Source: an optimization exercise on an open RTL-to-GDS flow (aim: a short achievable clock period and few clock cycles). Production flows keep margins and buffers that such runs may drop. Function was checked by simulation only, so behaviour that the tests miss may differ from the original. Not every run is shown, and edits may drop behaviour that the tests do not exercise. Power is estimated from default activity; no workload was simulated.

==> design.v <==
`timescale 1ns / 1ps
module control(
    input [5:0] OP,
    input [5:0]FUNC,
    output wire  [3:0]ALU_OP,
    output wire  Memtoreg, Memwrite, Alu_src, Regwrite, Syscall, Signedext, Regdst, Beq, Bne, Jr, Jmp, Jal, Shift,  Bgtz, 
    output wire[1:0]Mode
    );
    reg SLL, SRA, SRL, ADD, ADDU, SUB, AND, OR, NOR, SLT, SLTU, JR, SYSCALL, SRLV, SUBU;
    reg R_type;
	wire J,JAL,BEQ,BNE,BGTZ,ADDI,ADDIU,SLTI,ANDI,ORI,LW,SW,SB;
	assign  Mode = (SB)? 2'b00 : 2'b10;
	assign  Memtoreg = LW ;
    assign  Memwrite = SW || SB;
    assign  Alu_src = ADDI || ANDI || ADDIU || SLTI || ORI || LW || SW || SB;
    assign  Regwrite = R_type || JAL || ADDI || ANDI || ADDIU || SLTI || ORI || LW;
    assign  Syscall = SYSCALL;
    assign  Signedext = ADDI || ADDIU || SLTI || LW || SW || SB || BNE || Beq || SUBU || BGTZ;
    assign  Regdst = R_type;
    assign  Beq = BEQ;
    assign  Bne = BNE;
    assign  Jr = JR;
    assign  Jmp = J;
    assign  Jal = JAL;
    assign  Shift = SRLV ;
    assign  Bgtz = BGTZ;
	assign  ALU_OP = (ADD || ADDU || ADDI || ADDIU || LW || SW ||SB) ? 5 :
                (SLL) ? 0 :
                (SRA ) ? 1 :
                (SRL || SRLV) ? 2 :
                (SUB || SUBU) ? 6 :
                (AND || ANDI) ? 7 :
                (OR || ORI) ? 8 :
                (SLT || SLTI) ? 11 :
                (SLTU) ? 12 : 
                NOR ? 10 : 13;
    assign  J = (OP == 2);
    assign  JAL = (OP == 3);
    assign  BEQ = (OP == 4);
    assign  BNE = (OP == 5);
    assign  BGTZ = (OP == 7);
    assign  ADDI = (OP == 8);
    assign  ADDIU = (OP == 9);
    assign  SLTI = (OP == 10);
    assign  ANDI = (OP == 12);
    assign  ORI = (OP == 13);
    assign  LW = (OP == 35);
    assign  SB = (OP == 40);
    assign  SW = (OP == 43);
	always @(*) begin	
        if (OP == 0 && SYSCALL == 0)begin
            R_type = 1;
        end
        else R_type = 0;
	end
	always @(*) begin
		if(OP!=0)begin
			SLL = 0;
			SRA = 0;
			SRL = 0;
			ADD = 0;
			ADDU = 0;
			SUB = 0;
			AND = 0;
			OR = 0;
			NOR = 0;
			SLT = 0;
			SLTU = 0;
			JR = 0;
			SYSCALL = 0;
			SRLV = 0;
			SUBU = 0;
		end		
		else begin
		SLL = (FUNC == 0);
		SRL = (FUNC == 2);
		SRA = (FUNC == 3);
		SRLV = (FUNC == 6);
		JR = (FUNC == 8);
		SYSCALL = (FUNC == 12);
		ADD = (FUNC == 32);
		SUB = (FUNC == 34);
		ADDU = (FUNC == 33);
		SUBU = (FUNC == 35);
		AND = (FUNC == 36);
		OR = (FUNC == 37);
		NOR = (FUNC == 39);
		SLT = (FUNC == 42);
		SLTU = (FUNC == 43);
		end
	end
endmodule
`timescale 1ns / 1ps
module ALU(
	input [31:0] x,
	input [31:0] y,
	input [3:0] aluop,
	input [4:0] shamt,
	output reg [31:0] res1,
	output reg equ
    );
always @(*)
	begin
	equ = (x == y);
	case(aluop)
	0: res1 = y << shamt;
	1: res1 = $signed(y) >>> shamt;
	2: res1 = y >> shamt;
	5: res1 = x + y;
	6: res1 = x - y;
	7: res1 = x & y;
	8: res1 = x | y;
	9: res1 = x ^ y;
	10: res1 = ~(x | y);
	11: res1 = ($signed(x) < $signed(y)) ? 32'd1 : 32'd0;
	12: res1 = (x < y) ? 32'd1 : 32'd0;
	default: res1 = 0;
	endcase  
end
endmodule
`timescale 1ns / 1ps
module DataRelate(
	input [5:0] OP, F,
	input [4:0] EX_WriteNo, MEM_WriteNo, ID_R1No, ID_R2No,
	input EX_Write, MEM_Write,
	output R1_EX, R1_MEM, R2_EX, R2_MEM
    );
wire R1_Used, R2_Used;
assign R1_Used = ~OP[5] & ~OP[4] & ~OP[3] & ~OP[2] & ~OP[1] & ~OP[0] &  F[5] & ~F[4] & ~F[3] & ~F[2] & ~F[1] & ~F[0] |
~OP[5] & ~OP[4] & ~OP[3] & ~OP[2] & ~OP[1] & ~OP[0] &  F[5] & ~F[4] & ~F[3] & ~F[2] & ~F[1] &  F[0] |
~OP[5] & ~OP[4] & ~OP[3] & ~OP[2] & ~OP[1] & ~OP[0] &  F[5] & ~F[4] & ~F[3] & ~F[2] &  F[1] & ~F[0] |
~OP[5] & ~OP[4] & ~OP[3] & ~OP[2] & ~OP[1] & ~OP[0] &  F[5] & ~F[4] & ~F[3] &  F[2] & ~F[1] & ~F[0] |
~OP[5] & ~OP[4] & ~OP[3] & ~OP[2] & ~OP[1] & ~OP[0] &  F[5] & ~F[4] & ~F[3] &  F[2] & ~F[1] &  F[0] |
~OP[5] & ~OP[4] & ~OP[3] & ~OP[2] & ~OP[1] & ~OP[0] &  F[5] & ~F[4] & ~F[3] &  F[2] &  F[1] &  F[0] |
~OP[5] & ~OP[4] & ~OP[3] & ~OP[2] & ~OP[1] & ~OP[0] &  F[5] & ~F[4] &  F[3] & ~F[2] &  F[1] & ~F[0] |
~OP[5] & ~OP[4] & ~OP[3] & ~OP[2] & ~OP[1] & ~OP[0] &  F[5] & ~F[4] &  F[3] & ~F[2] &  F[1] &  F[0] |
~OP[5] & ~OP[4] & ~OP[3] & ~OP[2] & ~OP[1] & ~OP[0] & ~F[5] & ~F[4] &  F[3] & ~F[2] & ~F[1] & ~F[0] |
~OP[5] & ~OP[4] & ~OP[3] & ~OP[2] & ~OP[1] & ~OP[0] & ~F[5] & ~F[4] &  F[3] &  F[2] & ~F[1] & ~F[0] |
~OP[5] & ~OP[4] & ~OP[3] &  OP[2] & ~OP[1] & ~OP[0] |
~OP[5] & ~OP[4] & ~OP[3] &  OP[2] & ~OP[1] &  OP[0] |
~OP[5] & ~OP[4] &  OP[3] & ~OP[2] & ~OP[1] & ~OP[0] |
~OP[5] & ~OP[4] &  OP[3] &  OP[2] & ~OP[1] & ~OP[0] |
~OP[5] & ~OP[4] &  OP[3] & ~OP[2] & ~OP[1] &  OP[0] |
~OP[5] & ~OP[4] &  OP[3] & ~OP[2] &  OP[1] & ~OP[0] |
~OP[5] & ~OP[4] &  OP[3] &  OP[2] & ~OP[1] &  OP[0] |
 OP[5] & ~OP[4] & ~OP[3] & ~OP[2] &  OP[1] &  OP[0] |
 OP[5] & ~OP[4] &  OP[3] & ~OP[2] &  OP[1] &  OP[0] |
~OP[5] & ~OP[4] & ~OP[3] & ~OP[2] & ~OP[1] & ~OP[0] & ~F[5] & ~F[4] & ~F[3] &  F[2] &  F[1] & ~F[0] |
~OP[5] & ~OP[4] & ~OP[3] & ~OP[2] & ~OP[1] & ~OP[0] &  F[5] & ~F[4] & ~F[3] & ~F[2] &  F[1] &  F[0] |
 OP[5] & ~OP[4] &  OP[3] & ~OP[2] & ~OP[1] & ~OP[0] |
~OP[5] & ~OP[4] & ~OP[3] &  OP[2] &  OP[1] &  OP[0];
assign R2_Used = ~OP[5] & ~OP[4] & ~OP[3] & ~OP[2] & ~OP[1] & ~OP[0] & ~F[5] & ~F[4] & ~F[3] & ~F[2] & ~F[1] & ~F[0] |
~OP[5] & ~OP[4] & ~OP[3] & ~OP[2] & ~OP[1] & ~OP[0] & ~F[5] & ~F[4] & ~F[3] & ~F[2] &  F[1] &  F[0] |
~OP[5] & ~OP[4] & ~OP[3] & ~OP[2] & ~OP[1] & ~OP[0] & ~F[5] & ~F[4] & ~F[3] & ~F[2] &  F[1] & ~F[0] |
~OP[5] & ~OP[4] & ~OP[3] & ~OP[2] & ~OP[1] & ~OP[0] &  F[5] & ~F[4] & ~F[3] & ~F[2] & ~F[1] & ~F[0] |
~OP[5] & ~OP[4] & ~OP[3] & ~OP[2] & ~OP[1] & ~OP[0] &  F[5] & ~F[4] & ~F[3] & ~F[2] & ~F[1] &  F[0] |
~OP[5] & ~OP[4] & ~OP[3] & ~OP[2] & ~OP[1] & ~OP[0] &  F[5] & ~F[4] & ~F[3] & ~F[2] &  F[1] & ~F[0] |
~OP[5] & ~OP[4] & ~OP[3] & ~OP[2] & ~OP[1] & ~OP[0] &  F[5] & ~F[4] & ~F[3] &  F[2] & ~F[1] & ~F[0] |
~OP[5] & ~OP[4] & ~OP[3] & ~OP[2] & ~OP[1] & ~OP[0] &  F[5] & ~F[4] & ~F[3] &  F[2] & ~F[1] &  F[0] |
~OP[5] & ~OP[4] & ~OP[3] & ~OP[2] & ~OP[1] & ~OP[0] &  F[5] & ~F[4] & ~F[3] &  F[2] &  F[1] &  F[0] |
~OP[5] & ~OP[4] & ~OP[3] & ~OP[2] & ~OP[1] & ~OP[0] &  F[5] & ~F[4] &  F[3] & ~F[2] &  F[1] & ~F[0] |
~OP[5] & ~OP[4] & ~OP[3] & ~OP[2] & ~OP[1] & ~OP[0] &  F[5] & ~F[4] &  F[3] & ~F[2] &  F[1] &  F[0] |
~OP[5] & ~OP[4] & ~OP[3] & ~OP[2] & ~OP[1] & ~OP[0] & ~F[5] & ~F[4] &  F[3] &  F[2] & ~F[1] & ~F[0] |
~OP[5] & ~OP[4] & ~OP[3] &  OP[2] & ~OP[1] & ~OP[0] |
~OP[5] & ~OP[4] & ~OP[3] &  OP[2] & ~OP[1] &  OP[0] |
 OP[5] & ~OP[4] &  OP[3] & ~OP[2] &  OP[1] &  OP[0] |
~OP[5] & ~OP[4] & ~OP[3] & ~OP[2] & ~OP[1] & ~OP[0] & ~F[5] & ~F[4] & ~F[3] &  F[2] &  F[1] & ~F[0] |
~OP[5] & ~OP[4] & ~OP[3] & ~OP[2] & ~OP[1] & ~OP[0] &  F[5] & ~F[4] & ~F[3] & ~F[2] &  F[1] &  F[0] |
 OP[5] & ~OP[4] &  OP[3] & ~OP[2] & ~OP[1] & ~OP[0];
assign R1_EX = (ID_R1No != 5'h0) & ((ID_R1No == EX_WriteNo) & R1_Used & EX_Write);
assign R1_MEM = (ID_R1No != 5'h0) & ((ID_R1No == MEM_WriteNo) & R1_Used & MEM_Write);
assign R2_EX = (ID_R2No != 5'h0) & ((ID_R2No == EX_WriteNo) & R2_Used & EX_Write);
assign R2_MEM = (ID_R2No != 5'h0) & ((ID_R2No == MEM_WriteNo) & R2_Used & MEM_Write);
endmodule
`timescale 1ns / 1ps
module IF_ID(
	input clk,
	input rst,
	input en,
	input bubble,
	input [31:0] I_PC,
	input [31:0]I_IR,
	output reg [31:0]O_PC,
	output reg [31:0]O_IR
    );
always @(posedge clk or posedge rst)
begin
	if(rst)
	begin
		O_PC <= 0;
		O_IR <= 0;
	end
	else if(bubble)
	begin
		O_PC <= 0;
		O_IR <= 0;
	end
	else if(~en)
	begin
		O_PC <= I_PC;
		O_IR <= I_IR;
	end
end
endmodule
`timescale 1ns / 1ps
module ID_EX(
	input clk,
	input rst,
	input en,
	input bubble,
	input [31:0] I_PC, I_IR,
	input I_RegWrite, I_MemtoReg, I_MemWrite, 
	input [1:0] I_Mode,
	input I_ALU_SRC, I_BEQ, I_BNE, I_JR, I_JMP, I_JAL, I_BGTZ, I_Shamt,
	input [3:0] I_ALU_OP,
	input I_syscall, 
	input [4:0] I_Wnum,
	input [31:0] I_R1, I_R2, I_Imm,
	input I_R1_EX, I_R1_MEM, I_R2_EX, I_R2_MEM,
	output reg [31:0] O_PC, O_IR,
	output reg O_RegWrite, O_MemtoReg, O_MemWrite,
	output reg [1:0] O_Mode,
	output reg O_ALU_SRC, O_BEQ, O_BNE, O_JR, O_JMP, O_JAL, O_BGTZ, O_Shamt,
	output reg [3:0] O_ALU_OP,
	output reg O_syscall, 
	output reg [4:0] O_Wnum,
	output reg [31:0] O_R1, O_R2, O_Imm,
	output reg R1_EX, R1_MEM, R2_EX, R2_MEM
	);
always @(posedge clk or posedge rst)
begin
	if(rst)
	begin
		O_PC <= 0; O_IR <= 0;
		O_RegWrite <= 0; O_MemtoReg <= 0; O_MemWrite <= 0; O_Mode <= 0;
		O_ALU_SRC <= 0; O_BEQ <= 0; O_BNE <= 0; O_JR <= 0; O_JMP <= 0; O_JAL <= 0; O_BGTZ <= 0; O_Shamt <= 0;
		O_ALU_OP <= 0;
		O_syscall <= 0; 
		O_Wnum <= 0;
		O_R1 <= 0; O_R2 <= 0; O_Imm <= 0;	
		R1_EX <= 0; R1_MEM <= 0; R2_EX <= 0; R2_MEM <= 0;
	end
	else if(bubble)
	begin
		O_PC <= 0; O_IR <= 0;
		O_RegWrite <= 0; O_MemtoReg <= 0; O_MemWrite <= 0; O_Mode <= 0;
		O_ALU_SRC <= 0; O_BEQ <= 0; O_BNE <= 0; O_JR <= 0; O_JMP <= 0; O_JAL <= 0; O_BGTZ <= 0; O_Shamt <= 0;
		O_ALU_OP <= 0;
		O_syscall <= 0; 
		O_Wnum <= 0;
		O_R1 <= 0; O_R2 <= 0; O_Imm <= 0;
		R1_EX <= 0; R1_MEM <= 0; R2_EX <= 0; R2_MEM <= 0;
	end
	else if(~en)
	begin
		O_PC <= I_PC; O_IR <= I_IR;
		O_RegWrite <= I_RegWrite; O_MemtoReg <= I_MemtoReg; O_MemWrite <= I_MemWrite; O_Mode <= I_Mode;
		O_ALU_SRC <= I_ALU_SRC; O_BEQ <= I_BEQ; O_BNE <= I_BNE; O_JR <= I_JR; O_JMP <= I_JMP; O_JAL <= I_JAL; O_BGTZ <= I_BGTZ; O_Shamt <= I_Shamt;
		O_ALU_OP <= I_ALU_OP;
		O_syscall <= I_syscall; 
		O_Wnum <= I_Wnum;
		O_R1 <= I_R1; O_R2 <= I_R2; O_Imm <= I_Imm;
		R1_EX <= I_R1_EX; R1_MEM <= I_R1_MEM; R2_EX <= I_R2_EX; R2_MEM <= I_R2_MEM;
	end
end
endmodule
`timescale 1ns / 1ps
module EX_MEM(
	input clk,
	input rst,
	input en,
	input bubble,
	input [31:0] I_PC, I_IR,
	input I_RegWrite, I_MemtoReg, I_MemWrite, I_JAL, I_Halt,
	input [31:0] I_res1, I_mem_din,
	input [4:0] I_Wnum,
	input [1:0] I_mode,
	output reg [31:0] O_PC, O_IR, 
	output reg O_RegWrite, O_MemtoReg, O_MemWrite, O_JAL, O_Halt,
	output reg [31:0] O_res1, O_mem_din,
	output reg [4:0] O_Wnum,
	output reg [1:0] O_mode
    );
always @(posedge clk or posedge rst)
begin
	if(rst)
	begin
	O_PC <= 0; O_IR <= 0; 
	O_RegWrite <= 0; O_MemtoReg <= 0; O_MemWrite <= 0; O_JAL <= 0; O_Halt <= 0; 
	O_res1 <= 0; O_mem_din <= 0; 
	O_Wnum <= 0; 
	O_mode <= 0; 
	end
	else if(bubble)
	begin
	O_PC <= 0; O_IR <= 0; 
	O_RegWrite <= 0; O_MemtoReg <= 0; O_MemWrite <= 0; O_JAL <= 0; O_Halt <= 0; 
	O_res1 <= 0; O_mem_din <= 0; 
	O_Wnum <= 0; 
	O_mode <= 0; 
	end
	else if(~en)
	begin
	O_PC <= I_PC; O_IR <= I_IR; 
	O_RegWrite <= I_RegWrite; O_MemtoReg <= I_MemtoReg; O_MemWrite <= I_MemWrite; O_JAL <= I_JAL; O_Halt <= I_Halt; 
	O_res1 <= I_res1; O_mem_din <= I_mem_din; 
	O_Wnum <= I_Wnum; 
	O_mode <= I_mode; 
	end
end
endmodule
`timescale 1ns / 1ps
module MEM_WB(
	input clk,
	input rst,
	input en,
	input bubble,
	input [31:0] I_PC, I_IR,
	input I_RegWrite, I_MemtoReg, I_jal, 
	input [31:0] I_res1, I_MemOut,
	input [4:0] I_Wnum,
	output reg [31:0] O_PC, O_IR,
	output reg O_RegWrite, O_MemtoReg, O_jal, 
	output reg [31:0] O_res1, O_MemOut,
	output reg [4:0] O_Wnum
    );
always @(posedge clk or posedge rst)
begin
	if(rst)
	begin
	O_PC <= 0; O_IR <= 0;
	O_RegWrite <= 0; O_MemtoReg <= 0; O_jal <= 0; 
	O_res1 <= 0; O_MemOut <= 0;
	O_Wnum <= 0;
	end
	else if(bubble)
	begin
	O_PC <= 0; O_IR <= 0;
	O_RegWrite <= 0; O_MemtoReg <= 0; O_jal <= 0; 
	O_res1 <= 0; O_MemOut <= 0;
	O_Wnum <= 0;
	end
	else if(~en)
	begin
	O_PC <= I_PC; O_IR <= I_IR;
	O_RegWrite <= I_RegWrite; O_MemtoReg <= I_MemtoReg; O_jal <= I_jal; 
	O_res1 <= I_res1; O_MemOut <= I_MemOut;
	O_Wnum <= I_Wnum;
	end
end
endmodule
`timescale 1ns / 1ps
module RegFile(
	input [4:0] R1_num,
	input [4:0] R2_num,
	input [4:0] W_num,
	input [31:0] Din,
	input WE,
	input clk,
	output [31:0] R1_data,
	output [31:0] R2_data
    );
reg [31:0] Reg [1:31];
always @(posedge clk)
begin
	if(WE && W_num != 5'd0) Reg[W_num] <= Din;
end
assign R1_data = (R1_num == 5'd0) ? 32'd0 :
                 (WE && W_num == R1_num) ? Din : Reg[R1_num];
assign R2_data = (R2_num == 5'd0) ? 32'd0 :
                 (WE && W_num == R2_num) ? Din : Reg[R2_num];
endmodule
`timescale 1ns / 1ps
module LedData(Syscall, R1, R2, clk, clr, data);
    input Syscall, clk, clr;
    input [31:0] R1, R2;
    output reg [31:0]data;
    wire show;
    assign show = Syscall & (R1 == 34);
    always @(posedge clr or posedge clk) begin
		if(clr == 1) begin
			data <= 0;
		end
		else if(show == 1) begin
			data <= R2;
		end
	end
endmodule
`timescale 1ns / 1ps
module Counter(running, clk, clr, count);
    input running,clk,clr;
    output reg [31:0] count;
    always @(posedge clk) begin
     if(clr) count <= 0;
      else  if(running) count <= count+1;
    end
endmodule
`timescale 1ns / 1ps
module RAM
    (Addr, data_in, Mode, memWrite,  clk, clr, data_out,mem_probe,probe);
    parameter
        byte_mode       = 2'b00,
        dbyte_mode      = 2'b01,
        word_mode       = 2'b10,
        Addr_Width      = 7;
    input [31:0] data_in;
    input [Addr_Width - 1 : 0] Addr;
    input [1:0] Mode;
    input memWrite,  clk, clr;
    output wire [31:0] data_out;
    output wire [31:0] mem_probe ;
    input  wire [Addr_Width - 3:0] probe;
    wire [31:0] words [0:2**(Addr_Width - 2)-1];
    wire [31:0] select;
    wire [Addr_Width - 3:0]index;
    assign index = Addr[Addr_Width - 1:2];
    assign select = words[index];
    assign mem_probe = words[probe];
    reg [31:0] merged;
    always @(*) begin
        merged = select;
        case(Mode)
            dbyte_mode: begin
                if(Addr[1:1]==0) merged[15:0] = data_in[15:0];
                else merged[31:16] = data_in[15:0];
            end
            word_mode: merged = data_in;
            byte_mode: begin
                case(Addr[1:0])
                    2'd0: merged[7:0] = data_in[7:0];
                    2'd1: merged[15:8] = data_in[7:0];
                    2'd2: merged[23:16] = data_in[7:0];
                    default: merged[31:24] = data_in[7:0];
                endcase
            end
            default: merged = select;
        endcase
    end
    genvar w;
    generate
        for (w = 0; w < 2**(Addr_Width - 2); w = w + 1) begin : g_word
            reg [31:0] word;
            always @(posedge clk or posedge clr) begin
                if(clr) word <= 32'h0;
                else if(memWrite && index == w) word <= merged;
            end
            assign words[w] = word;
        end
    endgenerate
    wire [15:0] out_31_16;
    wire [7:0] out_7_0, out_15_8;
    assign out_7_0 = (Mode == byte_mode)?(
                 (Addr[1:0] == 2'b00)?select[7:0]:
                            ((Addr[1:0] == 2'b01)?select[15:8]:
                                ((Addr[1:0] == 2'b10)?select[23:16]:select[31:24]))):
                            ((Mode == dbyte_mode)?
                            ((Addr[1] == 0)?select[7:0]:select[23:16]):select[7:0]);
    assign out_15_8 = (Mode == byte_mode)?(8'b0):
                            ((Mode == dbyte_mode)?
                            ((Addr[1] == 1)?select[31:24]:select[15:8]):select[15:8]);
    assign out_31_16 = (Mode == word_mode)?select[31:16]:16'b0;
    assign data_out = {out_31_16, out_15_8, out_7_0};
endmodule
`timescale 1ns / 1ps
module MIPS_CPU(
	input rst, Go, clk,
	output [31:0] Leddata, Count_cycle, Count_branch, Count_jmp,
	input [4:0] probe,
	output [31:0] mem_probe,
	output [9:0] imem_addr,
	input [31:0] imem_data,
	output halted
    );
wire Memtoreg, Memwrite, Alu_src, Regwrite, Syscall, Signedext,
 Regdst, Beq, Bne, Jr, Jmp, Jal, Shift,  Bgtz;
reg [31:0] PC;
wire [31:0] ID_PC, EX_PC, MEM_PC, WB_PC;
wire [31:0] ID_IR, EX_IR, MEM_IR, WB_IR;
wire [5:0] OP, Func;
wire [3:0] ALU_OP;
wire [31:0] instr;
wire [1:0] Mode;
assign OP = ID_IR[31:26];
assign Func = ID_IR[5:0];
control control1(OP, Func, ALU_OP, Memtoreg, Memwrite, Alu_src, 
	Regwrite, Syscall, Signedext, Regdst, Beq, Bne, Jr, Jmp, 
    Jal, Shift, Bgtz, Mode);
wire [15:0]high = ID_IR[15] ? 16'hFFFF : 16'h0;
wire [31:0]imm = (Signedext) ? {high, ID_IR[15:0]} : {16'h0, ID_IR[15:0]};
wire LoadUse;
wire branch;
reg run;
wire EN1, EN2, EN3, EN4;
assign EN1 = LoadUse | ~run;
assign EN2 = ~run;
assign EN3 = ~run;
assign EN4 = ~run;
wire bubble1, bubble2, bubble3, bubble4;
assign bubble1 = branch;
assign bubble2 = branch | LoadUse;
assign bubble3 = 0;
assign bubble4 = 0;
assign imem_addr = PC[11:2];
assign instr = imem_data;
IF_ID IF_ID1(clk, rst, EN1, bubble1, PC, instr, ID_PC, ID_IR);
wire [4:0] R1_in, R2_in, W_in;
wire [31:0] R1_out, R2_out, Din;
assign R1_in = (Syscall == 1) ? 5'b00010 : ID_IR[25:21];
assign R2_in = (Syscall == 1) ? 5'b00100 : ID_IR[20:16];
assign W_in = (Jal == 1) ? 5'b11111 : 
			  (Regdst == 0) ? ID_IR[20:16] : ID_IR[15:11];
wire EX_RegWrite, EX_MemtoReg, EX_MemWrite;
wire [1:0]EX_Mode;
wire EX_ALU_SRC, EX_BEQ, EX_BNE, EX_JR, EX_JMP, EX_JAL, EX_BGTZ;
wire [3:0] EX_ALU_OP;
wire EX_syscall, EX_Shamt;
wire [4:0] EX_Wnum;
wire [31:0] EX_R1, EX_R2, EX_Imm;
wire R1_EX, R1_MEM, R2_EX, R2_MEM;
wire I_R1_EX, I_R1_MEM, I_R2_EX, I_R2_MEM;
assign LoadUse = (I_R1_EX | I_R2_EX) & EX_MemtoReg & ~EX_JAL;
ID_EX ID_EX1(clk, rst, EN2, bubble2, ID_PC, ID_IR, Regwrite, 
	Memtoreg, Memwrite, Mode, Alu_src, Beq, Bne, Jr, Jmp, Jal, 
	Bgtz, Shift, ALU_OP, Syscall, W_in, R1_out, R2_out, imm, 
	I_R1_EX, I_R1_MEM, I_R2_EX, I_R2_MEM,
	EX_PC, EX_IR, EX_RegWrite, EX_MemtoReg, EX_MemWrite, EX_Mode,
	EX_ALU_SRC, EX_BEQ, EX_BNE, EX_JR, EX_JMP, EX_JAL, EX_BGTZ, 
	EX_Shamt, EX_ALU_OP, EX_syscall, EX_Wnum, EX_R1, EX_R2, EX_Imm,
	R1_EX, R1_MEM, R2_EX, R2_MEM);
wire [31:0] EX_O_R1, EX_O_R2;
wire [31:0] X, Y;
wire [4:0] shamt;
wire [31:0] EX_res1;
wire equal;
assign X = EX_O_R1;
assign Y = EX_ALU_SRC ? EX_Imm : EX_O_R2;
assign shamt = (EX_Shamt == 1) ? EX_O_R1 : EX_IR[10:6];
ALU alu1 (X, Y, EX_ALU_OP, shamt, EX_res1, equal);
LedData led(EX_syscall, EX_O_R1, EX_O_R2, clk, rst, Leddata);
wire EX_Halt = EX_syscall & (EX_O_R1 != 32'h22);
wire MEM_RegWrite, MEM_MemtoReg, MEM_MemWrite, MEM_JAL, MEM_Halt;
wire [31:0] MEM_res1, MEM_MemDin;
wire [4:0] MEM_Wnum;
wire [1:0] MEM_mode;
wire [31:0] EX_MemDin = EX_O_R2;
EX_MEM EX_MEM1(
	clk, rst, EN3, bubble3, EX_PC, EX_IR, EX_RegWrite, EX_MemtoReg,
	EX_MemWrite, EX_JAL, EX_Halt, EX_res1, EX_MemDin, 
	EX_Wnum, EX_Mode,
	MEM_PC, MEM_IR, 
	MEM_RegWrite, MEM_MemtoReg, MEM_MemWrite, MEM_JAL, MEM_Halt,
	MEM_res1, MEM_MemDin,
	MEM_Wnum, 
	MEM_mode
	);
assign halted = ~run;
always @(posedge clk or posedge rst) begin : proc_run
	if(rst) begin
		run <= 1;
	end else if(Go) begin
		run <= 1;
	end else if(MEM_Halt) begin
		run <= 0;
	end 
end
wire [31:0]MEM_MemOut;
parameter RAM_Width = 7;
RAM RAM1(MEM_res1[RAM_Width - 1:0], MEM_MemDin, MEM_mode, 
	MEM_MemWrite, clk, rst, MEM_MemOut, mem_probe, probe);
wire WB_RegWrite, WB_MemtoReg, WB_jal; 
wire [31:0] WB_res1, WB_MemOut;
wire [4:0] WB_Wnum;
MEM_WB MEM_WB1(
	clk, rst, EN4, bubble4, MEM_PC, MEM_IR,
	MEM_RegWrite,  MEM_MemtoReg, MEM_JAL, 
	MEM_res1, MEM_MemOut, MEM_Wnum,
	WB_PC, WB_IR,
	WB_RegWrite, WB_MemtoReg, WB_jal, 
	WB_res1, WB_MemOut,
	WB_Wnum
	);
wire [31:0] WB_NPC;
assign WB_NPC = WB_PC + 4;
assign Din = (WB_jal == 1) ? WB_NPC : 
			  (WB_MemtoReg == 1) ? WB_MemOut : WB_res1;
RegFile regFile1(R1_in, R2_in, WB_Wnum, Din, WB_RegWrite, clk,
	R1_out, R2_out);
DataRelate DataRelate1(OP, Func, EX_Wnum, MEM_Wnum, R1_in, R2_in, 
	EX_RegWrite, MEM_RegWrite, I_R1_EX, I_R1_MEM, I_R2_EX, I_R2_MEM);
wire Branch_Rel = (EX_BNE & ~equal) | (EX_BEQ & equal) | 
	(EX_BGTZ & ~EX_O_R1[31] & (EX_O_R1 != 0));
wire Branch_Abs = EX_JMP | EX_JAL;
wire Branch_Reg = EX_JR;
assign branch = Branch_Rel | Branch_Abs | Branch_Reg;
wire [31:0]RelateAddr = EX_PC + 32'h4 + (EX_Imm << 2);
wire [31:0]AbsoluteAddr = {EX_PC[31:28], EX_IR[25:0], 2'b00};
wire [31:0]RegAddr = EX_O_R1;
assign EX_O_R1 = R1_EX ? MEM_res1 : R1_MEM ? Din : EX_R1;
assign EX_O_R2 = R2_EX ? MEM_res1 : R2_MEM ? Din : EX_R2;
always @(posedge clk or posedge rst) begin : proc_PC
	if(rst) begin
		PC <= 0;
	end else if(run & ~LoadUse) begin
		PC <= Branch_Reg ? RegAddr : 
			  Branch_Abs ? AbsoluteAddr : 
			  Branch_Rel ? RelateAddr : PC + 4;
	end
end
Counter count1(run, clk, rst, Count_cycle);
Counter count2(run & Branch_Rel, clk, rst, Count_branch);
Counter count3(run & (Branch_Abs | Branch_Reg), 
				clk, rst, Count_jmp);
endmodule
==> run.sh <==
#!/bin/bash
# synth_recipe.tcl (not shown) runs the flow's synth.tcl, then flattens the netlist and writes it again
# the make line also repeats each setting of config.mk as NAME=value (left out here)
make -C /OpenROAD-flow-scripts/flow DESIGN_CONFIG=/design/flow/config.mk WORK_HOME=/design/flow/orfs CLKGATE_MAP_FILE= SYNTH_SCRIPT=/design/flow/synth_recipe.tcl finish
==> config.mk <==
export PLATFORM = sky130hd
export DESIGN_NAME = MIPS_CPU
export DESIGN_NICKNAME = MIPS_CPU
export VERILOG_FILES = /design/flow/design.v
export SDC_FILE = /design/flow/constraint.sdc
export NUM_CORES = 8
export LEC_CHECK = 0
export CAP_MARGIN = 20
export CORE_MARGIN = 2
export CORE_UTILIZATION = 40
export PLACE_DENSITY = 0.6
export SLEW_MARGIN = 20
==> constraint.sdc <==
create_clock -name core_clock -period 10.0 [get_ports {clk}]
set_input_delay 2.0000 -clock core_clock [delete_from_list [all_inputs] [get_ports {clk}]]
set_output_delay 2.0000 -clock core_clock [all_outputs]
set_load 0.01 [all_outputs]
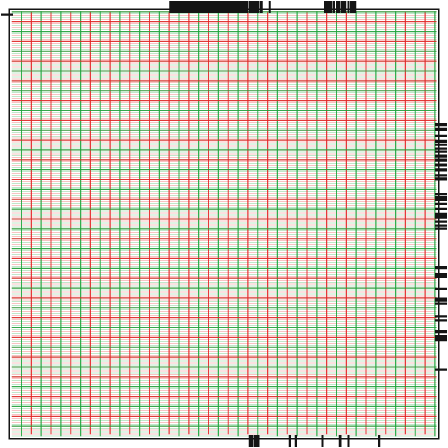
*Power grid, run 1*
Pins as bars on the die edge.
- green: VSS
- red: VDD
- rows: 215
- signal pins: 211
- met1 rails: 216

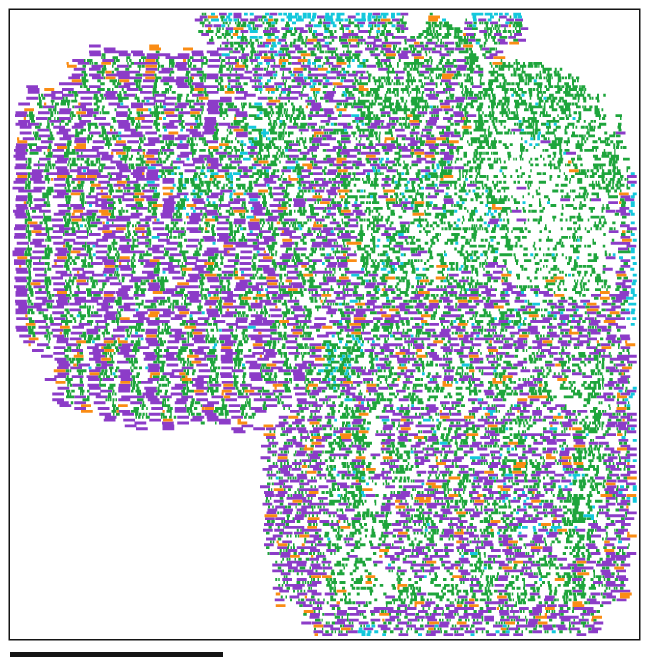
*Cell classes on the final placement, run 1*
The bar under the picture is 200 um long.
- purple: sequential cells (cells 2601; share of their area 46%)
- green: combinational and other logic (cells 10337; share of their area 43%)
- orange: clock drivers and dummy loads (cells 534; share of their area 6.9%)
- cyan: remaining buffers and delay cells (cells 621; share of their area 3.7%)

==> run_results.csv, run 1 <==
group,metric,value,unit
run_status,status,"no timing/DRC/antenna violations",
cts,clockRootBuffer,"clkbuf_16",
layout,largest_register,"RAM1.g_word.word",
cts,cts-htree-levels,5,
synthesis,synth_common_cells,"2448 x nand2_1, 1512 x dfrtp_1, 1357 x o21ai_0",
cts,clkLatencyLatePin,0.98,ns
worst_hold_path,min_to,"ID_EX1.O_Imm[8]",
synthesis,synth_cell_types,101,
place,port_buffers,210,
global_route,antenna_found_initial,52,
pwr,p_total,33.0,mW
setup_path,critPathLaunchType,"register",
setup_path,max_stage_delay,0.97,ns
setup_path,worstPathMaxFanout,81,
cts,cts_resized,0,
layout,layout.cells.non_filler,18684,
cts,path_clk_slew,0.07,ns
synthesis,synth_top_area_share,27.5,%
worst_hold_path,hp-class,"register to register",
setup_path,reg2reg_depth,19,
sta,holdWs,0.478,ns
detailed_routing,ant_nets,0,
setup_path,arrival,9.05,ns
sta,drv_slew,0,
detailed_routing,wirelength,651,mm
sta,setup_viol,0,
detailed_routing,vias,126680,
detailed_routing,drtIter0Drc,20918,
setup_path,critPathTopFamily,"simple AND/OR/NAND/NOR gates",
sta,worstMarginPinSlew,1.29,ns
layout,stdcell_area,156000,um^2
setup_path,regToRegSetupSlack,1.78,ns
sta,fmax,122,MHz
worst_hold_path,holdPathStages,1,
floorplanning,die_width,590,um
place,placedCellCount,18109,
synthesis,yosysTopAreaCell,"dfrtp_1",
detailed_routing,first_pass_iters,8,
floorplanning,start_util,40.1,%
floorplanning,core_region_area,342000,um^2
global_route,grt_remaining_overflow,0,
sta,fin_ws,1.78,ns
layout,largest_register_ffs,1024,
sta,fin_skew,0.115,ns
place,routabilityCongestion,1.02,
layout,fin_nets,14062,
setup_path,worstReg2RegStart,"MEM_WB1.O_PC[2]",
place,place_hpwl,398,mm
job,maxCapViolCount,0,
setup_path,crit_path_start,"MEM_WB1.O_PC[2]",
setup_path,worst_path_max_delay_cell,"and4_4",
Testbench counts for the RTL of run 1, summed over its fixed seeds: cycles 108,070.
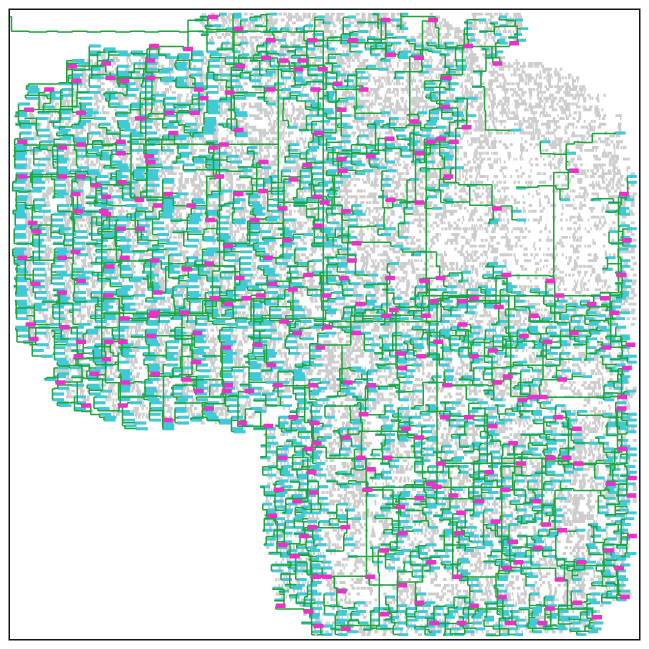
*Clock wires, drivers and flops, run 1*
- green: clock wires (length 36.0 mm)
- magenta: clock drivers (count 300)
- cyan: flip-flops (count 2601)
- flops lie: widely spread
- routed clock nets: 301

-- run 1: final cells by class --
| class | instances | area, um^2 | share of cell area, % |
|---|---|---|---|
| inverter | 180 | 682 | 0.437 |
| clock inverter | 139 | 1810 | 1.16 |
| clock buffer | 395 | 8530 | 5.47 |
| antenna | 34 | 85.1 | 0.0545 |
| timing repair buffer | 621 | 5600 | 3.59 |
| tap | 4557 | 5700 | 3.66 |
| multi-input combinational | 10157 | 64000 | 41.0 |
| sequential | 2601 | 69600 | 44.6 |
-- run 1: cell usage in the layout (no fill, tap or decap), types with 188 or more instances in the layout --
master           instances
nand2_1               2405
dfrtp_1               1497
o21ai_0               1350
edfxtp_1               992
a22oi_1                689
a21oi_1                601
nor2_1                 576
mux2i_1                422
buf_4                  380
clkbuf_16              317
mux2_2                 306
nand3_1                299
a22o_1                 294
a221oi_1               279
a211oi_1               228
clkdlybuf4s50_1        209
nor2b_1                197
nor3_1                 188
-- run 1: logic make-up (layout without fill, tap and decap cells) --
| kind of cell | Yosys count | in the layout | share of synthesized area [%] |
|---|---|---|---|
| simple gates | 4435 | 4435 | 14.3 |
| buf+inv | 1445 | 1335 | 4.07 |
| compound gates | 4677 | 4677 | 22.9 |
| xor+xnor | 141 | 141 | 0.899 |
| fa+ha+maj | 161 | 161 | 1.48 |
| other cells | 0 | 34 | 0 |
| mux | 743 | 743 | 5.72 |
| flops | 2601 | 2601 | 50.6 |
-- run 1: worst max path at each step --
stage                             to  slack (ns)  cells after the start
detailed placement    ID_EX1.O_PC[5]        2.22                     19
global placement        mem_probe[6]        2.19                      9
floorplan           count1.count[10]      -16.33                      3
finish               ID_EX1.O_PC[17]        1.78                     19
global route         ID_EX1.O_PC[17]        1.62                     19
CTS                  ID_EX1.O_PC[17]        2.17                     19
-- run 1: where the power goes --
group	switching, mW	total [mW]	internal (mW)
Sequential	1.06	13.1	12.0
Combinational	5.71	8.14	2.42
Clock	4.81	11.8	7.00
-- run 1: metal layers --
layer / track usage [%] / up-vias / part of all wire, %
met4: 20.0 / 36 / 6.9
met5: 0.0958 / - / 0.043
li1: - / 52368 / -
met3: 12.2 / 2482 / 14
met1: 48.7 / 61875 / 39
met2: 50.3 / 9919 / 40
==> run 2: a larger rewrite; changed files in full <==
==> design.v <==
`timescale 1ns / 1ps
module control(
    input  [31:0] ir,
    output [3:0]  alu_op,
    output        memtoreg, memwrite, sb, alu_src, regwrite, syscall, signext,
    output        beq, bne, bgtz, jr, j, jal, srlv,
    output [4:0]  wnum
    );
    wire [5:0] op = ir[31:26];
    wire [5:0] fn = ir[5:0];
    wire rt0 = (op == 6'd0);
    wire SLL  = rt0 & (fn == 6'd0);
    wire SRL  = rt0 & (fn == 6'd2);
    wire SRA  = rt0 & (fn == 6'd3);
    wire SRLV = rt0 & (fn == 6'd6);
    wire JR   = rt0 & (fn == 6'd8);
    wire SYSC = rt0 & (fn == 6'd12);
    wire ADD  = rt0 & (fn == 6'd32);
    wire ADDU = rt0 & (fn == 6'd33);
    wire SUB  = rt0 & (fn == 6'd34);
    wire SUBU = rt0 & (fn == 6'd35);
    wire AND  = rt0 & (fn == 6'd36);
    wire OR   = rt0 & (fn == 6'd37);
    wire NOR  = rt0 & (fn == 6'd39);
    wire SLT  = rt0 & (fn == 6'd42);
    wire SLTU = rt0 & (fn == 6'd43);
    wire RT   = rt0 & ~SYSC;
    wire J     = (op == 6'd2);
    wire JAL   = (op == 6'd3);
    wire BEQ   = (op == 6'd4);
    wire BNE   = (op == 6'd5);
    wire BGTZ  = (op == 6'd7);
    wire ADDI  = (op == 6'd8);
    wire ADDIU = (op == 6'd9);
    wire SLTI  = (op == 6'd10);
    wire ANDI  = (op == 6'd12);
    wire ORI   = (op == 6'd13);
    wire LW    = (op == 6'd35);
    wire SB    = (op == 6'd40);
    wire SW    = (op == 6'd43);
    assign memtoreg = LW;
    assign memwrite = SW | SB;
    assign sb       = SB;
    assign alu_src  = ADDI | ANDI | ADDIU | SLTI | ORI | LW | SW | SB;
    assign regwrite = RT | JAL | ADDI | ANDI | ADDIU | SLTI | ORI | LW;
    assign syscall  = SYSC;
    assign signext  = ~(ANDI | ORI);
    assign beq = BEQ; assign bne = BNE; assign bgtz = BGTZ;
    assign jr = JR; assign j = J; assign jal = JAL; assign srlv = SRLV;
    assign wnum = JAL ? 5'd31 : RT ? ir[15:11] : ir[20:16];
    assign alu_op = (ADD | ADDU | ADDI | ADDIU | LW | SW | SB) ? 4'd5 :
                    SLL ? 4'd0 :
                    SRA ? 4'd1 :
                    (SRL | SRLV) ? 4'd2 :
                    (SUB | SUBU) ? 4'd6 :
                    (AND | ANDI) ? 4'd7 :
                    (OR | ORI) ? 4'd8 :
                    (SLT | SLTI) ? 4'd11 :
                    SLTU ? 4'd12 :
                    NOR ? 4'd10 : 4'd13;
endmodule
`timescale 1ns / 1ps
module ALU(
	input [31:0] x,
	input [31:0] y,
	input [3:0] aluop,
	input [4:0] shamt,
	output reg [31:0] res1
    );
always @(*)
	begin
	case(aluop)
	0: res1 = y << shamt;
	1: res1 = $signed(y) >>> shamt;
	2: res1 = y >> shamt;
	5: res1 = x + y;
	6: res1 = x - y;
	7: res1 = x & y;
	8: res1 = x | y;
	9: res1 = x ^ y;
	10: res1 = ~(x | y);
	11: res1 = ($signed(x) < $signed(y)) ? 32'd1 : 32'd0;
	12: res1 = (x < y) ? 32'd1 : 32'd0;
	default: res1 = 0;
	endcase  
end
endmodule
`timescale 1ns / 1ps
module RegFile(
	input [4:0] R1_num,
	input [4:0] R2_num,
	input [4:0] W_num,
	input [31:0] Din,
	input WE,
	input clk,
	output [31:0] R1_data,
	output [31:0] R2_data,
	output [31:0] V0_data,
	output [31:0] A0_data
    );
reg [31:0] Reg [1:31];
always @(posedge clk)
begin
	if(WE && W_num != 5'd0) Reg[W_num] <= Din;
end
assign R1_data = (R1_num == 5'd0) ? 32'd0 : Reg[R1_num];
assign R2_data = (R2_num == 5'd0) ? 32'd0 : Reg[R2_num];
assign V0_data = Reg[2];
assign A0_data = Reg[4];
endmodule
`timescale 1ns / 1ps
module LedData(show, R2, clk, clr, data);
    input show, clk, clr;
    input [31:0] R2;
    output reg [31:0]data;
    always @(posedge clr or posedge clk) begin
		if(clr == 1) begin
			data <= 0;
		end
		else if(show == 1) begin
			data <= R2;
		end
	end
endmodule
`timescale 1ns / 1ps
module Counter(running, clk, clr, count);
    input running,clk,clr;
    output reg [31:0] count;
    always @(posedge clk) begin
     if(clr) count <= 0;
      else  if(running) count <= count+1;
    end
endmodule
`timescale 1ns / 1ps
module RAM(Addr, data_in, sb, memWrite, clk, clr, data_out, mem_probe, probe);
    input [6:0] Addr;
    input [31:0] data_in;
    input sb, memWrite, clk, clr;
    output wire [31:0] data_out;
    output wire [31:0] mem_probe;
    input wire [4:0] probe;
    wire [31:0] words [0:31];
    wire [4:0] index = Addr[6:2];
    assign data_out = words[index];
    assign mem_probe = words[probe];
    genvar w, b;
    generate
        for (w = 0; w < 32; w = w + 1) begin : g_word
            for (b = 0; b < 4; b = b + 1) begin : g_byte
                reg [7:0] byte_q;
                always @(posedge clk or posedge clr) begin
                    if(clr) byte_q <= 8'h0;
                    else if(memWrite && index == w && (!sb || Addr[1:0] == b))
                        byte_q <= sb ? data_in[7:0] : data_in[8*b+7:8*b];
                end
                assign words[w][8*b+7:8*b] = byte_q;
            end
        end
    endgenerate
endmodule
`timescale 1ns / 1ps
module MIPS_CPU(
	input rst, Go, clk,
	output [31:0] Leddata, Count_cycle, Count_branch, Count_jmp,
	input [4:0] probe,
	output [31:0] mem_probe,
	output [9:0] imem_addr,
	input [31:0] imem_data,
	output halted
    );
reg run;
reg [31:0] PC;
assign imem_addr = PC[11:2];
assign halted = ~run;
wire [31:0] IR = imem_data;
wire [3:0] alu_op;
wire memtoreg, memwrite, sb, alu_src, regwrite, syscall, signext;
wire beq, bne, bgtz, jr, j, jal, srlv;
wire [4:0] wnum;
control ctl(IR, alu_op, memtoreg, memwrite, sb, alu_src, regwrite, syscall, signext,
	beq, bne, bgtz, jr, j, jal, srlv, wnum);
wire [4:0] rs = IR[25:21];
wire [4:0] rt = IR[20:16];
wire [31:0] imm = {{16{signext & IR[15]}}, IR[15:0]};
reg        B_regwrite, B_memtoreg, B_memwrite, B_sb, B_jal;
reg [4:0]  B_wnum;
reg [3:0]  B_aluop;
reg [4:0]  B_shamt;
reg [31:0] B_x, B_y, B_sd, B_pc4;
wire [31:0] B_din;
wire B_fwd_ok = B_regwrite & (B_wnum != 5'd0);
wire [31:0] rf_a, rf_b, rf_v0, rf_a0;
RegFile regFile1(rs, rt, B_wnum, B_din, B_regwrite, clk, rf_a, rf_b, rf_v0, rf_a0);
wire [31:0] A = (B_fwd_ok && B_wnum == rs) ? B_din : rf_a;
wire [31:0] Bv = (B_fwd_ok && B_wnum == rt) ? B_din : rf_b;
wire [31:0] V0 = (B_fwd_ok && B_wnum == 5'd2) ? B_din : rf_v0;
wire [31:0] A0 = (B_fwd_ok && B_wnum == 5'd4) ? B_din : rf_a0;
wire show = syscall & (V0 == 32'd34);
wire halt = syscall & (V0 != 32'd34);
wire equal = (A == Bv);
wire br_taken = (beq & equal) | (bne & ~equal) | (bgtz & ~A[31] & (A != 32'd0));
wire [31:0] PC4 = PC + 32'd4;
wire [31:0] br_target = PC4 + {imm[29:0], 2'b00};
wire [31:0] j_target = {PC[31:28], IR[25:0], 2'b00};
wire [31:0] nextPC = jr ? A : (j | jal) ? j_target : br_taken ? br_target : PC4;
always @(posedge clk or posedge rst) begin
	if (rst) run <= 1'b1;
	else if (Go) run <= 1'b1;
	else if (run & halt) run <= 1'b0;
end
always @(posedge clk or posedge rst) begin
	if (rst) PC <= 32'd0;
	else if (run) PC <= nextPC;
end
always @(posedge clk or posedge rst) begin
	if (rst) begin
		B_regwrite <= 1'b0; B_memwrite <= 1'b0;
	end else if (run) begin
		B_regwrite <= regwrite; B_memwrite <= memwrite;
	end else begin
		B_regwrite <= 1'b0; B_memwrite <= 1'b0;
	end
end
always @(posedge clk) begin
	if (run) begin
		B_memtoreg <= memtoreg; B_sb <= sb; B_jal <= jal;
		B_wnum <= wnum; B_aluop <= alu_op;
		B_shamt <= srlv ? A[4:0] : IR[10:6];
		B_x <= A;
		B_y <= alu_src ? imm : Bv;
		B_sd <= Bv;
		B_pc4 <= PC4;
	end
end
LedData led(run & show, A0, clk, rst, Leddata);
wire [31:0] alu_res;
ALU alu1(B_x, B_y, B_aluop, B_shamt, alu_res);
wire [31:0] mem_out;
RAM RAM1(alu_res[6:0], B_sd, B_sb, B_memwrite, clk, rst, mem_out, mem_probe, probe);
assign B_din = B_jal ? B_pc4 : B_memtoreg ? mem_out : alu_res;
Counter count1(run, clk, rst, Count_cycle);
Counter count2(run & br_taken, clk, rst, Count_branch);
Counter count3(run & (j | jal | jr), clk, rst, Count_jmp);
endmodule
==> config.mk <==
export PLATFORM = sky130hd
export DESIGN_NAME = MIPS_CPU
export DESIGN_NICKNAME = MIPS_CPU
export VERILOG_FILES = /design/flow/design.v
export SDC_FILE = /design/flow/constraint.sdc
export NUM_CORES = 8
export LEC_CHECK = 0
export ABC_CLOCK_PERIOD_IN_PS = 5000
export CAP_MARGIN = 20
export CORE_MARGIN = 2
export CORE_UTILIZATION = 40
export PLACE_DENSITY = 0.6
export SETUP_SLACK_MARGIN = 4.5
export SLEW_MARGIN = 20
export TNS_END_PERCENT = 100
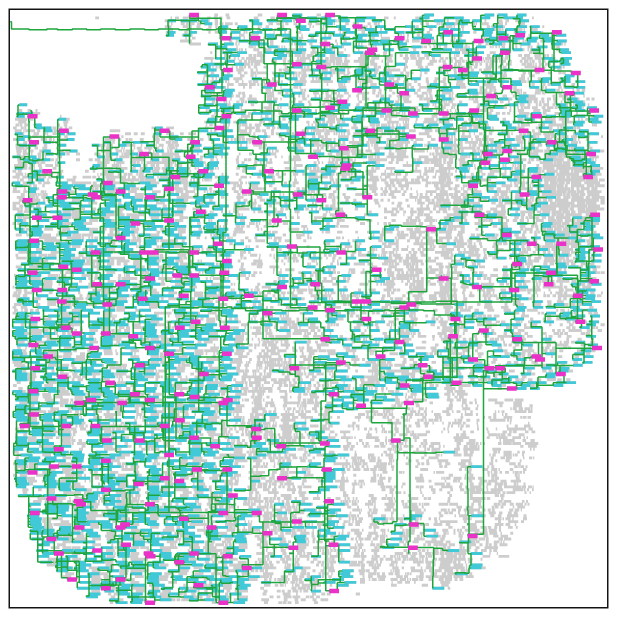
*Clock wires, drivers and flops, run 2*
- green: clock wires (length 32.9 mm)
- magenta: clock drivers (count 273)
- cyan: flip-flops (count 2324)
- routed clock nets: 274

==> run 2 against run 1 <==
  * Sequential power shrank 12%
  * Highest routed layer unchanged
  * Still clean on timing, DRC and antenna
  * Critical endpoint is now count2.count[30]
  * Critical path depth up 10
  * Worst hold slack improved by 0.015 ns
  * Sequential cell count shrank 277
==> run_results.csv, run 2 <==
group,metric,value,unit
layout,largest_register,"RAM1.g_word.g_byte.byte_q",
layout,largest_register_ffs,1024,
detailed_routing,drtIter0Drc,21374,
sta,fin_skew,0.111,ns
pwr,p_total,29.9,mW
layout,mostFrequentLayoutCell,"edfxtp_1",
run_status,status,"no timing/DRC/antenna violations",
global_route,grt_remaining_overflow,0,
job,maxCapViolCount,0,
detailed_routing,wirelength,695,mm
setup_path,path_depth,29,
synthesis,synth_top_area_share,27.5,%
setup_path,regToRegSetupSlack,2.36,ns
place,port_buffers,210,
worst_hold_path,min_to,"count3.count[31]",
cts,path_clk_slew,0.06,ns
setup_path,critPathTopFamily,"simple AND/OR/NAND/NOR gates",
detailed_routing,vias,116714,
setup_path,max_stage_delay,0.60,ns
worst_hold_path,holdPathStages,2,
detailed_routing,route.met2.wl,278,mm
sta,worstMarginPinSlew,1.38,ns
setup_path,arrival,8.43,ns
synthesis,synth_cell_types,115,
floorplanning,start_util,40.2,%
setup_path,worst_path_max_delay_cell,"a222oi_1",
Testbench counts for the RTL of run 2, summed over its fixed seeds: cycles 81,580.
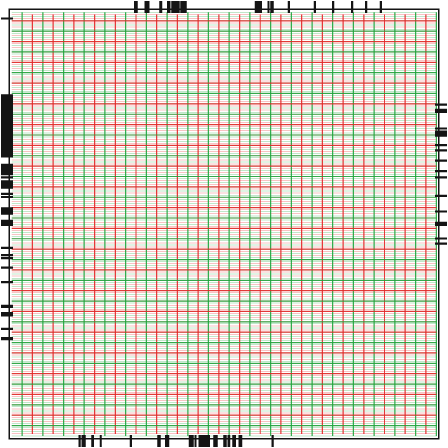
*Power grid, run 2*
Pins as bars on the die edge.
- red: VDD
- green: VSS
- met4 straps: 41
- met5 straps: 40
- signal pins: 211
- met1 rails: 205

==> run 2: cell types whose count changed after synthesis, sizes merged, moves of 366 or more <==
cell	change
dfrtp	-422
nand2	-1744
clkbuf	-392
a21oi	+366
mux4	+540
nor2	+509
o21ai	-901
==> run 2: cells by family (layout without fill, tap and decap cells) <==
group / after synthesis / in the layout / synth area share [%]
AO/OA/AOI/OAI: 3176 / 3178 / 17.5
XOR/XNOR: 150 / 150 / 1.06
adder cells (fa/ha/maj): 133 / 133 / 1.36
buffers and inverters: 1090 / 2157 / 3.52
flip-flops: 2324 / 2324 / 51.1
multiplexers: 1187 / 1187 / 15.4
other: 0 / 70 / 0
AND/OR/NAND/NOR: 2798 / 2801 / 10.2
==> run 2: report_power, final <==
part	total [mW]	switching, mW	leakage (nW)	internal [mW]
Sequential	11.5	0.849	26.7	10.7
Clock	10.4	4.44	4.46	5.96
Combinational	8.01	5.22	30.3	2.79
Total	29.9	10.5	61.4	19.4
==> run 2: metal layers <==
layer / track usage (%) / vias up
met1: 51.8 / 58317
met5: 1.43 / -
met4: 31.1 / 60
li1: - / 44036
met3: 19.4 / 3339
met2: 58.2 / 10962
==> run 2: timing repair <==
item	4_1_cts	5_1_grt
gates resized for setup	1185	600
setup buffers	473	182
endpoints found under the setup margin	2273	1584
endpoints found under the hold margin	0	0
cloned	67	22
pin swaps	294	331
==> run 2: layout make-up <==
cell class,instances,area [um^2]
fill,26584,150000
sequential,2324,63400
multi-input combinational,7449,62800
timing repair buffer,1477,17200
clock buffer,365,7730
tap,4120,5150
clock inverter,127,1350
inverter,176,733
antenna,70,175
timing repair inverter,12,91.3
==> run 2: stage by stage <==
step / std cells / setup WS (ns) / util, % / cell area, um^2 / hold slack [ns]
finish: 16120 / 2.36 / 51.4 / 159000 / 0.493
global route: 16060 / 2.41 / 51.3 / 158000 / 0.530
CTS: 15843 / 2.54 / 49.8 / 154000 / 0.483
detailed placement: 14811 / 0.784 / 43.4 / 134000 / 0.469
global placement: 14796 / 0.890 / 43.3 / 134000 / 0.473
floorplan: 10858 / 3.39 / - / 124000 / 0.425
==> run 2: worst min-delay path, cell delays in order, from the launching register on <==
cell,delay (ns)
dfxtp_1,0.31
o21ai_0,0.07
a21oi_1,0.06
==> run 2 -> run 3 <==
--- a/design.v
+++ b/design.v
@@ -94,18 +94,31 @@
 	input WE,
 	input clk,
-	output [31:0] R1_data,
-	output [31:0] R2_data,
+	output reg [31:0] R1_data,
+	output reg [31:0] R2_data,
 	output [31:0] V0_data,
 	output [31:0] A0_data
     );
-reg [31:0] Reg [1:31];
-always @(posedge clk)
-begin
-	if(WE && W_num != 5'd0) Reg[W_num] <= Din;
-end
-assign R1_data = (R1_num == 5'd0) ? 32'd0 : Reg[R1_num];
-assign R2_data = (R2_num == 5'd0) ? 32'd0 : Reg[R2_num];
-assign V0_data = Reg[2];
-assign A0_data = Reg[4];
+wire [31:0] q [0:31];
+assign q[0] = 32'd0;
+genvar k;
+generate
+	for (k = 1; k < 32; k = k + 1) begin : g_reg
+		reg [31:0] r;
+		always @(posedge clk)
+			if (WE && W_num == k) r <= Din;
+		assign q[k] = r;
+	end
+endgenerate
+integer i;
+always @(*) begin
+	R1_data = 32'd0;
+	R2_data = 32'd0;
+	for (i = 1; i < 32; i = i + 1) begin
+		R1_data = R1_data | ({32{R1_num == i}} & q[i]);
+		R2_data = R2_data | ({32{R2_num == i}} & q[i]);
+	end
+end
+assign V0_data = q[2];
+assign A0_data = q[4];
 endmodule
 `timescale 1ns / 1ps
@@ -133,15 +146,22 @@
 endmodule
 `timescale 1ns / 1ps
-module RAM(Addr, data_in, sb, memWrite, clk, clr, data_out, mem_probe, probe);
-    input [6:0] Addr;
+module RAM(wsel, lane, data_in, sb, memWrite, clk, clr, data_out, mem_probe, probe);
+    input [31:0] wsel;
+    input [1:0] lane;
     input [31:0] data_in;
     input sb, memWrite, clk, clr;
-    output wire [31:0] data_out;
-    output wire [31:0] mem_probe;
+    output reg [31:0] data_out;
+    output reg [31:0] mem_probe;
     input wire [4:0] probe;
     wire [31:0] words [0:31];
-    wire [4:0] index = Addr[6:2];
-    assign data_out = words[index];
-    assign mem_probe = words[probe];
+    integer i;
+    always @(*) begin
+        data_out = 32'd0;
+        mem_probe = 32'd0;
+        for (i = 0; i < 32; i = i + 1) begin
+            data_out = data_out | ({32{wsel[i]}} & words[i]);
+            mem_probe = mem_probe | ({32{probe == i}} & words[i]);
+        end
+    end
     genvar w, b;
     generate
@@ -151,5 +171,5 @@
                 always @(posedge clk or posedge clr) begin
                     if(clr) byte_q <= 8'h0;
-                    else if(memWrite && index == w && (!sb || Addr[1:0] == b))
+                    else if(memWrite && wsel[w] && (!sb || lane == b))
                         byte_q <= sb ? data_in[7:0] : data_in[8*b+7:8*b];
                 end
@@ -192,16 +212,33 @@
 wire [31:0] rf_a, rf_b, rf_v0, rf_a0;
 RegFile regFile1(rs, rt, B_wnum, B_din, B_regwrite, clk, rf_a, rf_b, rf_v0, rf_a0);
-wire [31:0] A = (B_fwd_ok && B_wnum == rs) ? B_din : rf_a;
-wire [31:0] Bv = (B_fwd_ok && B_wnum == rt) ? B_din : rf_b;
+wire fa  = B_fwd_ok & (B_wnum == rs);
+wire fb  = B_fwd_ok & (B_wnum == rt);
+wire [31:0] A  = fa ? B_din : rf_a;
+wire [31:0] Bv = fb ? B_din : rf_b;
 wire [31:0] V0 = (B_fwd_ok && B_wnum == 5'd2) ? B_din : rf_v0;
 wire [31:0] A0 = (B_fwd_ok && B_wnum == 5'd4) ? B_din : rf_a0;
 wire show = syscall & (V0 == 32'd34);
 wire halt = syscall & (V0 != 32'd34);
-wire equal = (A == Bv);
-wire br_taken = (beq & equal) | (bne & ~equal) | (bgtz & ~A[31] & (A != 32'd0));
+wire eq_rr = (rf_a == rf_b);
+wire eq_dr = (B_din == rf_b);
+wire eq_rd = (rf_a == B_din);
+wire equal = fa ? (fb ? 1'b1 : eq_dr) : (fb ? eq_rd : eq_rr);
+wire gtz_r = ~rf_a[31] & (rf_a != 32'd0);
+wire gtz_d = ~B_din[31] & (B_din != 32'd0);
+wire gtz = fa ? gtz_d : gtz_r;
+wire br_taken = (beq & equal) | (bne & ~equal) | (bgtz & gtz);
 wire [31:0] PC4 = PC + 32'd4;
 wire [31:0] br_target = PC4 + {imm[29:0], 2'b00};
 wire [31:0] j_target = {PC[31:28], IR[25:0], 2'b00};
-wire [31:0] nextPC = jr ? A : (j | jal) ? j_target : br_taken ? br_target : PC4;
+wire [31:0] seqPC = jr ? A : (j | jal) ? j_target : PC4;
+wire [31:0] nextPC = br_taken ? br_target : seqPC;
+wire [6:0] addr7 = A[6:0] + imm[6:0];
+wire [31:0] wsel;
+genvar gi;
+generate
+	for (gi = 0; gi < 32; gi = gi + 1) begin : g_wsel
+		assign wsel[gi] = (addr7[6:2] == gi);
+	end
+endgenerate
 always @(posedge clk or posedge rst) begin
 	if (rst) run <= 1'b1;
@@ -213,4 +250,6 @@
 	else if (run) PC <= nextPC;
 end
+reg [31:0] B_wsel;
+reg [1:0]  B_lane;
 always @(posedge clk or posedge rst) begin
 	if (rst) begin
@@ -231,4 +270,6 @@
 		B_sd <= Bv;
 		B_pc4 <= PC4;
+		B_wsel <= wsel;
+		B_lane <= addr7[1:0];
 	end
 end
@@ -237,8 +278,13 @@
 ALU alu1(B_x, B_y, B_aluop, B_shamt, alu_res);
 wire [31:0] mem_out;
-RAM RAM1(alu_res[6:0], B_sd, B_sb, B_memwrite, clk, rst, mem_out, mem_probe, probe);
+RAM RAM1(B_wsel, B_lane, B_sd, B_sb, B_memwrite, clk, rst, mem_out, mem_probe, probe);
 assign B_din = B_jal ? B_pc4 : B_memtoreg ? mem_out : alu_res;
 Counter count1(run, clk, rst, Count_cycle);
-Counter count2(run & br_taken, clk, rst, Count_branch);
-Counter count3(run & (j | jal | jr), clk, rst, Count_jmp);
-endmodule
+reg br_pend, jmp_pend;
+always @(posedge clk or posedge rst) begin
+	if (rst) begin br_pend <= 1'b0; jmp_pend <= 1'b0; end
+	else begin br_pend <= run & br_taken; jmp_pend <= run & (j | jal | jr); end
+end
+Counter count2(br_pend, clk, rst, Count_branch);
+Counter count3(jmp_pend, clk, rst, Count_jmp);
+endmodule
==> run 3 against run 2 <==
  * Sequential power is 8% higher
  * First-iteration DRC count is 17% higher
  * Wire length is 6.8% higher
  * Worst setup slack better by 0.77 ns
  * Final area is 3.3% lower
  * Worst hold slack worse by 0.044 ns
  * Die area is 1.8% lower
  * Clock skew is 0.031 ns lower
  * Global-route usage is 3.8 points higher
  * Critical path type is now input port to register
  * Largest power group unchanged
==> run_results.csv, run 3 <==
group,metric,value,unit
pwr,seqPwrFrac,41.4,%
place,routabilityCongestion,1.05,
place,placedCellCount,15282,
job,maxCapViolCount,0,
synthesis,synth_fa_ha_area_share,1.45,%
run_status,status,"no timing/DRC/antenna violations",
layout,fin_nets,12464,
synthesis,synth_top_area_share,28.9,%
global_route,grt_remaining_overflow,0,
global_route,antenna_found_initial,69,
place,port_buffers,210,
sta,fin_skew,0.0805,ns
place,place_hpwl,460,mm
synthesis,synth_common_cells,"1171 x edfxtp_1, 1139 x a22oi_1, 1137 x nor2_1",
pwr,pwr-share-clk,34.9,%
layout,mostFrequentLayoutCells,"1171 x edfxtp_1, 1105 x a22oi_1, 1091 x dfrtp_1",
sta,setup_viol,0,
setup_path,critPathTopFamily,"simple AND/OR/NAND/NOR gates",
setup_path,arrival,7.66,ns
setup_path,reg2reg_depth,20,
sta,fmax,146,MHz
floorplanning,core_region_area,303000,um^2
detailed_routing,drtIter0Drc,25038,
layout,largest_register_ffs,1024,
detailed_routing,first_pass_iters,19,
floorplanning,start_util,40.2,%
setup_path,path_depth,20,
detailed_routing,ant_nets,0,
cts,cts-htree-levels,5,
Testbench counts for the RTL of run 3, summed over its fixed seeds: cycles 81,580.
## run 3: changes by cell type after synthesis, moves of 56 or more
cell,before,now
a2111oi_0,25,121
clkbuf_1,689,791
and3_1,75,399
a22oi_1,334,1139
nand3_1,229,320
nand2_1,704,812
mux2i_1,336,127
xor2_1,63,119
nand4_1,131,331
mux4_2,543,72
a21oi_1,998,726
## run 3: cells by family (layout without fill, tap and decap cells)
group	Yosys count	count (layout)
compound gates	3509	3510
xor+xnor	234	234
fa+ha+maj	139	139
buf+inv	1120	2110
flops	2360	2360
mux	537	537
other cells	0	65
simple gates	3609	3614
## run 3: path summary, 6_finish.rpt
| check | slack, ns | start | to |
|---|---|---|---|
| worst max-delay path | 3.13 | imem_data[17] | PC[15] |
| worst min-delay path | 0.45 | PC[1] | B_pc4[1] |
| worst max register to register | 3.16 | B_wsel[9] | PC[15] |
| worst min register to register | 0.45 | PC[1] | B_pc4[1] |
| max in group asynchronous | 6.13 | rst | RAM1.g_word[25].g_byte[3].byte_q[1] |
| min in group asynchronous | 1.62 | rst | RAM1.g_word[10].g_byte[0].byte_q[4] |
## run 3: area by class of cell
cell class              count  area [um^2]
flip-flops and latches   2360        64400
clock buffers             367         7710
fillers                 26529       149000
repair inverters            3         18.8
inverters                 162          674
repair buffers           1450        15400
clock inverters           128         1430
multi-input cells        8034        58600
diodes                     65          163
well taps                3978         4980
## run 3: metal layers
metal  global-route usage (%)  vias to the layer above  wire, um  part of all wire [%]
met2                     61.9                    13592    285000                    38
met3                     21.8                     4248    126000                    17
li1                         -                    46160         -                     -
met1                     56.7                    61100    256000                    34
met5                    0.609                        -       985                  0.13
met4                     35.1                       42     74500                    10
## run 3: through the flow
stage          setup slack [ns]  hold WS (ns)  TNS (ns)  total power, mW
2_1_floorplan             -7.56         0.425  -8253.52             15.4
3_3_place_gp              0.940         0.444         0             18.0
3_5_place_dp              0.940         0.442         0             18.1
4_1_cts                    3.49         0.448         0             29.1
5_1_grt                    3.21         0.463         0             30.4
6_report                   3.13         0.449         0             29.9
## run 3: power by group through the flow
stage | sequential, mW | combinational, mW | clock [mW]
2_1_floorplan | 12.0 | 3.38 | 0
3_3_place_gp | 12.5 | 5.53 | 0
3_5_place_dp | 12.5 | 5.63 | 0
4_1_cts | 12.3 | 6.46 | 10.4
5_1_grt | 12.4 | 7.19 | 10.8
6_report | 12.4 | 7.08 | 10.4
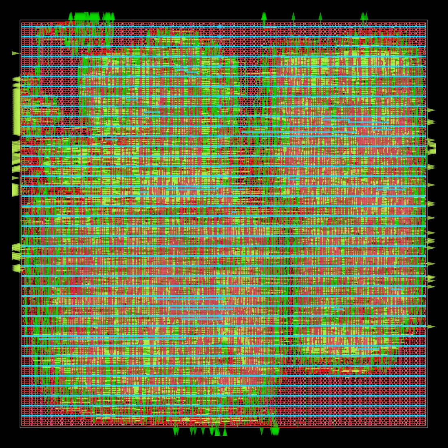
*Full-chip view from the flow's report step, run 3*
die area: 309000 um^2
routed wire length: 743 mm
IO Pins: 211
row count: 202
Util after Layout: 50.7%

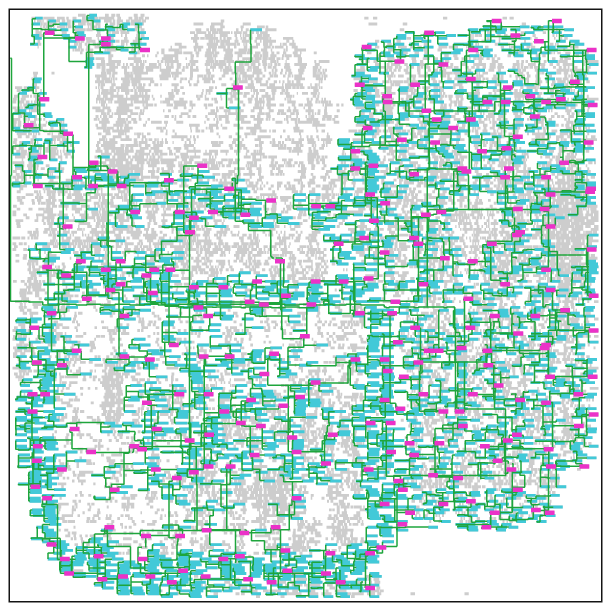
*Clock wires, drivers and flops, run 3*
- cyan: flip-flops (count 2360)
- green: clock wires (length 32.0 mm)
- magenta: clock drivers (count 274)
- routed clock nets: 275

### Wiring by layer, run 3

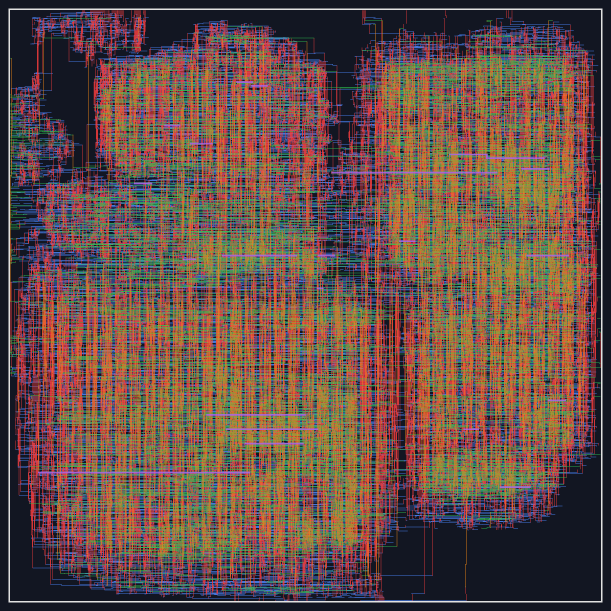

==> run 3 -> run 4 <==
--- a/config.mk
+++ b/config.mk
@@ -6,5 +6,4 @@
 export NUM_CORES = 8
 export LEC_CHECK = 0
-export ABC_CLOCK_PERIOD_IN_PS = 5000
 export CAP_MARGIN = 20
 export CORE_MARGIN = 2
@@ -13,3 +12,5 @@
 export SETUP_SLACK_MARGIN = 4.5
 export SLEW_MARGIN = 20
+export SYNTH_HIERARCHICAL = 1
+export SYNTH_MINIMUM_KEEP_SIZE = 0
 export TNS_END_PERCENT = 100
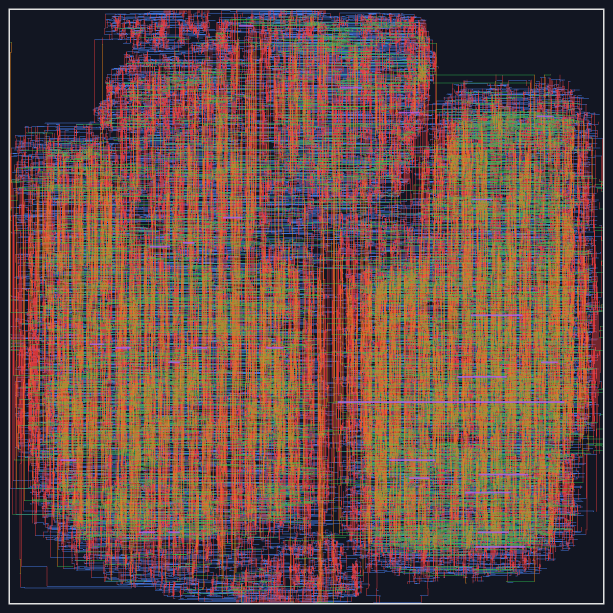
*Wiring by layer, run 4*
- orange: metal 4 (wire length 86.6 mm)
- blue: metal 1 (wire length 256 mm)
- red: metal 2 (wire length 296 mm)
- green: metal 3 (wire length 115 mm)
- purple: metal 5 (wire length 757 um)

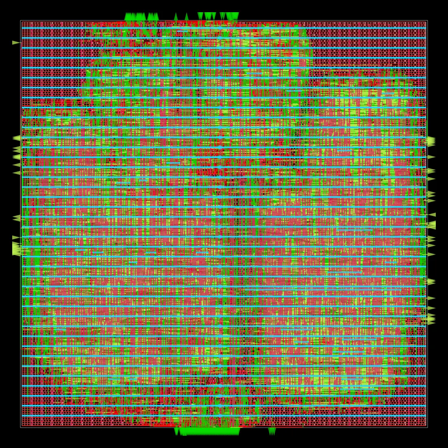
*Full-chip view from the flow's report step, run 4*
Util after Layout: 49.6%
die area: 310000 um^2
row count: 203
Die Y: 557 um
Post-Layout Cell Count: 16702

==> run 4 against run 3 <==
  * Clock power is essentially flat
  * Sequential power is essentially flat
  * Global-route usage grew 0.75 points
  * Synthesized cell count grew 1.5%
  * Register-to-register slack gained 0.60 ns
  * Fmax grew 7.8%
  * Combinational power grew 9.9%
  * Critical endpoint is now mem_probe[2]
==> run_results.csv, run 4 <==
group,metric,value,unit
synthesis,synth_top_area_share,28.7,%
layout,largest_register,"RAM1.g_word.g_byte.byte_q",
sta,worstMarginPinSlew,1.33,ns
setup_path,worst_path_max_delay_cell,"or4_4",
setup_path,worstReg2RegStart,"B_wsel[3]",
cts,clockRootBuffer,"clkbuf_16",
sta,fmax,157,MHz
pwr,switching_share,35.0,%
setup_path,regToRegSetupSlack,3.76,ns
setup_path,reg2reg_to,"PC[23]",
floorplanning,start_util,40.1,%
setup_path,crit_end,"mem_probe[2]",
pwr,p_int,20.0,mW
place,placedCellCount,15565,
layout,largest_register_ffs,1024,
sta,drv_slew,0,
place,port_buffers,210,
setup_path,critPathTopFamily,"simple AND/OR/NAND/NOR gates",
setup_path,arrival,4.37,ns
setup_path,path_depth,10,
setup_path,critPathLaunchType,"input port",
place,routabilityCongestion,1.05,
cts,cts-htree-levels,5,
cts,path_clk_slew,0.06,ns
detailed_routing,drtIter0Drc,25175,
pwr,pwr-share-clk,34.8,%
cts,post_cts_buffers,335,
pwr,p_comb_share,25.2,%
sta,fin_setup_tns,0,ns
floorplanning,die_width,557,um
floorplanning,ioPinCount,211,
detailed_routing,wirelength,754,mm
setup_path,worstPathMaxFanout,7,
detailed_routing,ant_nets,0,
layout,stdcell_area,151000,um^2
floorplanning,core_region_area,305000,um^2
detailed_routing,first_pass_iters,17,
synthesis,synth_common_cells,"1232 x a22oi_1, 1171 x edfxtp_1, 1092 x dfrtp_1",
pwr,seqPwrFrac,40.0,%
sta,holdWs,0.459,ns
setup_path,reg2reg_depth,19,
global_route,antenna_found_initial,90,
layout,mostFrequentLayoutCells,"1213 x a22oi_1, 1171 x edfxtp_1, 1091 x dfrtp_1",
place,place_hpwl,467,mm
synthesis,synth_cell_types,131,
global_route,grt_remaining_overflow,0,
run_status,status,"no timing/DRC/antenna violations",
cts,cts_resized,1022,
layout,fin_nets,12469,
job,maxCapViolCount,0,
layout,mostFrequentLayoutCell,"a22oi_1",
## run 4: cell types whose count changed in the layout (fill, tap and decap cells not counted), moves of 56 or more
cell,before,now
a22oi_1,1105,1213
nor2_4,131,69
nand2_1,794,679
o21ai_0,397,453
and3_1,380,525
a221oi_2,84,8
a221oi_1,201,125
a22o_1,282,97
or4_1,39,96
nand3_1,296,532
xor2_1,118,59
## run 4: worst min path at each step
| stage | slack, ns | end | start | depth (start not counted) |
|---|---|---|---|---|
| finish | 0.46 | B_pc4[1] | PC[1] | 0 |
| global placement | 0.44 | B_pc4[0] | PC[0] | 0 |
| floorplan | 0.43 | B_pc4[0] | PC[0] | 0 |
| global route | 0.47 | B_pc4[1] | PC[1] | 0 |
| detailed placement | 0.44 | B_pc4[1] | PC[1] | 0 |
| CTS | 0.45 | B_pc4[1] | PC[1] | 0 |
## run 4: cell families (layout without fill, tap and decap cells)
kind of cell / after synthesis / after routing / share of synthesized area [%]
DFF: 2360 / 2360 / 52.7
AOI/OAI and AO/OA: 3476 / 3476 / 19.6
and+or+nand+nor: 3769 / 3783 / 15.6
muxes: 580 / 581 / 5.52
buffers and inverters: 1198 / 1997 / 3.96
xor gates and xnor gates: 153 / 153 / 1.09
other: 0 / 103 / 0
adders and majority gates: 149 / 149 / 1.55
## run 4: power by group through the flow
stage | sequential [mW] | combinational, mW | clock, mW
after CTS | 12.3 | 6.96 | 10.7
after global routing | 12.4 | 7.87 | 11.1
final | 12.3 | 7.78 | 10.7
after detailed placement | 12.5 | 6.25 | 0
after global placement | 12.4 | 6.16 | 0
after floorplan | 12.1 | 3.42 | 0
## run 4: metal layers
metal / routed length [um] / global-route usage (%)
met3: 115000 / 20.1
met2: 296000 / 64.1
met4: 86600 / 40.0
met5: 757 / 0.617
met1: 256000 / 56.3
## run 4: final cells by class
class / count / area (um^2)
Tap cell: 4100 / 5130
Multi-Input combinational cell: 8142 / 58000
Timing Repair Buffer: 1297 / 13300
Clock inverter: 134 / 1700
Fill cell: 27114 / 154000
Timing Repair inverter: 1 / 5.00
Antenna cell: 103 / 258
Sequential cell: 2360 / 64400
Clock buffer: 360 / 7650
Inverter: 205 / 828
## run 4: through the flow
stage	power (mW)	setup slack [ns]
detailed placement	18.7	1.21
finish	30.8	3.63
CTS	29.9	3.79
global route	31.3	3.68
floorplan	15.5	-6.11
global placement	18.6	1.22
## Run 5: files that changed since run 4, shown whole
==> design.v <==
`timescale 1ns / 1ps
module control(
    input  [31:0] ir,
    output [3:0]  alu_op,
    output        memtoreg, memwrite, sb, alu_src, regwrite, syscall, signext,
    output        beq, bne, bgtz, jr, j, jal, srlv,
    output [4:0]  wnum,
    output        use_rs, use_rt, is_mem, is_jump
    );
    wire [5:0] op = ir[31:26];
    wire [5:0] fn = ir[5:0];
    wire rt0 = (op == 6'd0);
    wire SLL  = rt0 & (fn == 6'd0);
    wire SRL  = rt0 & (fn == 6'd2);
    wire SRA  = rt0 & (fn == 6'd3);
    wire SRLV = rt0 & (fn == 6'd6);
    wire JR   = rt0 & (fn == 6'd8);
    wire SYSC = rt0 & (fn == 6'd12);
    wire ADD  = rt0 & (fn == 6'd32);
    wire ADDU = rt0 & (fn == 6'd33);
    wire SUB  = rt0 & (fn == 6'd34);
    wire SUBU = rt0 & (fn == 6'd35);
    wire AND  = rt0 & (fn == 6'd36);
    wire OR   = rt0 & (fn == 6'd37);
    wire NOR  = rt0 & (fn == 6'd39);
    wire SLT  = rt0 & (fn == 6'd42);
    wire SLTU = rt0 & (fn == 6'd43);
    wire RT   = rt0 & ~SYSC;
    wire J     = (op == 6'd2);
    wire JAL   = (op == 6'd3);
    wire BEQ   = (op == 6'd4);
    wire BNE   = (op == 6'd5);
    wire BGTZ  = (op == 6'd7);
    wire ADDI  = (op == 6'd8);
    wire ADDIU = (op == 6'd9);
    wire SLTI  = (op == 6'd10);
    wire ANDI  = (op == 6'd12);
    wire ORI   = (op == 6'd13);
    wire LW    = (op == 6'd35);
    wire SB    = (op == 6'd40);
    wire SW    = (op == 6'd43);
    assign memtoreg = LW;
    assign memwrite = SW | SB;
    assign sb       = SB;
    assign alu_src  = ADDI | ANDI | ADDIU | SLTI | ORI | LW | SW | SB;
    assign regwrite = RT | JAL | ADDI | ANDI | ADDIU | SLTI | ORI | LW;
    assign syscall  = SYSC;
    assign signext  = ~(ANDI | ORI);
    assign beq = BEQ; assign bne = BNE; assign bgtz = BGTZ;
    assign jr = JR; assign j = J; assign jal = JAL; assign srlv = SRLV;
    assign wnum = JAL ? 5'd31 : RT ? ir[15:11] : ir[20:16];
    assign use_rs = ~(SLL | SRL | SRA | J | JAL);
    assign use_rt = rt0 | BEQ | BNE | SW | SB;
    assign is_mem = LW | SW | SB;
    assign is_jump = J | JAL | JR;
    assign alu_op = (ADD | ADDU | ADDI | ADDIU | LW | SW | SB) ? 4'd5 :
                    SLL ? 4'd0 :
                    SRA ? 4'd1 :
                    (SRL | SRLV) ? 4'd2 :
                    (SUB | SUBU) ? 4'd6 :
                    (AND | ANDI) ? 4'd7 :
                    (OR | ORI) ? 4'd8 :
                    (SLT | SLTI) ? 4'd11 :
                    SLTU ? 4'd12 :
                    NOR ? 4'd10 : 4'd13;
endmodule
`timescale 1ns / 1ps
module ALU(
	input [31:0] x,
	input [31:0] y,
	input [3:0] aluop,
	input [4:0] shamt,
	output reg [31:0] res1
    );
always @(*)
	begin
	case(aluop)
	0: res1 = y << shamt;
	1: res1 = $signed(y) >>> shamt;
	2: res1 = y >> shamt;
	5: res1 = x + y;
	6: res1 = x - y;
	7: res1 = x & y;
	8: res1 = x | y;
	9: res1 = x ^ y;
	10: res1 = ~(x | y);
	11: res1 = ($signed(x) < $signed(y)) ? 32'd1 : 32'd0;
	12: res1 = (x < y) ? 32'd1 : 32'd0;
	default: res1 = 0;
	endcase  
end
endmodule
`timescale 1ns / 1ps
module RegFile(
	input [4:0] Ra0, Rb0, Ra1, Rb1,
	input [4:0] W0_num, W1_num,
	input [31:0] Din0, Din1,
	input WE0, WE1,
	input clk,
	output reg [31:0] Qa0, Qb0, Qa1, Qb1,
	output [31:0] V0_data,
	output [31:0] A0_data
    );
wire [31:0] q [0:31];
assign q[0] = 32'd0;
genvar k;
generate
	for (k = 1; k < 32; k = k + 1) begin : g_reg
		reg [31:0] r;
		always @(posedge clk)
			if (WE1 && W1_num == k) r <= Din1;
			else if (WE0 && W0_num == k) r <= Din0;
		assign q[k] = r;
	end
endgenerate
integer i;
always @(*) begin
	Qa0 = 32'd0; Qb0 = 32'd0; Qa1 = 32'd0; Qb1 = 32'd0;
	for (i = 1; i < 32; i = i + 1) begin
		Qa0 = Qa0 | ({32{Ra0 == i}} & q[i]);
		Qb0 = Qb0 | ({32{Rb0 == i}} & q[i]);
		Qa1 = Qa1 | ({32{Ra1 == i}} & q[i]);
		Qb1 = Qb1 | ({32{Rb1 == i}} & q[i]);
	end
end
assign V0_data = q[2];
assign A0_data = q[4];
endmodule
`timescale 1ns / 1ps
module LedData(show, R2, clk, clr, data);
    input show, clk, clr;
    input [31:0] R2;
    output reg [31:0]data;
    always @(posedge clr or posedge clk) begin
		if(clr == 1) begin
			data <= 0;
		end
		else if(show == 1) begin
			data <= R2;
		end
	end
endmodule
`timescale 1ns / 1ps
module Counter(running, clk, clr, count);
    input running,clk,clr;
    output reg [31:0] count;
    always @(posedge clk) begin
     if(clr) count <= 0;
      else  if(running) count <= count+1;
    end
endmodule
`timescale 1ns / 1ps
module RAM(wsel, lane, data_in, sb, memWrite, clk, clr, data_out, mem_probe, probe);
    input [31:0] wsel;
    input [1:0] lane;
    input [31:0] data_in;
    input sb, memWrite, clk, clr;
    output reg [31:0] data_out;
    output reg [31:0] mem_probe;
    input wire [4:0] probe;
    wire [31:0] words [0:31];
    integer i;
    always @(*) begin
        data_out = 32'd0;
        mem_probe = 32'd0;
        for (i = 0; i < 32; i = i + 1) begin
            data_out = data_out | ({32{wsel[i]}} & words[i]);
            mem_probe = mem_probe | ({32{probe == i}} & words[i]);
        end
    end
    genvar w, b;
    generate
        for (w = 0; w < 32; w = w + 1) begin : g_word
            for (b = 0; b < 4; b = b + 1) begin : g_byte
                reg [7:0] byte_q;
                always @(posedge clk or posedge clr) begin
                    if(clr) byte_q <= 8'h0;
                    else if(memWrite && wsel[w] && (!sb || lane == b))
                        byte_q <= sb ? data_in[7:0] : data_in[8*b+7:8*b];
                end
                assign words[w][8*b+7:8*b] = byte_q;
            end
        end
    endgenerate
endmodule
`timescale 1ns / 1ps
module MIPS_CPU(
	input rst, Go, clk,
	output [31:0] Leddata, Count_cycle, Count_branch, Count_jmp,
	input [4:0] probe,
	output [31:0] mem_probe,
	output [9:0] imem_addr,
	input [31:0] imem_data,
	output halted
    );
reg run;
reg [31:0] PC;
assign imem_addr = PC[11:2];
assign halted = ~run;
localparam NE = 16;
reg [NE-1:0] c_valid;
reg [25:0]   c_tag  [0:NE-1];
reg [31:0]   c_word [0:NE-1];
wire [3:0]   c_idx = PC[5:2];
wire         c_hit = c_valid[c_idx] && (c_tag[c_idx] == PC[31:6]);
wire [31:0]  IR1 = c_word[c_idx];
wire [31:0]  IR0 = imem_data;
wire [3:0] alu_op0, alu_op1;
wire memtoreg0, memwrite0, sb0, alu_src0, regwrite0, syscall0, signext0;
wire beq0, bne0, bgtz0, jr0, j0, jal0, srlv0;
wire [4:0] wnum0;
wire use_rs0, use_rt0, is_mem0, is_jump0;
control ctl0(IR0, alu_op0, memtoreg0, memwrite0, sb0, alu_src0, regwrite0, syscall0, signext0,
	beq0, bne0, bgtz0, jr0, j0, jal0, srlv0, wnum0, use_rs0, use_rt0, is_mem0, is_jump0);
wire memtoreg1, memwrite1, sb1, alu_src1, regwrite1, syscall1, signext1;
wire beq1, bne1, bgtz1, jr1, j1, jal1, srlv1;
wire [4:0] wnum1;
wire use_rs1, use_rt1, is_mem1, is_jump1;
control ctl1(IR1, alu_op1, memtoreg1, memwrite1, sb1, alu_src1, regwrite1, syscall1, signext1,
	beq1, bne1, bgtz1, jr1, j1, jal1, srlv1, wnum1, use_rs1, use_rt1, is_mem1, is_jump1);
wire [4:0] rs0 = IR0[25:21], rt0 = IR0[20:16];
wire [4:0] rs1 = IR1[25:21], rt1 = IR1[20:16];
wire [31:0] imm0 = {{16{signext0 & IR0[15]}}, IR0[15:0]};
wire [31:0] imm1 = {{16{signext1 & IR1[15]}}, IR1[15:0]};
reg        B0_regwrite, B1_regwrite, B_memwrite;
reg        B0_memtoreg, B1_memtoreg, B0_jal, B1_jal, B_sb;
reg [4:0]  B0_wnum, B1_wnum;
reg [3:0]  B0_aluop, B1_aluop;
reg [4:0]  B0_shamt, B1_shamt;
reg [31:0] B0_x, B0_y, B1_x, B1_y, B_sd, B0_pc4, B1_pc4;
reg [31:0] B_wsel;
reg [1:0]  B_lane;
wire [31:0] B0_din, B1_din;
wire B0_ok = B0_regwrite & (B0_wnum != 5'd0);
wire B1_ok = B1_regwrite & (B1_wnum != 5'd0);
wire [31:0] rf_a0, rf_b0, rf_a1, rf_b1, rf_v0, rf_a0r;
RegFile regFile1(rs0, rt0, rs1, rt1, B0_wnum, B1_wnum, B0_din, B1_din,
	B0_regwrite, B1_regwrite, clk, rf_a0, rf_b0, rf_a1, rf_b1, rf_v0, rf_a0r);
function [31:0] fwd;
	input [4:0] r;
	input [31:0] rf;
	input b1ok, b0ok;
	input [4:0] w1, w0;
	input [31:0] d1, d0;
	begin
		fwd = (b1ok && w1 == r) ? d1 : (b0ok && w0 == r) ? d0 : rf;
	end
endfunction
wire [31:0] A0 = fwd(rs0, rf_a0, B1_ok, B0_ok, B1_wnum, B0_wnum, B1_din, B0_din);
wire [31:0] Bv0 = fwd(rt0, rf_b0, B1_ok, B0_ok, B1_wnum, B0_wnum, B1_din, B0_din);
wire [31:0] A1 = fwd(rs1, rf_a1, B1_ok, B0_ok, B1_wnum, B0_wnum, B1_din, B0_din);
wire [31:0] Bv1 = fwd(rt1, rf_b1, B1_ok, B0_ok, B1_wnum, B0_wnum, B1_din, B0_din);
wire [31:0] V0 = fwd(5'd2, rf_v0, B1_ok, B0_ok, B1_wnum, B0_wnum, B1_din, B0_din);
wire [31:0] A0r = fwd(5'd4, rf_a0r, B1_ok, B0_ok, B1_wnum, B0_wnum, B1_din, B0_din);
wire show = syscall0 & (V0 == 32'd34);
wire halt = syscall0 & (V0 != 32'd34);
wire eq0 = (A0 == Bv0);
wire taken0 = (beq0 & eq0) | (bne0 & ~eq0) | (bgtz0 & ~A0[31] & (A0 != 32'd0));
wire eq1 = (A1 == Bv1);
wire taken1 = (beq1 & eq1) | (bne1 & ~eq1) | (bgtz1 & ~A1[31] & (A1 != 32'd0));
wire dep = regwrite0 & (wnum0 != 5'd0) &
	((use_rs1 & (rs1 == wnum0)) | (use_rt1 & (rt1 == wnum0)));
wire pair = c_hit & ~syscall0 & ~is_jump0 & ~syscall1 & ~(is_mem0 & is_mem1) & ~dep;
wire ex1 = pair & ~taken0;    
wire [31:0] PC4 = PC + 32'd4;
wire [31:0] PC8 = PC + 32'd8;
wire [31:0] bt0 = PC4 + {imm0[29:0], 2'b00};
wire [31:0] bt1 = PC8 + {imm1[29:0], 2'b00};
wire [31:0] jt0 = {PC[31:28], IR0[25:0], 2'b00};
wire [31:0] jt1 = {PC4[31:28], IR1[25:0], 2'b00};
wire [31:0] seq0 = jr0 ? A0 : (j0 | jal0) ? jt0 : PC4;
wire [31:0] seq1 = jr1 ? A1 : (j1 | jal1) ? jt1 : taken1 ? bt1 : PC8;
wire [31:0] nextPC = taken0 ? bt0 : pair ? seq1 : seq0;
reg        f_seq;
reg [31:0] f_addr;
wire [3:0] f_idx = f_addr[5:2];
integer ci;
always @(posedge clk or posedge rst) begin
	if (rst) begin
		c_valid <= {NE{1'b0}};
		f_seq <= 1'b0;
	end else if (run) begin
		if (halt) c_valid <= {NE{1'b0}};
		else if (f_seq) c_valid[f_idx] <= 1'b1;
		f_seq <= ~halt & ~taken0 & ~is_jump0 & (~pair | (~taken1 & ~is_jump1));
	end else begin
		f_seq <= 1'b0;
	end
end
always @(posedge clk) begin
	if (run) begin
		if (f_seq) begin
			c_tag[f_idx] <= f_addr[31:6];
			c_word[f_idx] <= IR0;
		end
		f_addr <= pair ? PC4 : PC;
	end
end
always @(posedge clk or posedge rst) begin
	if (rst) run <= 1'b1;
	else if (Go) run <= 1'b1;
	else if (run & halt) run <= 1'b0;
end
always @(posedge clk or posedge rst) begin
	if (rst) PC <= 32'd0;
	else if (run) PC <= nextPC;
end
wire [6:0] addr0 = A0[6:0] + imm0[6:0];
wire [6:0] addr1 = A1[6:0] + imm1[6:0];
wire [6:0] addr7 = is_mem0 ? addr0 : addr1;
wire [31:0] wsel;
genvar gi;
generate
	for (gi = 0; gi < 32; gi = gi + 1) begin : g_wsel
		assign wsel[gi] = (addr7[6:2] == gi);
	end
endgenerate
always @(posedge clk or posedge rst) begin
	if (rst) begin
		B0_regwrite <= 1'b0; B1_regwrite <= 1'b0; B_memwrite <= 1'b0;
	end else if (run) begin
		B0_regwrite <= regwrite0;
		B1_regwrite <= ex1 & regwrite1;
		B_memwrite <= memwrite0 | (ex1 & memwrite1);
	end else begin
		B0_regwrite <= 1'b0; B1_regwrite <= 1'b0; B_memwrite <= 1'b0;
	end
end
always @(posedge clk) begin
	if (run) begin
		B0_memtoreg <= memtoreg0; B0_jal <= jal0;
		B0_wnum <= wnum0; B0_aluop <= alu_op0;
		B0_shamt <= srlv0 ? A0[4:0] : IR0[10:6];
		B0_x <= A0;
		B0_y <= alu_src0 ? imm0 : Bv0;
		B0_pc4 <= PC4;
		B1_memtoreg <= memtoreg1; B1_jal <= jal1;
		B1_wnum <= wnum1; B1_aluop <= alu_op1;
		B1_shamt <= srlv1 ? A1[4:0] : IR1[10:6];
		B1_x <= A1;
		B1_y <= alu_src1 ? imm1 : Bv1;
		B1_pc4 <= PC8;
		B_sb <= is_mem0 ? sb0 : sb1;
		B_sd <= is_mem0 ? Bv0 : Bv1;
		B_wsel <= wsel;
		B_lane <= addr7[1:0];
	end
end
LedData led(run & show, A0r, clk, rst, Leddata);
wire [31:0] alu0, alu1;
ALU alu_0(B0_x, B0_y, B0_aluop, B0_shamt, alu0);
ALU alu_1(B1_x, B1_y, B1_aluop, B1_shamt, alu1);
wire [31:0] mem_out;
RAM RAM1(B_wsel, B_lane, B_sd, B_sb, B_memwrite, clk, rst, mem_out, mem_probe, probe);
assign B0_din = B0_jal ? B0_pc4 : B0_memtoreg ? mem_out : alu0;
assign B1_din = B1_jal ? B1_pc4 : B1_memtoreg ? mem_out : alu1;
reg br_pend, jmp_pend;
always @(posedge clk or posedge rst) begin
	if (rst) begin br_pend <= 1'b0; jmp_pend <= 1'b0; end
	else begin
		br_pend <= run & (taken0 | (ex1 & taken1));
		jmp_pend <= run & (is_jump0 | (ex1 & is_jump1));
	end
end
Counter count1(run, clk, rst, Count_cycle);
Counter count2(br_pend, clk, rst, Count_branch);
Counter count3(jmp_pend, clk, rst, Count_jmp);
endmodule
==> config.mk <==
export PLATFORM = sky130hd
export DESIGN_NAME = MIPS_CPU
export DESIGN_NICKNAME = MIPS_CPU
export VERILOG_FILES = /design/flow/design.v
export SDC_FILE = /design/flow/constraint.sdc
export NUM_CORES = 8
export LEC_CHECK = 0
export ABC_CLOCK_PERIOD_IN_PS = 5000
export CAP_MARGIN = 20
export CORE_MARGIN = 2
export CORE_UTILIZATION = 40
export PLACE_DENSITY = 0.6
export SETUP_SLACK_MARGIN = 4.5
export SLEW_MARGIN = 20
export TNS_END_PERCENT = 100
==> run 5 against run 4 <==
  * The run now fails in 5_1_grt
  * Synthesized area grew 71%
  * Synthesized cell count grew 79%
==> run_results.csv, run 5 <==
group,metric,value,unit
place,place_hpwl,1400,mm
cts,cts-htree-levels,5,
synthesis,synth_cell_types,127,
floorplanning,floorplan.die.height,727,um
floorplanning,ioPinCount,211,
place,place_area,232000,um^2
cts,cts.sinks,3446,
run_status,error,"[ERROR GRT-0116] Global routing finished with congestion. Check the congestion regions in the DRC Viewer.",
cts,hold_buffers,0,
place,routabilityCongestion,1.26,
synthesis,yosys_most_used_dff,"edfxtp_1",
synthesis,syn_area,209000,um^2
synthesis,yosysSeqAreaShare,46.3,%
place,port_buffers,210,
synthesis,synth_edf_count,2239,
run_status,failing_step,"5_1_grt",
synthesis,yosysMostFrequentCell,"edfxtp_1",
cts,cts_buffer_depth,4,
synthesis,synth.yosys.warnings,6,
floorplanning,start_util,40.2,%
floorplanning,row_count,265,
synthesis,yosysTopAreaCell,"edfxtp_1",
synthesis,syn_area_per_cell,9.99,um^2
synthesis,synth.ff_latch_count,3446,
synthesis,async_flop_share,32.2,%
floorplanning,die_width,727,um
synthesis,synth_top_area_share,32.1,%
cts,cts_made_buffers,376,
synthesis,synth_common_cells,"2239 x edfxtp_1, 2023 x nand2_1, 1816 x a22oi_1",
global_route,grt_remaining_overflow,2348,
global_route,grt_max_degree,182,
run_status,status,"aborted with a tool error",
synthesis,syn_inst,20951,
global_route,grt_pass1_wl,2900,mm
cts,clockRootBuffer,"clkbuf_16",
global_route,grt_pass1_vias,263131,
synthesis,ys_top_cells_by_area,"edfxtp_1 32%, dfrtp_1 13%, a22oi_1 6.5%",
global_route,grt_usage,82.0,%
Testbench counts for the RTL of run 5, summed over its fixed seeds: cycles 65,765.
==> run 5: cells by family after synthesis <==
group / Yosys count / synth area share (%)
XOR/XNOR: 376 / 1.57
AND/OR/NAND/NOR: 6220 / 13.9
AO/OA/AOI/OAI: 6976 / 22.9
flip-flops: 3446 / 46.3
multiplexers: 1410 / 9.32
buffers and inverters: 2240 / 4.23
adder cells (fa/ha/maj): 283 / 1.72
==> run 5: timing repair <==
action | in CTS
gates cloned | 60
endpoints found under the setup margin | 598
buffers inserted | 981
gates resized for setup | 2155
pin swaps | 537
==> run 5: power by group through the flow <==
stage	combinational, mW	clock, mW	sequential, mW
floorplan	22.6	0	18.6
global placement	56.8	0	19.7
detailed placement	56.9	0	19.9
CTS	66.3	15.0	19.4
==> run 5: per-layer routing <==
layer | track usage (%) | GRT overflow
met5 | 51.2 | 17
met2 | 92.5 | 1093
met3 | 72.0 | 246
met1 | 84.4 | 235
met4 | 76.4 | 757
==> run 5: stage by stage <==
step           worst slack (ns)  util [%]  std cells
4_1_cts                    3.12      50.8      29798
3_5_place_dp              0.143      44.5      28060
3_3_place_gp             -0.724      44.4      28040
2_1_floorplan             -7.81         -      20951
==> run 5: how the worst max path moves through the flow <==
stage             startpoint  cells after the start     endpoint
4_1_cts                PC[2]                     27       PC[17]
3_5_place_dp   imem_data[21]                     25       PC[18]
3_3_place_gp   imem_data[20]                     25        PC[7]
2_1_floorplan            rst                      4  B0_regwrite
==> run 5 -> run 6 <==
--- a/design.v
+++ b/design.v
@@ -92,4 +92,61 @@
 endmodule
 `timescale 1ns / 1ps
+module BrUnit(
+	input [31:0] ra, rb, d0, d1,
+	input [2:0] sa, sb,
+	input beq, bne, bgtz,
+	output taken
+    );
+wire eq_rr = (ra == rb);
+wire eq_r0 = (ra == d0);
+wire eq_r1 = (ra == d1);
+wire eq_0r = (d0 == rb);
+wire eq_1r = (d1 == rb);
+wire eq_01 = (d0 == d1);
+wire equal = (sa[0] & sb[0] & eq_rr) | (sa[0] & sb[1] & eq_r0) | (sa[0] & sb[2] & eq_r1) |
+             (sa[1] & sb[0] & eq_0r) | (sa[2] & sb[0] & eq_1r) |
+             (sa[1] & sb[1]) | (sa[2] & sb[2]) | (((sa[1] & sb[2]) | (sa[2] & sb[1])) & eq_01);
+wire gtz = (sa[0] & ~ra[31] & (ra != 32'd0)) | (sa[1] & ~d0[31] & (d0 != 32'd0)) |
+           (sa[2] & ~d1[31] & (d1 != 32'd0));
+assign taken = (beq & equal) | (bne & ~equal) | (bgtz & gtz);
+endmodule
+`timescale 1ns / 1ps
+module SuccCache(
+	input clk, rst, clear,
+	input we,
+	input [31:0] wkey,
+	input [31:0] wword,
+	input [31:0] k0, k1, k2, k3, k4, k5,
+	output h0, h1, h2, h3, h4, h5,
+	output [31:0] w0, w1, w2, w3, w4, w5
+    );
+reg [15:0] valid;
+reg [25:0] tag  [0:15];
+reg [31:0] word [0:15];
+always @(posedge clk or posedge rst) begin
+	if (rst) valid <= 16'd0;
+	else if (clear) valid <= 16'd0;
+	else if (we) valid[wkey[5:2]] <= 1'b1;
+end
+always @(posedge clk) begin
+	if (we) begin
+		tag[wkey[5:2]] <= wkey[31:6];
+		word[wkey[5:2]] <= wword;
+	end
+end
+assign h0 = valid[k0[5:2]] & (tag[k0[5:2]] == k0[31:6]);
+assign h1 = valid[k1[5:2]] & (tag[k1[5:2]] == k1[31:6]);
+assign h2 = valid[k2[5:2]] & (tag[k2[5:2]] == k2[31:6]);
+assign h3 = valid[k3[5:2]] & (tag[k3[5:2]] == k3[31:6]);
+assign h4 = valid[k4[5:2]] & (tag[k4[5:2]] == k4[31:6]);
+assign h5 = valid[k5[5:2]] & (tag[k5[5:2]] == k5[31:6]);
+assign w0 = word[k0[5:2]];
+assign w1 = word[k1[5:2]];
+assign w2 = word[k2[5:2]];
+assign w3 = word[k3[5:2]];
+assign w4 = word[k4[5:2]];
+assign w5 = word[k5[5:2]];
+endmodule
+`timescale 1ns / 1ps
 module RegFile(
 	input [4:0] Ra0, Rb0, Ra1, Rb1,
@@ -198,12 +255,8 @@
 assign imem_addr = PC[11:2];
 assign halted = ~run;
-localparam NE = 16;
-reg [NE-1:0] c_valid;
-reg [25:0]   c_tag  [0:NE-1];
-reg [31:0]   c_word [0:NE-1];
-wire [3:0]   c_idx = PC[5:2];
-wire         c_hit = c_valid[c_idx] && (c_tag[c_idx] == PC[31:6]);
-wire [31:0]  IR1 = c_word[c_idx];
-wire [31:0]  IR0 = imem_data;
+reg        I1_valid;
+reg [31:0] I1_word;
+wire [31:0] IR0 = imem_data;
+wire [31:0] IR1 = I1_word;
 wire [3:0] alu_op0, alu_op1;
 wire memtoreg0, memwrite0, sb0, alu_src0, regwrite0, syscall0, signext0;
@@ -237,29 +290,42 @@
 RegFile regFile1(rs0, rt0, rs1, rt1, B0_wnum, B1_wnum, B0_din, B1_din,
 	B0_regwrite, B1_regwrite, clk, rf_a0, rf_b0, rf_a1, rf_b1, rf_v0, rf_a0r);
-function [31:0] fwd;
+function [2:0] srcsel;
 	input [4:0] r;
-	input [31:0] rf;
 	input b1ok, b0ok;
 	input [4:0] w1, w0;
-	input [31:0] d1, d0;
+	reg m1, m0;
 	begin
-		fwd = (b1ok && w1 == r) ? d1 : (b0ok && w0 == r) ? d0 : rf;
+		m1 = b1ok & (w1 == r);
+		m0 = b0ok & (w0 == r);
+		srcsel = {m1, ~m1 & m0, ~m1 & ~m0};
 	end
 endfunction
-wire [31:0] A0 = fwd(rs0, rf_a0, B1_ok, B0_ok, B1_wnum, B0_wnum, B1_din, B0_din);
-wire [31:0] Bv0 = fwd(rt0, rf_b0, B1_ok, B0_ok, B1_wnum, B0_wnum, B1_din, B0_din);
-wire [31:0] A1 = fwd(rs1, rf_a1, B1_ok, B0_ok, B1_wnum, B0_wnum, B1_din, B0_din);
-wire [31:0] Bv1 = fwd(rt1, rf_b1, B1_ok, B0_ok, B1_wnum, B0_wnum, B1_din, B0_din);
-wire [31:0] V0 = fwd(5'd2, rf_v0, B1_ok, B0_ok, B1_wnum, B0_wnum, B1_din, B0_din);
-wire [31:0] A0r = fwd(5'd4, rf_a0r, B1_ok, B0_ok, B1_wnum, B0_wnum, B1_din, B0_din);
+function [31:0] pick;
+	input [2:0] s;
+	input [31:0] rf, d0, d1;
+	begin
+		pick = ({32{s[0]}} & rf) | ({32{s[1]}} & d0) | ({32{s[2]}} & d1);
+	end
+endfunction
+wire [2:0] sa0 = srcsel(rs0, B1_ok, B0_ok, B1_wnum, B0_wnum);
+wire [2:0] tb0 = srcsel(rt0, B1_ok, B0_ok, B1_wnum, B0_wnum);
+wire [2:0] sa1 = srcsel(rs1, B1_ok, B0_ok, B1_wnum, B0_wnum);
+wire [2:0] tb1 = srcsel(rt1, B1_ok, B0_ok, B1_wnum, B0_wnum);
+wire [2:0] sv0 = srcsel(5'd2, B1_ok, B0_ok, B1_wnum, B0_wnum);
+wire [2:0] sa0r = srcsel(5'd4, B1_ok, B0_ok, B1_wnum, B0_wnum);
+wire [31:0] A0  = pick(sa0, rf_a0, B0_din, B1_din);
+wire [31:0] Bv0 = pick(tb0, rf_b0, B0_din, B1_din);
+wire [31:0] A1  = pick(sa1, rf_a1, B0_din, B1_din);
+wire [31:0] Bv1 = pick(tb1, rf_b1, B0_din, B1_din);
+wire [31:0] V0  = pick(sv0, rf_v0, B0_din, B1_din);
+wire [31:0] A0r = pick(sa0r, rf_a0r, B0_din, B1_din);
 wire show = syscall0 & (V0 == 32'd34);
 wire halt = syscall0 & (V0 != 32'd34);
-wire eq0 = (A0 == Bv0);
-wire taken0 = (beq0 & eq0) | (bne0 & ~eq0) | (bgtz0 & ~A0[31] & (A0 != 32'd0));
-wire eq1 = (A1 == Bv1);
-wire taken1 = (beq1 & eq1) | (bne1 & ~eq1) | (bgtz1 & ~A1[31] & (A1 != 32'd0));
+wire taken0, taken1;
+BrUnit bru0(rf_a0, rf_b0, B0_din, B1_din, sa0, tb0, beq0, bne0, bgtz0, taken0);
+BrUnit bru1(rf_a1, rf_b1, B0_din, B1_din, sa1, tb1, beq1, bne1, bgtz1, taken1);
 wire dep = regwrite0 & (wnum0 != 5'd0) &
 	((use_rs1 & (rs1 == wnum0)) | (use_rt1 & (rt1 == wnum0)));
-wire pair = c_hit & ~syscall0 & ~is_jump0 & ~syscall1 & ~(is_mem0 & is_mem1) & ~dep;
+wire pair = I1_valid & ~syscall0 & ~is_jump0 & ~syscall1 & ~(is_mem0 & is_mem1) & ~dep;
 wire ex1 = pair & ~taken0;    
 wire [31:0] PC4 = PC + 32'd4;
@@ -274,25 +340,32 @@
 reg        f_seq;
 reg [31:0] f_addr;
-wire [3:0] f_idx = f_addr[5:2];
-integer ci;
+wire hp4, hp8, hbt0, hjt0, hbt1, hjt1;
+wire [31:0] wp4, wp8, wbt0, wjt0, wbt1, wjt1;
+SuccCache cache(clk, rst, run & halt, run & f_seq, f_addr, IR0,
+	PC4, PC8, bt0, jt0, bt1, jt1,
+	hp4, hp8, hbt0, hjt0, hbt1, hjt1,
+	wp4, wp8, wbt0, wjt0, wbt1, wjt1);
+wire        n1_v0 = ~jr0 & ((j0 | jal0) ? hjt0 : hp4);
+wire [31:0] n1_w0 = (j0 | jal0) ? wjt0 : wp4;
+wire        n1_v1 = ~jr1 & ((j1 | jal1) ? hjt1 : taken1 ? hbt1 : hp8);
+wire [31:0] n1_w1 = (j1 | jal1) ? wjt1 : taken1 ? wbt1 : wp8;
+wire        n1_v = taken0 ? hbt0 : pair ? n1_v1 : n1_v0;
+wire [31:0] n1_w = taken0 ? wbt0 : pair ? n1_w1 : n1_w0;
 always @(posedge clk or posedge rst) begin
 	if (rst) begin
-		c_valid <= {NE{1'b0}};
 		f_seq <= 1'b0;
+		I1_valid <= 1'b0;
 	end else if (run) begin
-		if (halt) c_valid <= {NE{1'b0}};
-		else if (f_seq) c_valid[f_idx] <= 1'b1;
 		f_seq <= ~halt & ~taken0 & ~is_jump0 & (~pair | (~taken1 & ~is_jump1));
+		I1_valid <= ~halt & n1_v;
 	end else begin
 		f_seq <= 1'b0;
+		I1_valid <= 1'b0;
 	end
 end
 always @(posedge clk) begin
 	if (run) begin
-		if (f_seq) begin
-			c_tag[f_idx] <= f_addr[31:6];
-			c_word[f_idx] <= IR0;
-		end
 		f_addr <= pair ? PC4 : PC;
+		I1_word <= n1_w;
 	end
 end
--- a/config.mk
+++ b/config.mk
@@ -6,10 +6,11 @@
 export NUM_CORES = 8
 export LEC_CHECK = 0
-export ABC_CLOCK_PERIOD_IN_PS = 5000
 export CAP_MARGIN = 20
 export CORE_MARGIN = 2
-export CORE_UTILIZATION = 40
-export PLACE_DENSITY = 0.6
+export CORE_UTILIZATION = 30
+export PLACE_DENSITY = 0.5
 export SETUP_SLACK_MARGIN = 4.5
 export SLEW_MARGIN = 20
+export SYNTH_HIERARCHICAL = 1
+export SYNTH_MINIMUM_KEEP_SIZE = 0
 export TNS_END_PERCENT = 100
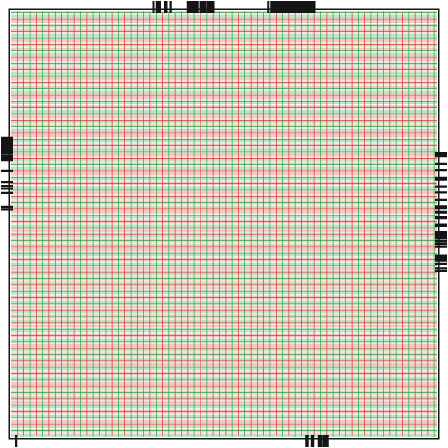
*Power grid, run 6*
Pins as bars on the die edge.
- green: VSS
- red: VDD
- met5 straps: 67
- met1 rails: 337
- rows: 336
- signal pins: 211
- met4 straps: 67

==> run 6 against run 5 <==
  * The run now finishes clean
  * Synthesized cell count increased by 10%
  * Synthesized area is 20% higher
==> run_results.csv, run 6 <==
group,metric,value,unit
floorplanning,dieArea,846000,um^2
setup_path,reg2reg_depth,23,
sta,setup_viol,0,
global_route,grt_pass1_vias,231092,
sta,fmax,133,MHz
layout,layout.cells.non_filler,35234,
cts,post_cts_buffers,480,
cts,cts_buffer_depth,4,
sta,fin_ws,2.50,ns
setup_path,worstPathMaxFanout,28,
cts,clkLatencyLatePin,1.19,ns
synthesis,syn_area_per_cell,10.9,um^2
cts,cts_resized,1255,
run_status,status,"no timing/DRC/antenna violations",
setup_path,critPathLaunchType,"register",
cts,cts.sinks,3479,
cts,path_clk_slew,0.06,ns
worst_hold_path,hp-class,"register to register",
cts,hold_buffers,0,
place,dpl_worst_slack,0.584,ns
sta,drv_slew,0,
layout,fin_nets,23815,
sta,holdWs,0.465,ns
layout,mostFrequentLayoutCells,"2271 x edfxtp_1, 1632 x a22oi_1, 1602 x mux4_2",
global_route,grt_max_degree,168,
worst_hold_path,holdPathStages,0,
floorplanning,start_util,30.1,%
setup_path,arrival,8.32,ns
job,maxCapViolCount,0,
worst_hold_path,min_to,"B0_pc4[0]",
Testbench counts for the RTL of run 6, summed over its fixed seeds: cycles 65,854.
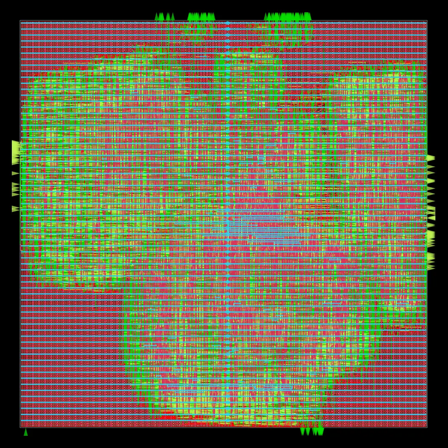
*Full-chip view from the flow's report step, run 6*
Util after Layout: 36.0%
routed wire length: 1780 mm
final instance area: 302000 um^2
Die Wd: 920 um

run 6: area by class of cell:
| type | count | area [um^2] | area share [%] |
|---|---|---|---|
| clock inverters | 247 | 2910 | 0.966 |
| well taps | 11154 | 14000 | 4.63 |
| flip-flops and latches | 3479 | 98000 | 32.5 |
| repair inverters | 1 | 7.51 | 0.00249 |
| clock buffers | 554 | 11700 | 3.89 |
| repair buffers | 2178 | 22000 | 7.29 |
| inverters | 369 | 1450 | 0.480 |
| multi-input cells | 17009 | 151000 | 50.0 |
| diodes | 243 | 608 | 0.202 |
run 6: per-stage QoR:
step,instance area (um^2),setup TNS (ns),total power [mW],util (%)
2_1_floorplan,252000,-6260.67,54.8,-
3_3_place_gp,272000,0,83.8,32.5
3_5_place_dp,272000,0,83.8,32.5
4_1_cts,296000,0,104,35.4
5_1_grt,301000,0,110,36.0
6_report,302000,0,110,36.0
run 6: worst max path at each step:
stage	endpoint	slack (ns)	start
global placement	PC[19]	0.51	imem_data[25]
detailed placement	PC[19]	0.58	imem_data[25]
floorplan	RAM1.g_word[0].g_byte[0].byte_q[0]	-6.11	rst
CTS	PC[19]	3.05	B1_y[0]
finish	I1_word[26]	2.50	I1_word[17]
global route	PC[4]	2.82	B1_x[0]
run 6: worst max-delay path: stages (launching register included):
cell and delay (ns):
edfxtp_1 0.38, buf_4 0.26, nor2_4 0.65, buf_4 0.59, and2_4 0.77, buf_4 0.51
a22oi_1 0.17, nand3_1 0.13, or4_1 0.73, xor2_1 0.15, nor4_1 0.36, nand4_1 0.25
nor4_2 0.34, a41oi_1 0.14, and4_4 0.22, mux2i_4 0.19, buf_6 0.13, buf_12 0.17
buf_16 0.19, buf_16 0.20, mux2i_1 0.20, o21ai_0 0.08, a21oi_1 0.18, o21ai_1 0.09
run 6: power breakdown:
| part | switching, mW | internal (mW) | total (mW) |
|---|---|---|---|
| registers | 2.57 | 18.1 | 20.7 |
| logic | 48.0 | 24.2 | 72.2 |
| clock network | 7.30 | 9.54 | 16.8 |
| total | 57.9 | 51.9 | 110 |
run 6: per-layer routing:
metal,part of all wire (%),GRT usage (%),vias up
li1,-,-,92752
met1,35,47.8,129204
met2,39,54.5,26317
met3,15,18.8,8137
met4,10,31.5,126
met5,0.15,1.62,-
### Wiring by layer, run 6

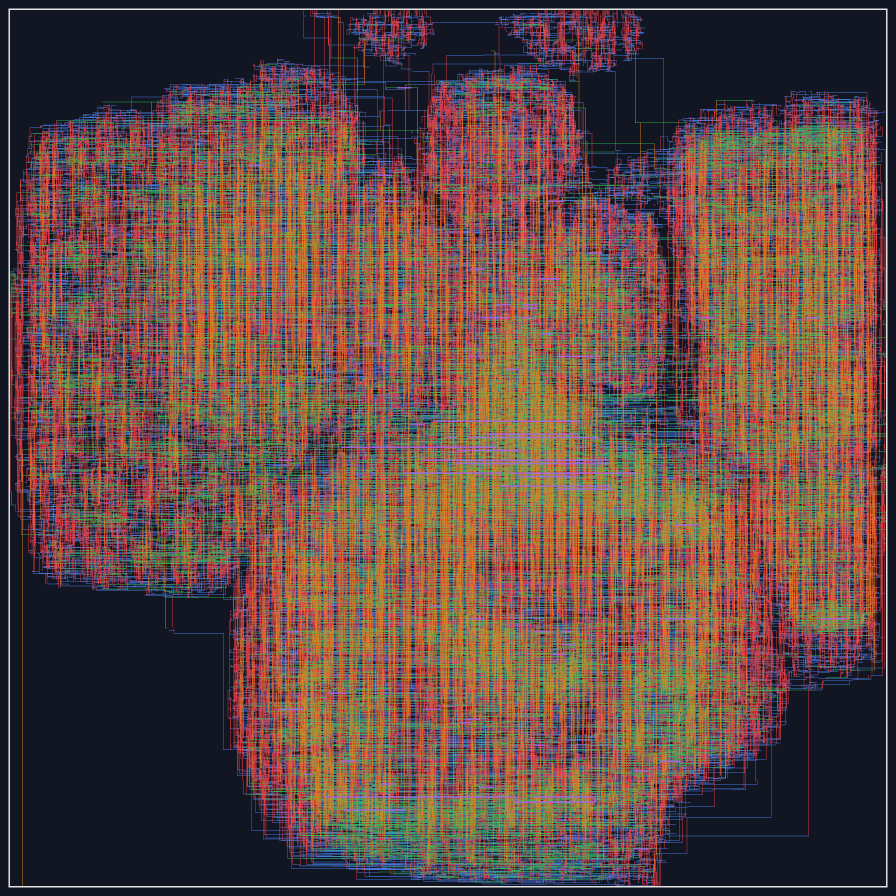

==> run 7: too many edits to list; what changed since run 6 <==
design.v: 441 -> 559 lines; modules unchanged: 3
  ALU: edited, 25 -> 21 lines
  BrUnit: edited, 19 -> 9 lines
  SuccCache: edited, 36 -> 40 lines
  g_a22oi: new, 1 lines
  g_nand4: new, 1 lines
  g_nor2: new, 1 lines
  g_nand2: new, 1 lines
  g_and2: new, 1 lines
  g_nor3: new, 1 lines
  sel32: new, 17 lines
  dec32: new, 15 lines
  psel8: new, 19 lines
  RegFile: edited, 35 -> 48 lines
  RAM: edited, 33 -> 39 lines
  MIPS_CPU: edited, 198 -> 249 lines
==> module RegFile as of run 7 <==
module RegFile(
	input [4:0] Ra0, Rb0, Ra1, Rb1,
	input [4:0] W0_num, W1_num,
	input [31:0] Din0, Din1,
	input WE0, WE1,
	input clk,
	output [31:0] Qa0, Qb0, Qa1, Qb1,
	output [31:0] V0_data,
	output [31:0] A0_data,
	output GZa0, GZa1         
    );
wire [31:0] q [0:31];
assign q[0] = 32'd0;
genvar k;
generate
	for (k = 1; k < 32; k = k + 1) begin : g_reg
		reg [31:0] r;
		always @(posedge clk)
			if (WE1 && W1_num == k) r <= Din1;
			else if (WE0 && W0_num == k) r <= Din0;
		assign q[k] = r;
	end
endgenerate
wire [1023:0] flat;
genvar f;
generate for (f = 0; f < 32; f = f + 1) begin : g_flat
	assign flat[32*f+31:32*f] = q[f];
end endgenerate
wire [31:0] da0, db0, da1, db1;
dec32 dA0(Ra0, da0);
dec32 dB0(Rb0, db0);
dec32 dA1(Ra1, da1);
dec32 dB1(Rb1, db1);
sel32 sA0(da0, flat, Qa0);
sel32 sB0(db0, flat, Qb0);
sel32 sA1(da1, flat, Qa1);
sel32 sB1(db1, flat, Qb1);
wire [31:0] gz;
assign gz[0] = 1'b0;
genvar z;
generate for (z = 1; z < 32; z = z + 1) begin : g_gz
	assign gz[z] = ~q[z][31] & (q[z] != 32'd0);
end endgenerate
assign GZa0 = |(da0 & gz);
assign GZa1 = |(da1 & gz);
assign V0_data = q[2];
assign A0_data = q[4];
endmodule
==> module psel8 as of run 7 <==
module psel8(input [4:0] p, input [255:0] d, output [7:0] y);
wire [31:0] s;
dec32 dd(p, s);
genvar b, k;
generate for (b = 0; b < 8; b = b + 1) begin : g_bit
	wire [15:0] t;
	wire [3:0] u;
	wire [1:0] v;
	for (k = 0; k < 16; k = k + 1) begin : g_t
		g_a22oi x(s[2*k], d[8*(2*k)+b], s[2*k+1], d[8*(2*k+1)+b], t[k]);
	end
	for (k = 0; k < 4; k = k + 1) begin : g_u
		g_nand4 x(t[4*k], t[4*k+1], t[4*k+2], t[4*k+3], u[k]);
	end
	g_nor2 x0(u[0], u[1], v[0]);
	g_nor2 x1(u[2], u[3], v[1]);
	g_nand2 x2(v[0], v[1], y[b]);
end endgenerate
endmodule
==> module g_nand4 as of run 7 <==
module g_nand4(input a, b, c, d, output y); assign y = ~(a & b & c & d); endmodule
==> module g_a22oi as of run 7 <==
module g_a22oi(input a1, a2, b1, b2, output y); assign y = ~((a1 & a2) | (b1 & b2)); endmodule
==> module dec32 as of run 7 <==
module dec32(input [4:0] a, output [31:0] y);
wire [3:0] lo; wire [7:0] hi;
genvar i;
generate
	for (i = 0; i < 4; i = i + 1) begin : g_lo
		g_nor2 x(a[0] ^ i[0], a[1] ^ i[1], lo[i]);
	end
	for (i = 0; i < 8; i = i + 1) begin : g_hi
		g_nor3 x(a[2] ^ i[0], a[3] ^ i[1], a[4] ^ i[2], hi[i]);
	end
	for (i = 0; i < 32; i = i + 1) begin : g_y
		g_and2 x(lo[i % 4], hi[i / 4], y[i]);
	end
endgenerate
endmodule
==> module g_nor3 as of run 7 <==
module g_nor3(input a, b, c, output y); assign y = ~(a | b | c); endmodule
==> module g_nand2 as of run 7 <==
module g_nand2(input a, b, output y); assign y = ~(a & b); endmodule
==> module g_nor2 as of run 7 <==
module g_nor2(input a, b, output y); assign y = ~(a | b); endmodule
==> module g_and2 as of run 7 <==
module g_and2(input a, b, output y); assign y = a & b; endmodule
==> module ALU as of run 7 <==
module ALU(
	input [31:0] x,
	input [31:0] y,
	input [9:0] op,
	input [4:0] shamt,
	output [31:0] res1
    );
wire sub = op[1] | op[5] | op[6];
wire [32:0] sum = {1'b0, x} + {1'b0, y ^ {32{sub}}} + {32'd0, sub};
wire slt  = (x[31] ^ y[31]) ? x[31] : sum[31];
wire sltu = ~sum[32];
wire [31:0] sra = $signed(y) >>> shamt;
assign res1 = ({32{op[0] | op[1]}} & sum[31:0]) |
              ({32{op[2]}} & (x & y)) |
              ({32{op[3]}} & (x | y)) |
              ({32{op[4]}} & ~(x | y)) |
              {31'd0, (op[5] & slt) | (op[6] & sltu)} |
              ({32{op[7]}} & (y << shamt)) |
              ({32{op[8]}} & (y >> shamt)) |
              ({32{op[9]}} & sra);
endmodule
--- a/config.mk
+++ b/config.mk
@@ -6,10 +6,10 @@
 export NUM_CORES = 8
 export LEC_CHECK = 0
-export CAP_MARGIN = 20
+export CAP_MARGIN = 40
 export CORE_MARGIN = 2
 export CORE_UTILIZATION = 30
 export PLACE_DENSITY = 0.5
 export SETUP_SLACK_MARGIN = 4.5
-export SLEW_MARGIN = 20
+export SLEW_MARGIN = 40
 export SYNTH_HIERARCHICAL = 1
 export SYNTH_MINIMUM_KEEP_SIZE = 0
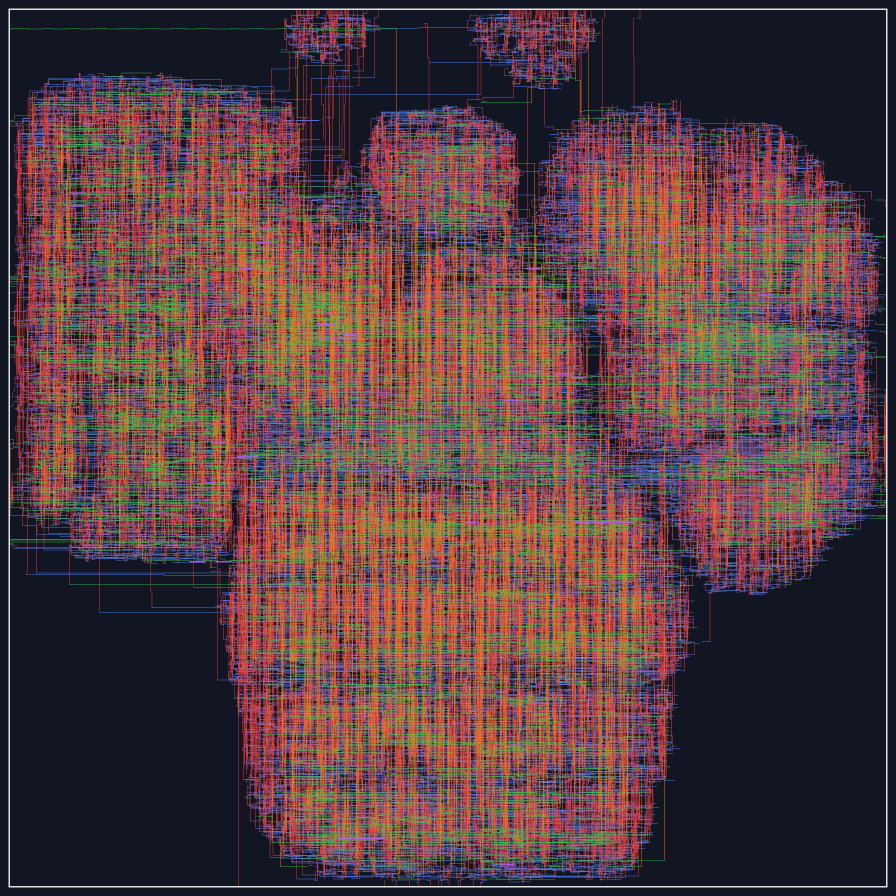
*Wiring by layer, run 7*
- orange: metal 4 (wire length 127 mm)
- red: metal 2 (wire length 562 mm)
- purple: metal 5 (wire length 558 um)
- blue: metal 1 (wire length 508 mm)
- green: metal 3 (wire length 163 mm)

==> run 7 against run 6 <==
  * Sequential power grew 13%
  * Wire length shrank 24%
  * Worst setup slack gained 0.90 ns
  * Sequential cell count shrank 277
  * Synthesized area shrank 3.3%
  * First-iteration DRC count shrank 27%
  * Via count shrank 16%
  * Final cell count shrank 10%
  * Critical endpoint is now I1_valid
  * Highest routed layer unchanged
==> run_results.csv, run 7 <==
group,metric,value,unit
floorplanning,ioPinCount,211,
setup_path,critPathLaunchType,"register",
setup_path,critPathTopFamily,"compound AO/OA/AOI/OAI gates",
floorplanning,start_util,30.1,%
detailed_routing,vias,215187,
detailed_routing,first_pass_iters,10,
global_route,grt_pass1_vias,199951,
place,routabilityCongestion,1.03,
global_route,grt_usage,31.6,%
floorplanning,dieArea,818000,um^2
sta,setup_viol,0,
sta,fmax,152,MHz
synthesis,syn_area_per_cell,12.3,um^2
sta,worstMarginPinSlew,1.11,ns
detailed_routing,drtIter0Drc,36712,
cts,cts.sinks,3202,
pwr,power_leakage,98.1,nW
cts,cts-htree-levels,5,
sta,hold_viol,0,
global_route,grt_pass1_wl,1820,mm
setup_path,worstPathMaxFanout,8,
floorplanning,die_width,905,um
layout,mostFrequentLayoutCell,"a22oi_2",
setup_path,worst_path_max_delay_cell,"or4_4",
global_route,grt_max_degree,156,
synthesis,syn_area,243000,um^2
setup_path,path_buf_inv,7,
synthesis,syn_inst,19725,
cts,clockRootBuffer,"clkbuf_16",
cts,clkLatencyLatePin,1.15,ns
place,place_area,261000,um^2
layout,largest_register,"RAM1.g_word.g_byte.byte_q",
global_route,antenna_found_initial,101,
layout,stdcell_area,287000,um^2
floorplanning,core_region_area,808000,um^2
sta,drv_slew,0,
layout,fin_nets,20571,
layout,nFillCells,78901,
layout,largest_register_ffs,1024,
cts,cts_made_buffers,400,
synthesis,synth.yosys.warnings,12,
setup_path,regToRegSetupSlack,3.40,ns
cts,cts_buffer_depth,4,
job,maxCapViolCount,0,
global_route,grt_remaining_overflow,0,
place,place_hpwl,924,mm
floorplanning,floorplan.die.height,905,um
cts,path_clk_slew,0.06,ns
detailed_routing,wirelength,1360,mm
setup_path,arrival,7.60,ns
layout,mostFrequentLayoutCells,"2608 x a22oi_2, 1992 x edfxtp_1, 1624 x mux4_2",
run_status,status,"no timing/DRC/antenna violations",
detailed_routing,ant_nets,0,
Testbench counts for the RTL of run 7, summed over its fixed seeds: cycles 65,707.
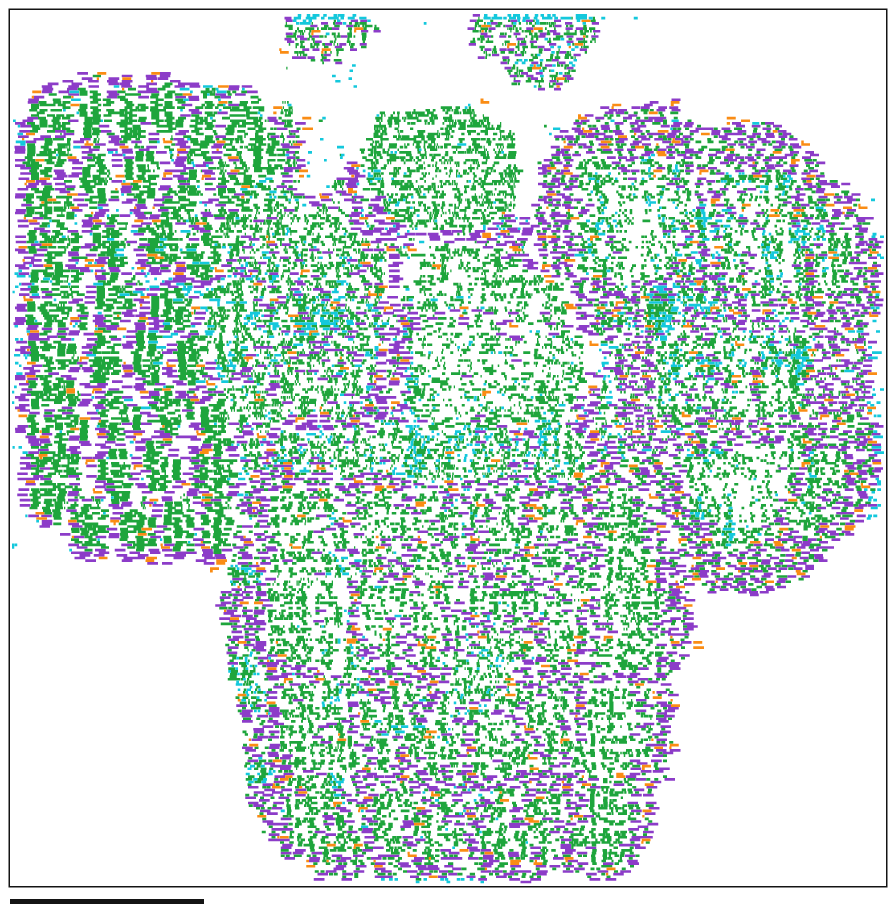
*Cell classes on the final placement, run 7*
The bar under the picture is 200 um long.
- cyan: remaining buffers and delay cells (cells 1642; share of their area 6.1%)
- orange: clock drivers and dummy loads (cells 739; share of their area 4.9%)
- purple: sequential cells (cells 3202; share of their area 33%)
- green: combinational and other logic (cells 15120; share of their area 56%)

run 7: changes by cell type in the layout (fill, tap and decap cells not counted), moves of 193 or more:
cell      delta
a21oi_1    -638
a22oi_1   -1131
a22oi_2   +2556
and3_1     -644
buf_4      -500
edfxtp_1   -279
mux2_2     +193
mux2_4     +296
mux2i_1    -378
nand2_1    -475
nand3_1    -955
nand4_1    +339
nor2_1     -262
xor2_1     -205
run 7: layout make-up:
type                    count  area, um^2  share of cell area, %
well taps               10790       13500                   4.70
flip-flops and latches   3202       89600                   31.2
repair buffers           1642       16700                   5.83
inverters                 310        1370                  0.477
clock buffers             524       10900                   3.79
clock inverters           215        2490                  0.868
multi-input cells       14797      152000                   53.0
diodes                     62         155                 0.0541
repair inverters           13         246                 0.0859
run 7: per-stage QoR:
| step | TNS, ns | cells | util [%] | hold WS (ns) | setup slack [ns] |
|---|---|---|---|---|---|
| 6_report | 0 | 31555 | 35.5 | 0.447 | 3.40 |
| 2_1_floorplan | -6260.67 | 19852 | - | 0.425 | -6.11 |
| 3_3_place_gp | 0 | 30059 | 32.2 | 0.435 | 0.644 |
| 4_1_cts | 0 | 31314 | 35.0 | 0.447 | 3.55 |
| 3_5_place_dp | 0 | 30102 | 32.3 | 0.437 | 0.743 |
| 5_1_grt | 0 | 31511 | 35.5 | 0.475 | 3.37 |
run 7: report_power, final:
group	internal [mW]	total (mW)	switching (mW)	leakage (nW)
Sequential	17.6	23.4	5.75	35.1
Combinational	21.1	55.6	34.5	56.5
Clock	8.62	15.3	6.66	6.48
run 7: layer usage:
metal	vias up	part of all wire (%)	track usage, %
met3	4409	12	8.98
met2	17973	41	45.4
met4	68	9.3	22.7
li1	82133	-	-
met1	110604	37	40.6
met5	-	0.041	0.0694
run 7: worst paths after layout:
path,cells past startpoint,to,start
worst max-delay path,28,I1_valid,B_mx[1]
worst min-delay path,0,B0_pc4[1],PC[1]
worst max register to register,28,I1_valid,B_mx[1]
worst min register to register,0,B0_pc4[1],PC[1]
max in group asynchronous,6,RAM1.g_word[1].g_byte[0].byte_q[6],rst
min in group asynchronous,2,RAM1.g_word[17].g_byte[1].byte_q[3],rst
run 7: timing repair:
item | 4_1_cts | 5_1_grt
pin swaps | 382 | 336
endpoints found under the setup margin | 2927 | 536
gates resized for setup | 1177 | 419
gates cloned | 59 | 9
buffers inserted | 414 | 150

==> notes/layouts.md <==
Pictures saved along the way, in no particular order.

Full-chip view from the flow's report step.
image #1
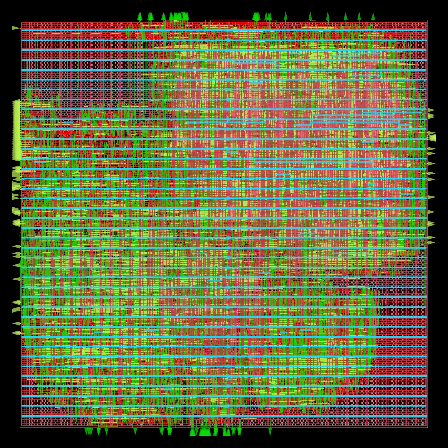
image #2
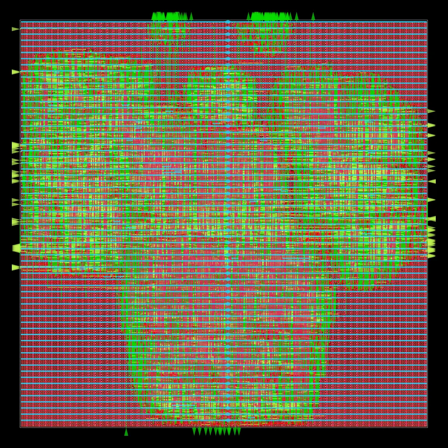
image #3
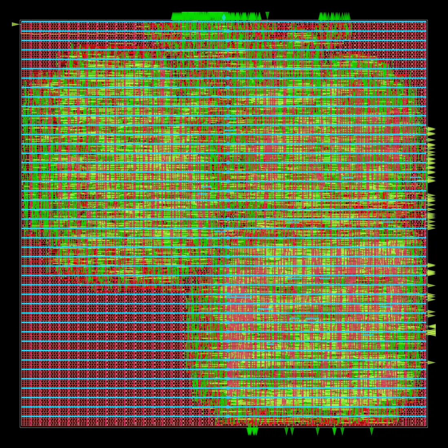
Run 2 is image #1.
Run 7 is image #2.
Run 1 is image #3.
- fewest cells: image #1
- lowest utilization: image #2


==> layout pictures side by side <==
Clock wires, drivers and flops.
Plate I
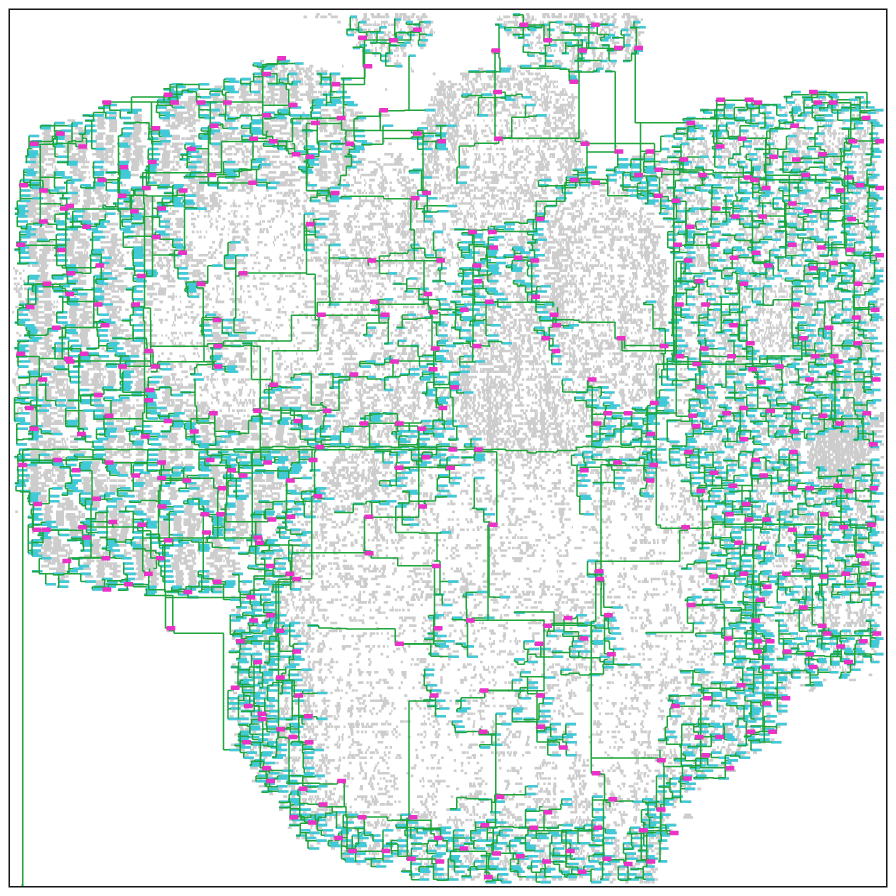
Plate II
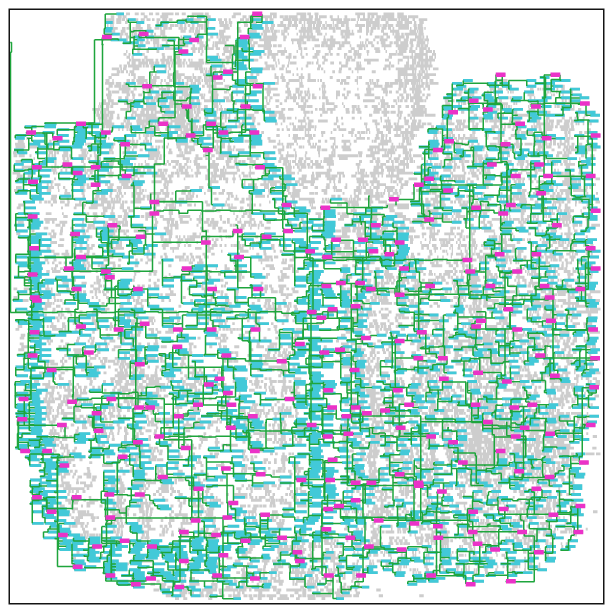
Plate III
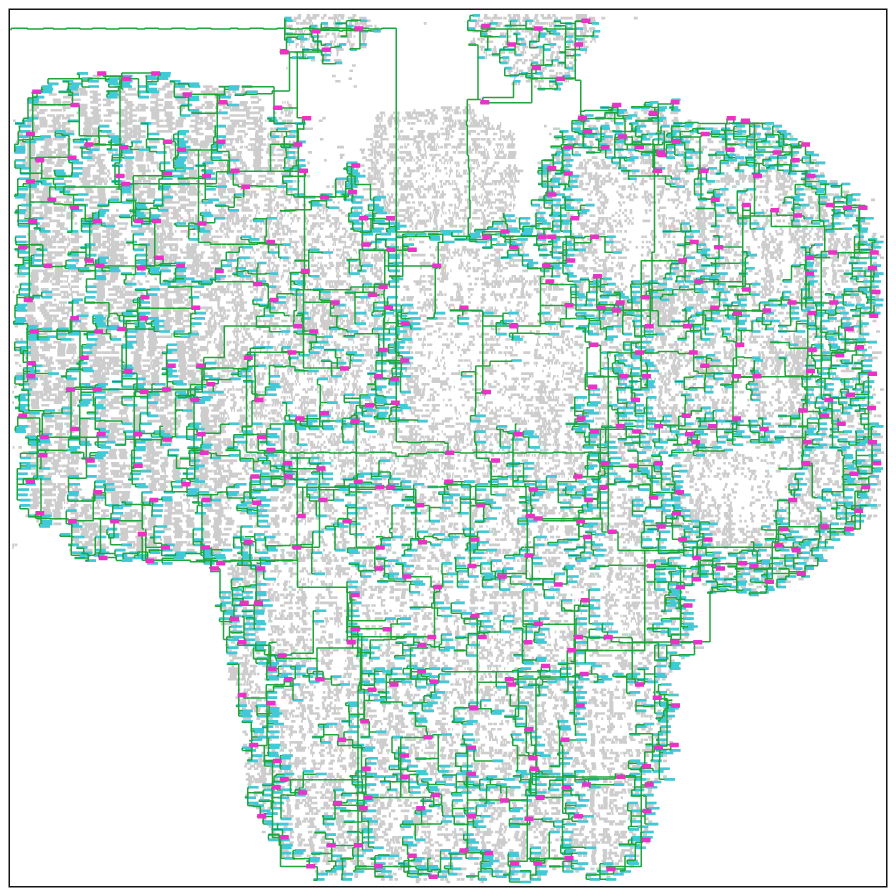
| from | picture |
|---|---|
| run 4 | Plate II |
| run 6 | Plate I |
| run 7 | Plate III |
- fewest sequential cells: Plate II

Key to Plate III:
- green: clock wires (length 53.2 mm)
- magenta: clock drivers (count 400)
- cyan: flip-flops (count 3202)
- flops lie: widely spread
- routed clock nets: 401

## afterwards: timing with drivers on the ports
In the flow no input, the clock included, has a driving cell. The finished layouts below were timed again as built, in two steps. Step 1 sets driving cells, clkbuf_16 on the clock port and buf_2 on the other inputs (assumed; they add their load-dependent delay and slew). Step 2 also shifts input and output timing later by t, the mid clock arrival at the registers, as if the neighbouring blocks saw the same clock. Slacks: ideal / step 1 / step 2; pairs: ideal / step 1.
run	shift t [ns]	slack for setup (ns)	worst setup path at the end	latest minus earliest clock arrival (ns)
run 1	1.032	1.782 / 1.782 / 1.782	register to register	0.117 / 0.118
run 2	1.052	2.361 / 2.361 / 1.618	input to register	0.112 / 0.111
run 3	1.019	3.135 / 3.012 / 1.993	input to register	0.081 / 0.080
run 4	1.055	3.631 / 3.314 / 2.710	input to register	0.082 / 0.082
run 6	1.274	2.498 / 2.498 / 1.342	input to register	0.146 / 0.145
run 7	1.247	3.401 / 3.401 / 2.684	input to register	0.124 / 0.124
After both steps setup and hold are still met in every run listed. The setup slack of run 6, which loses most, moves by 0.000 ns with the drivers and by -1.156 ns with both steps.
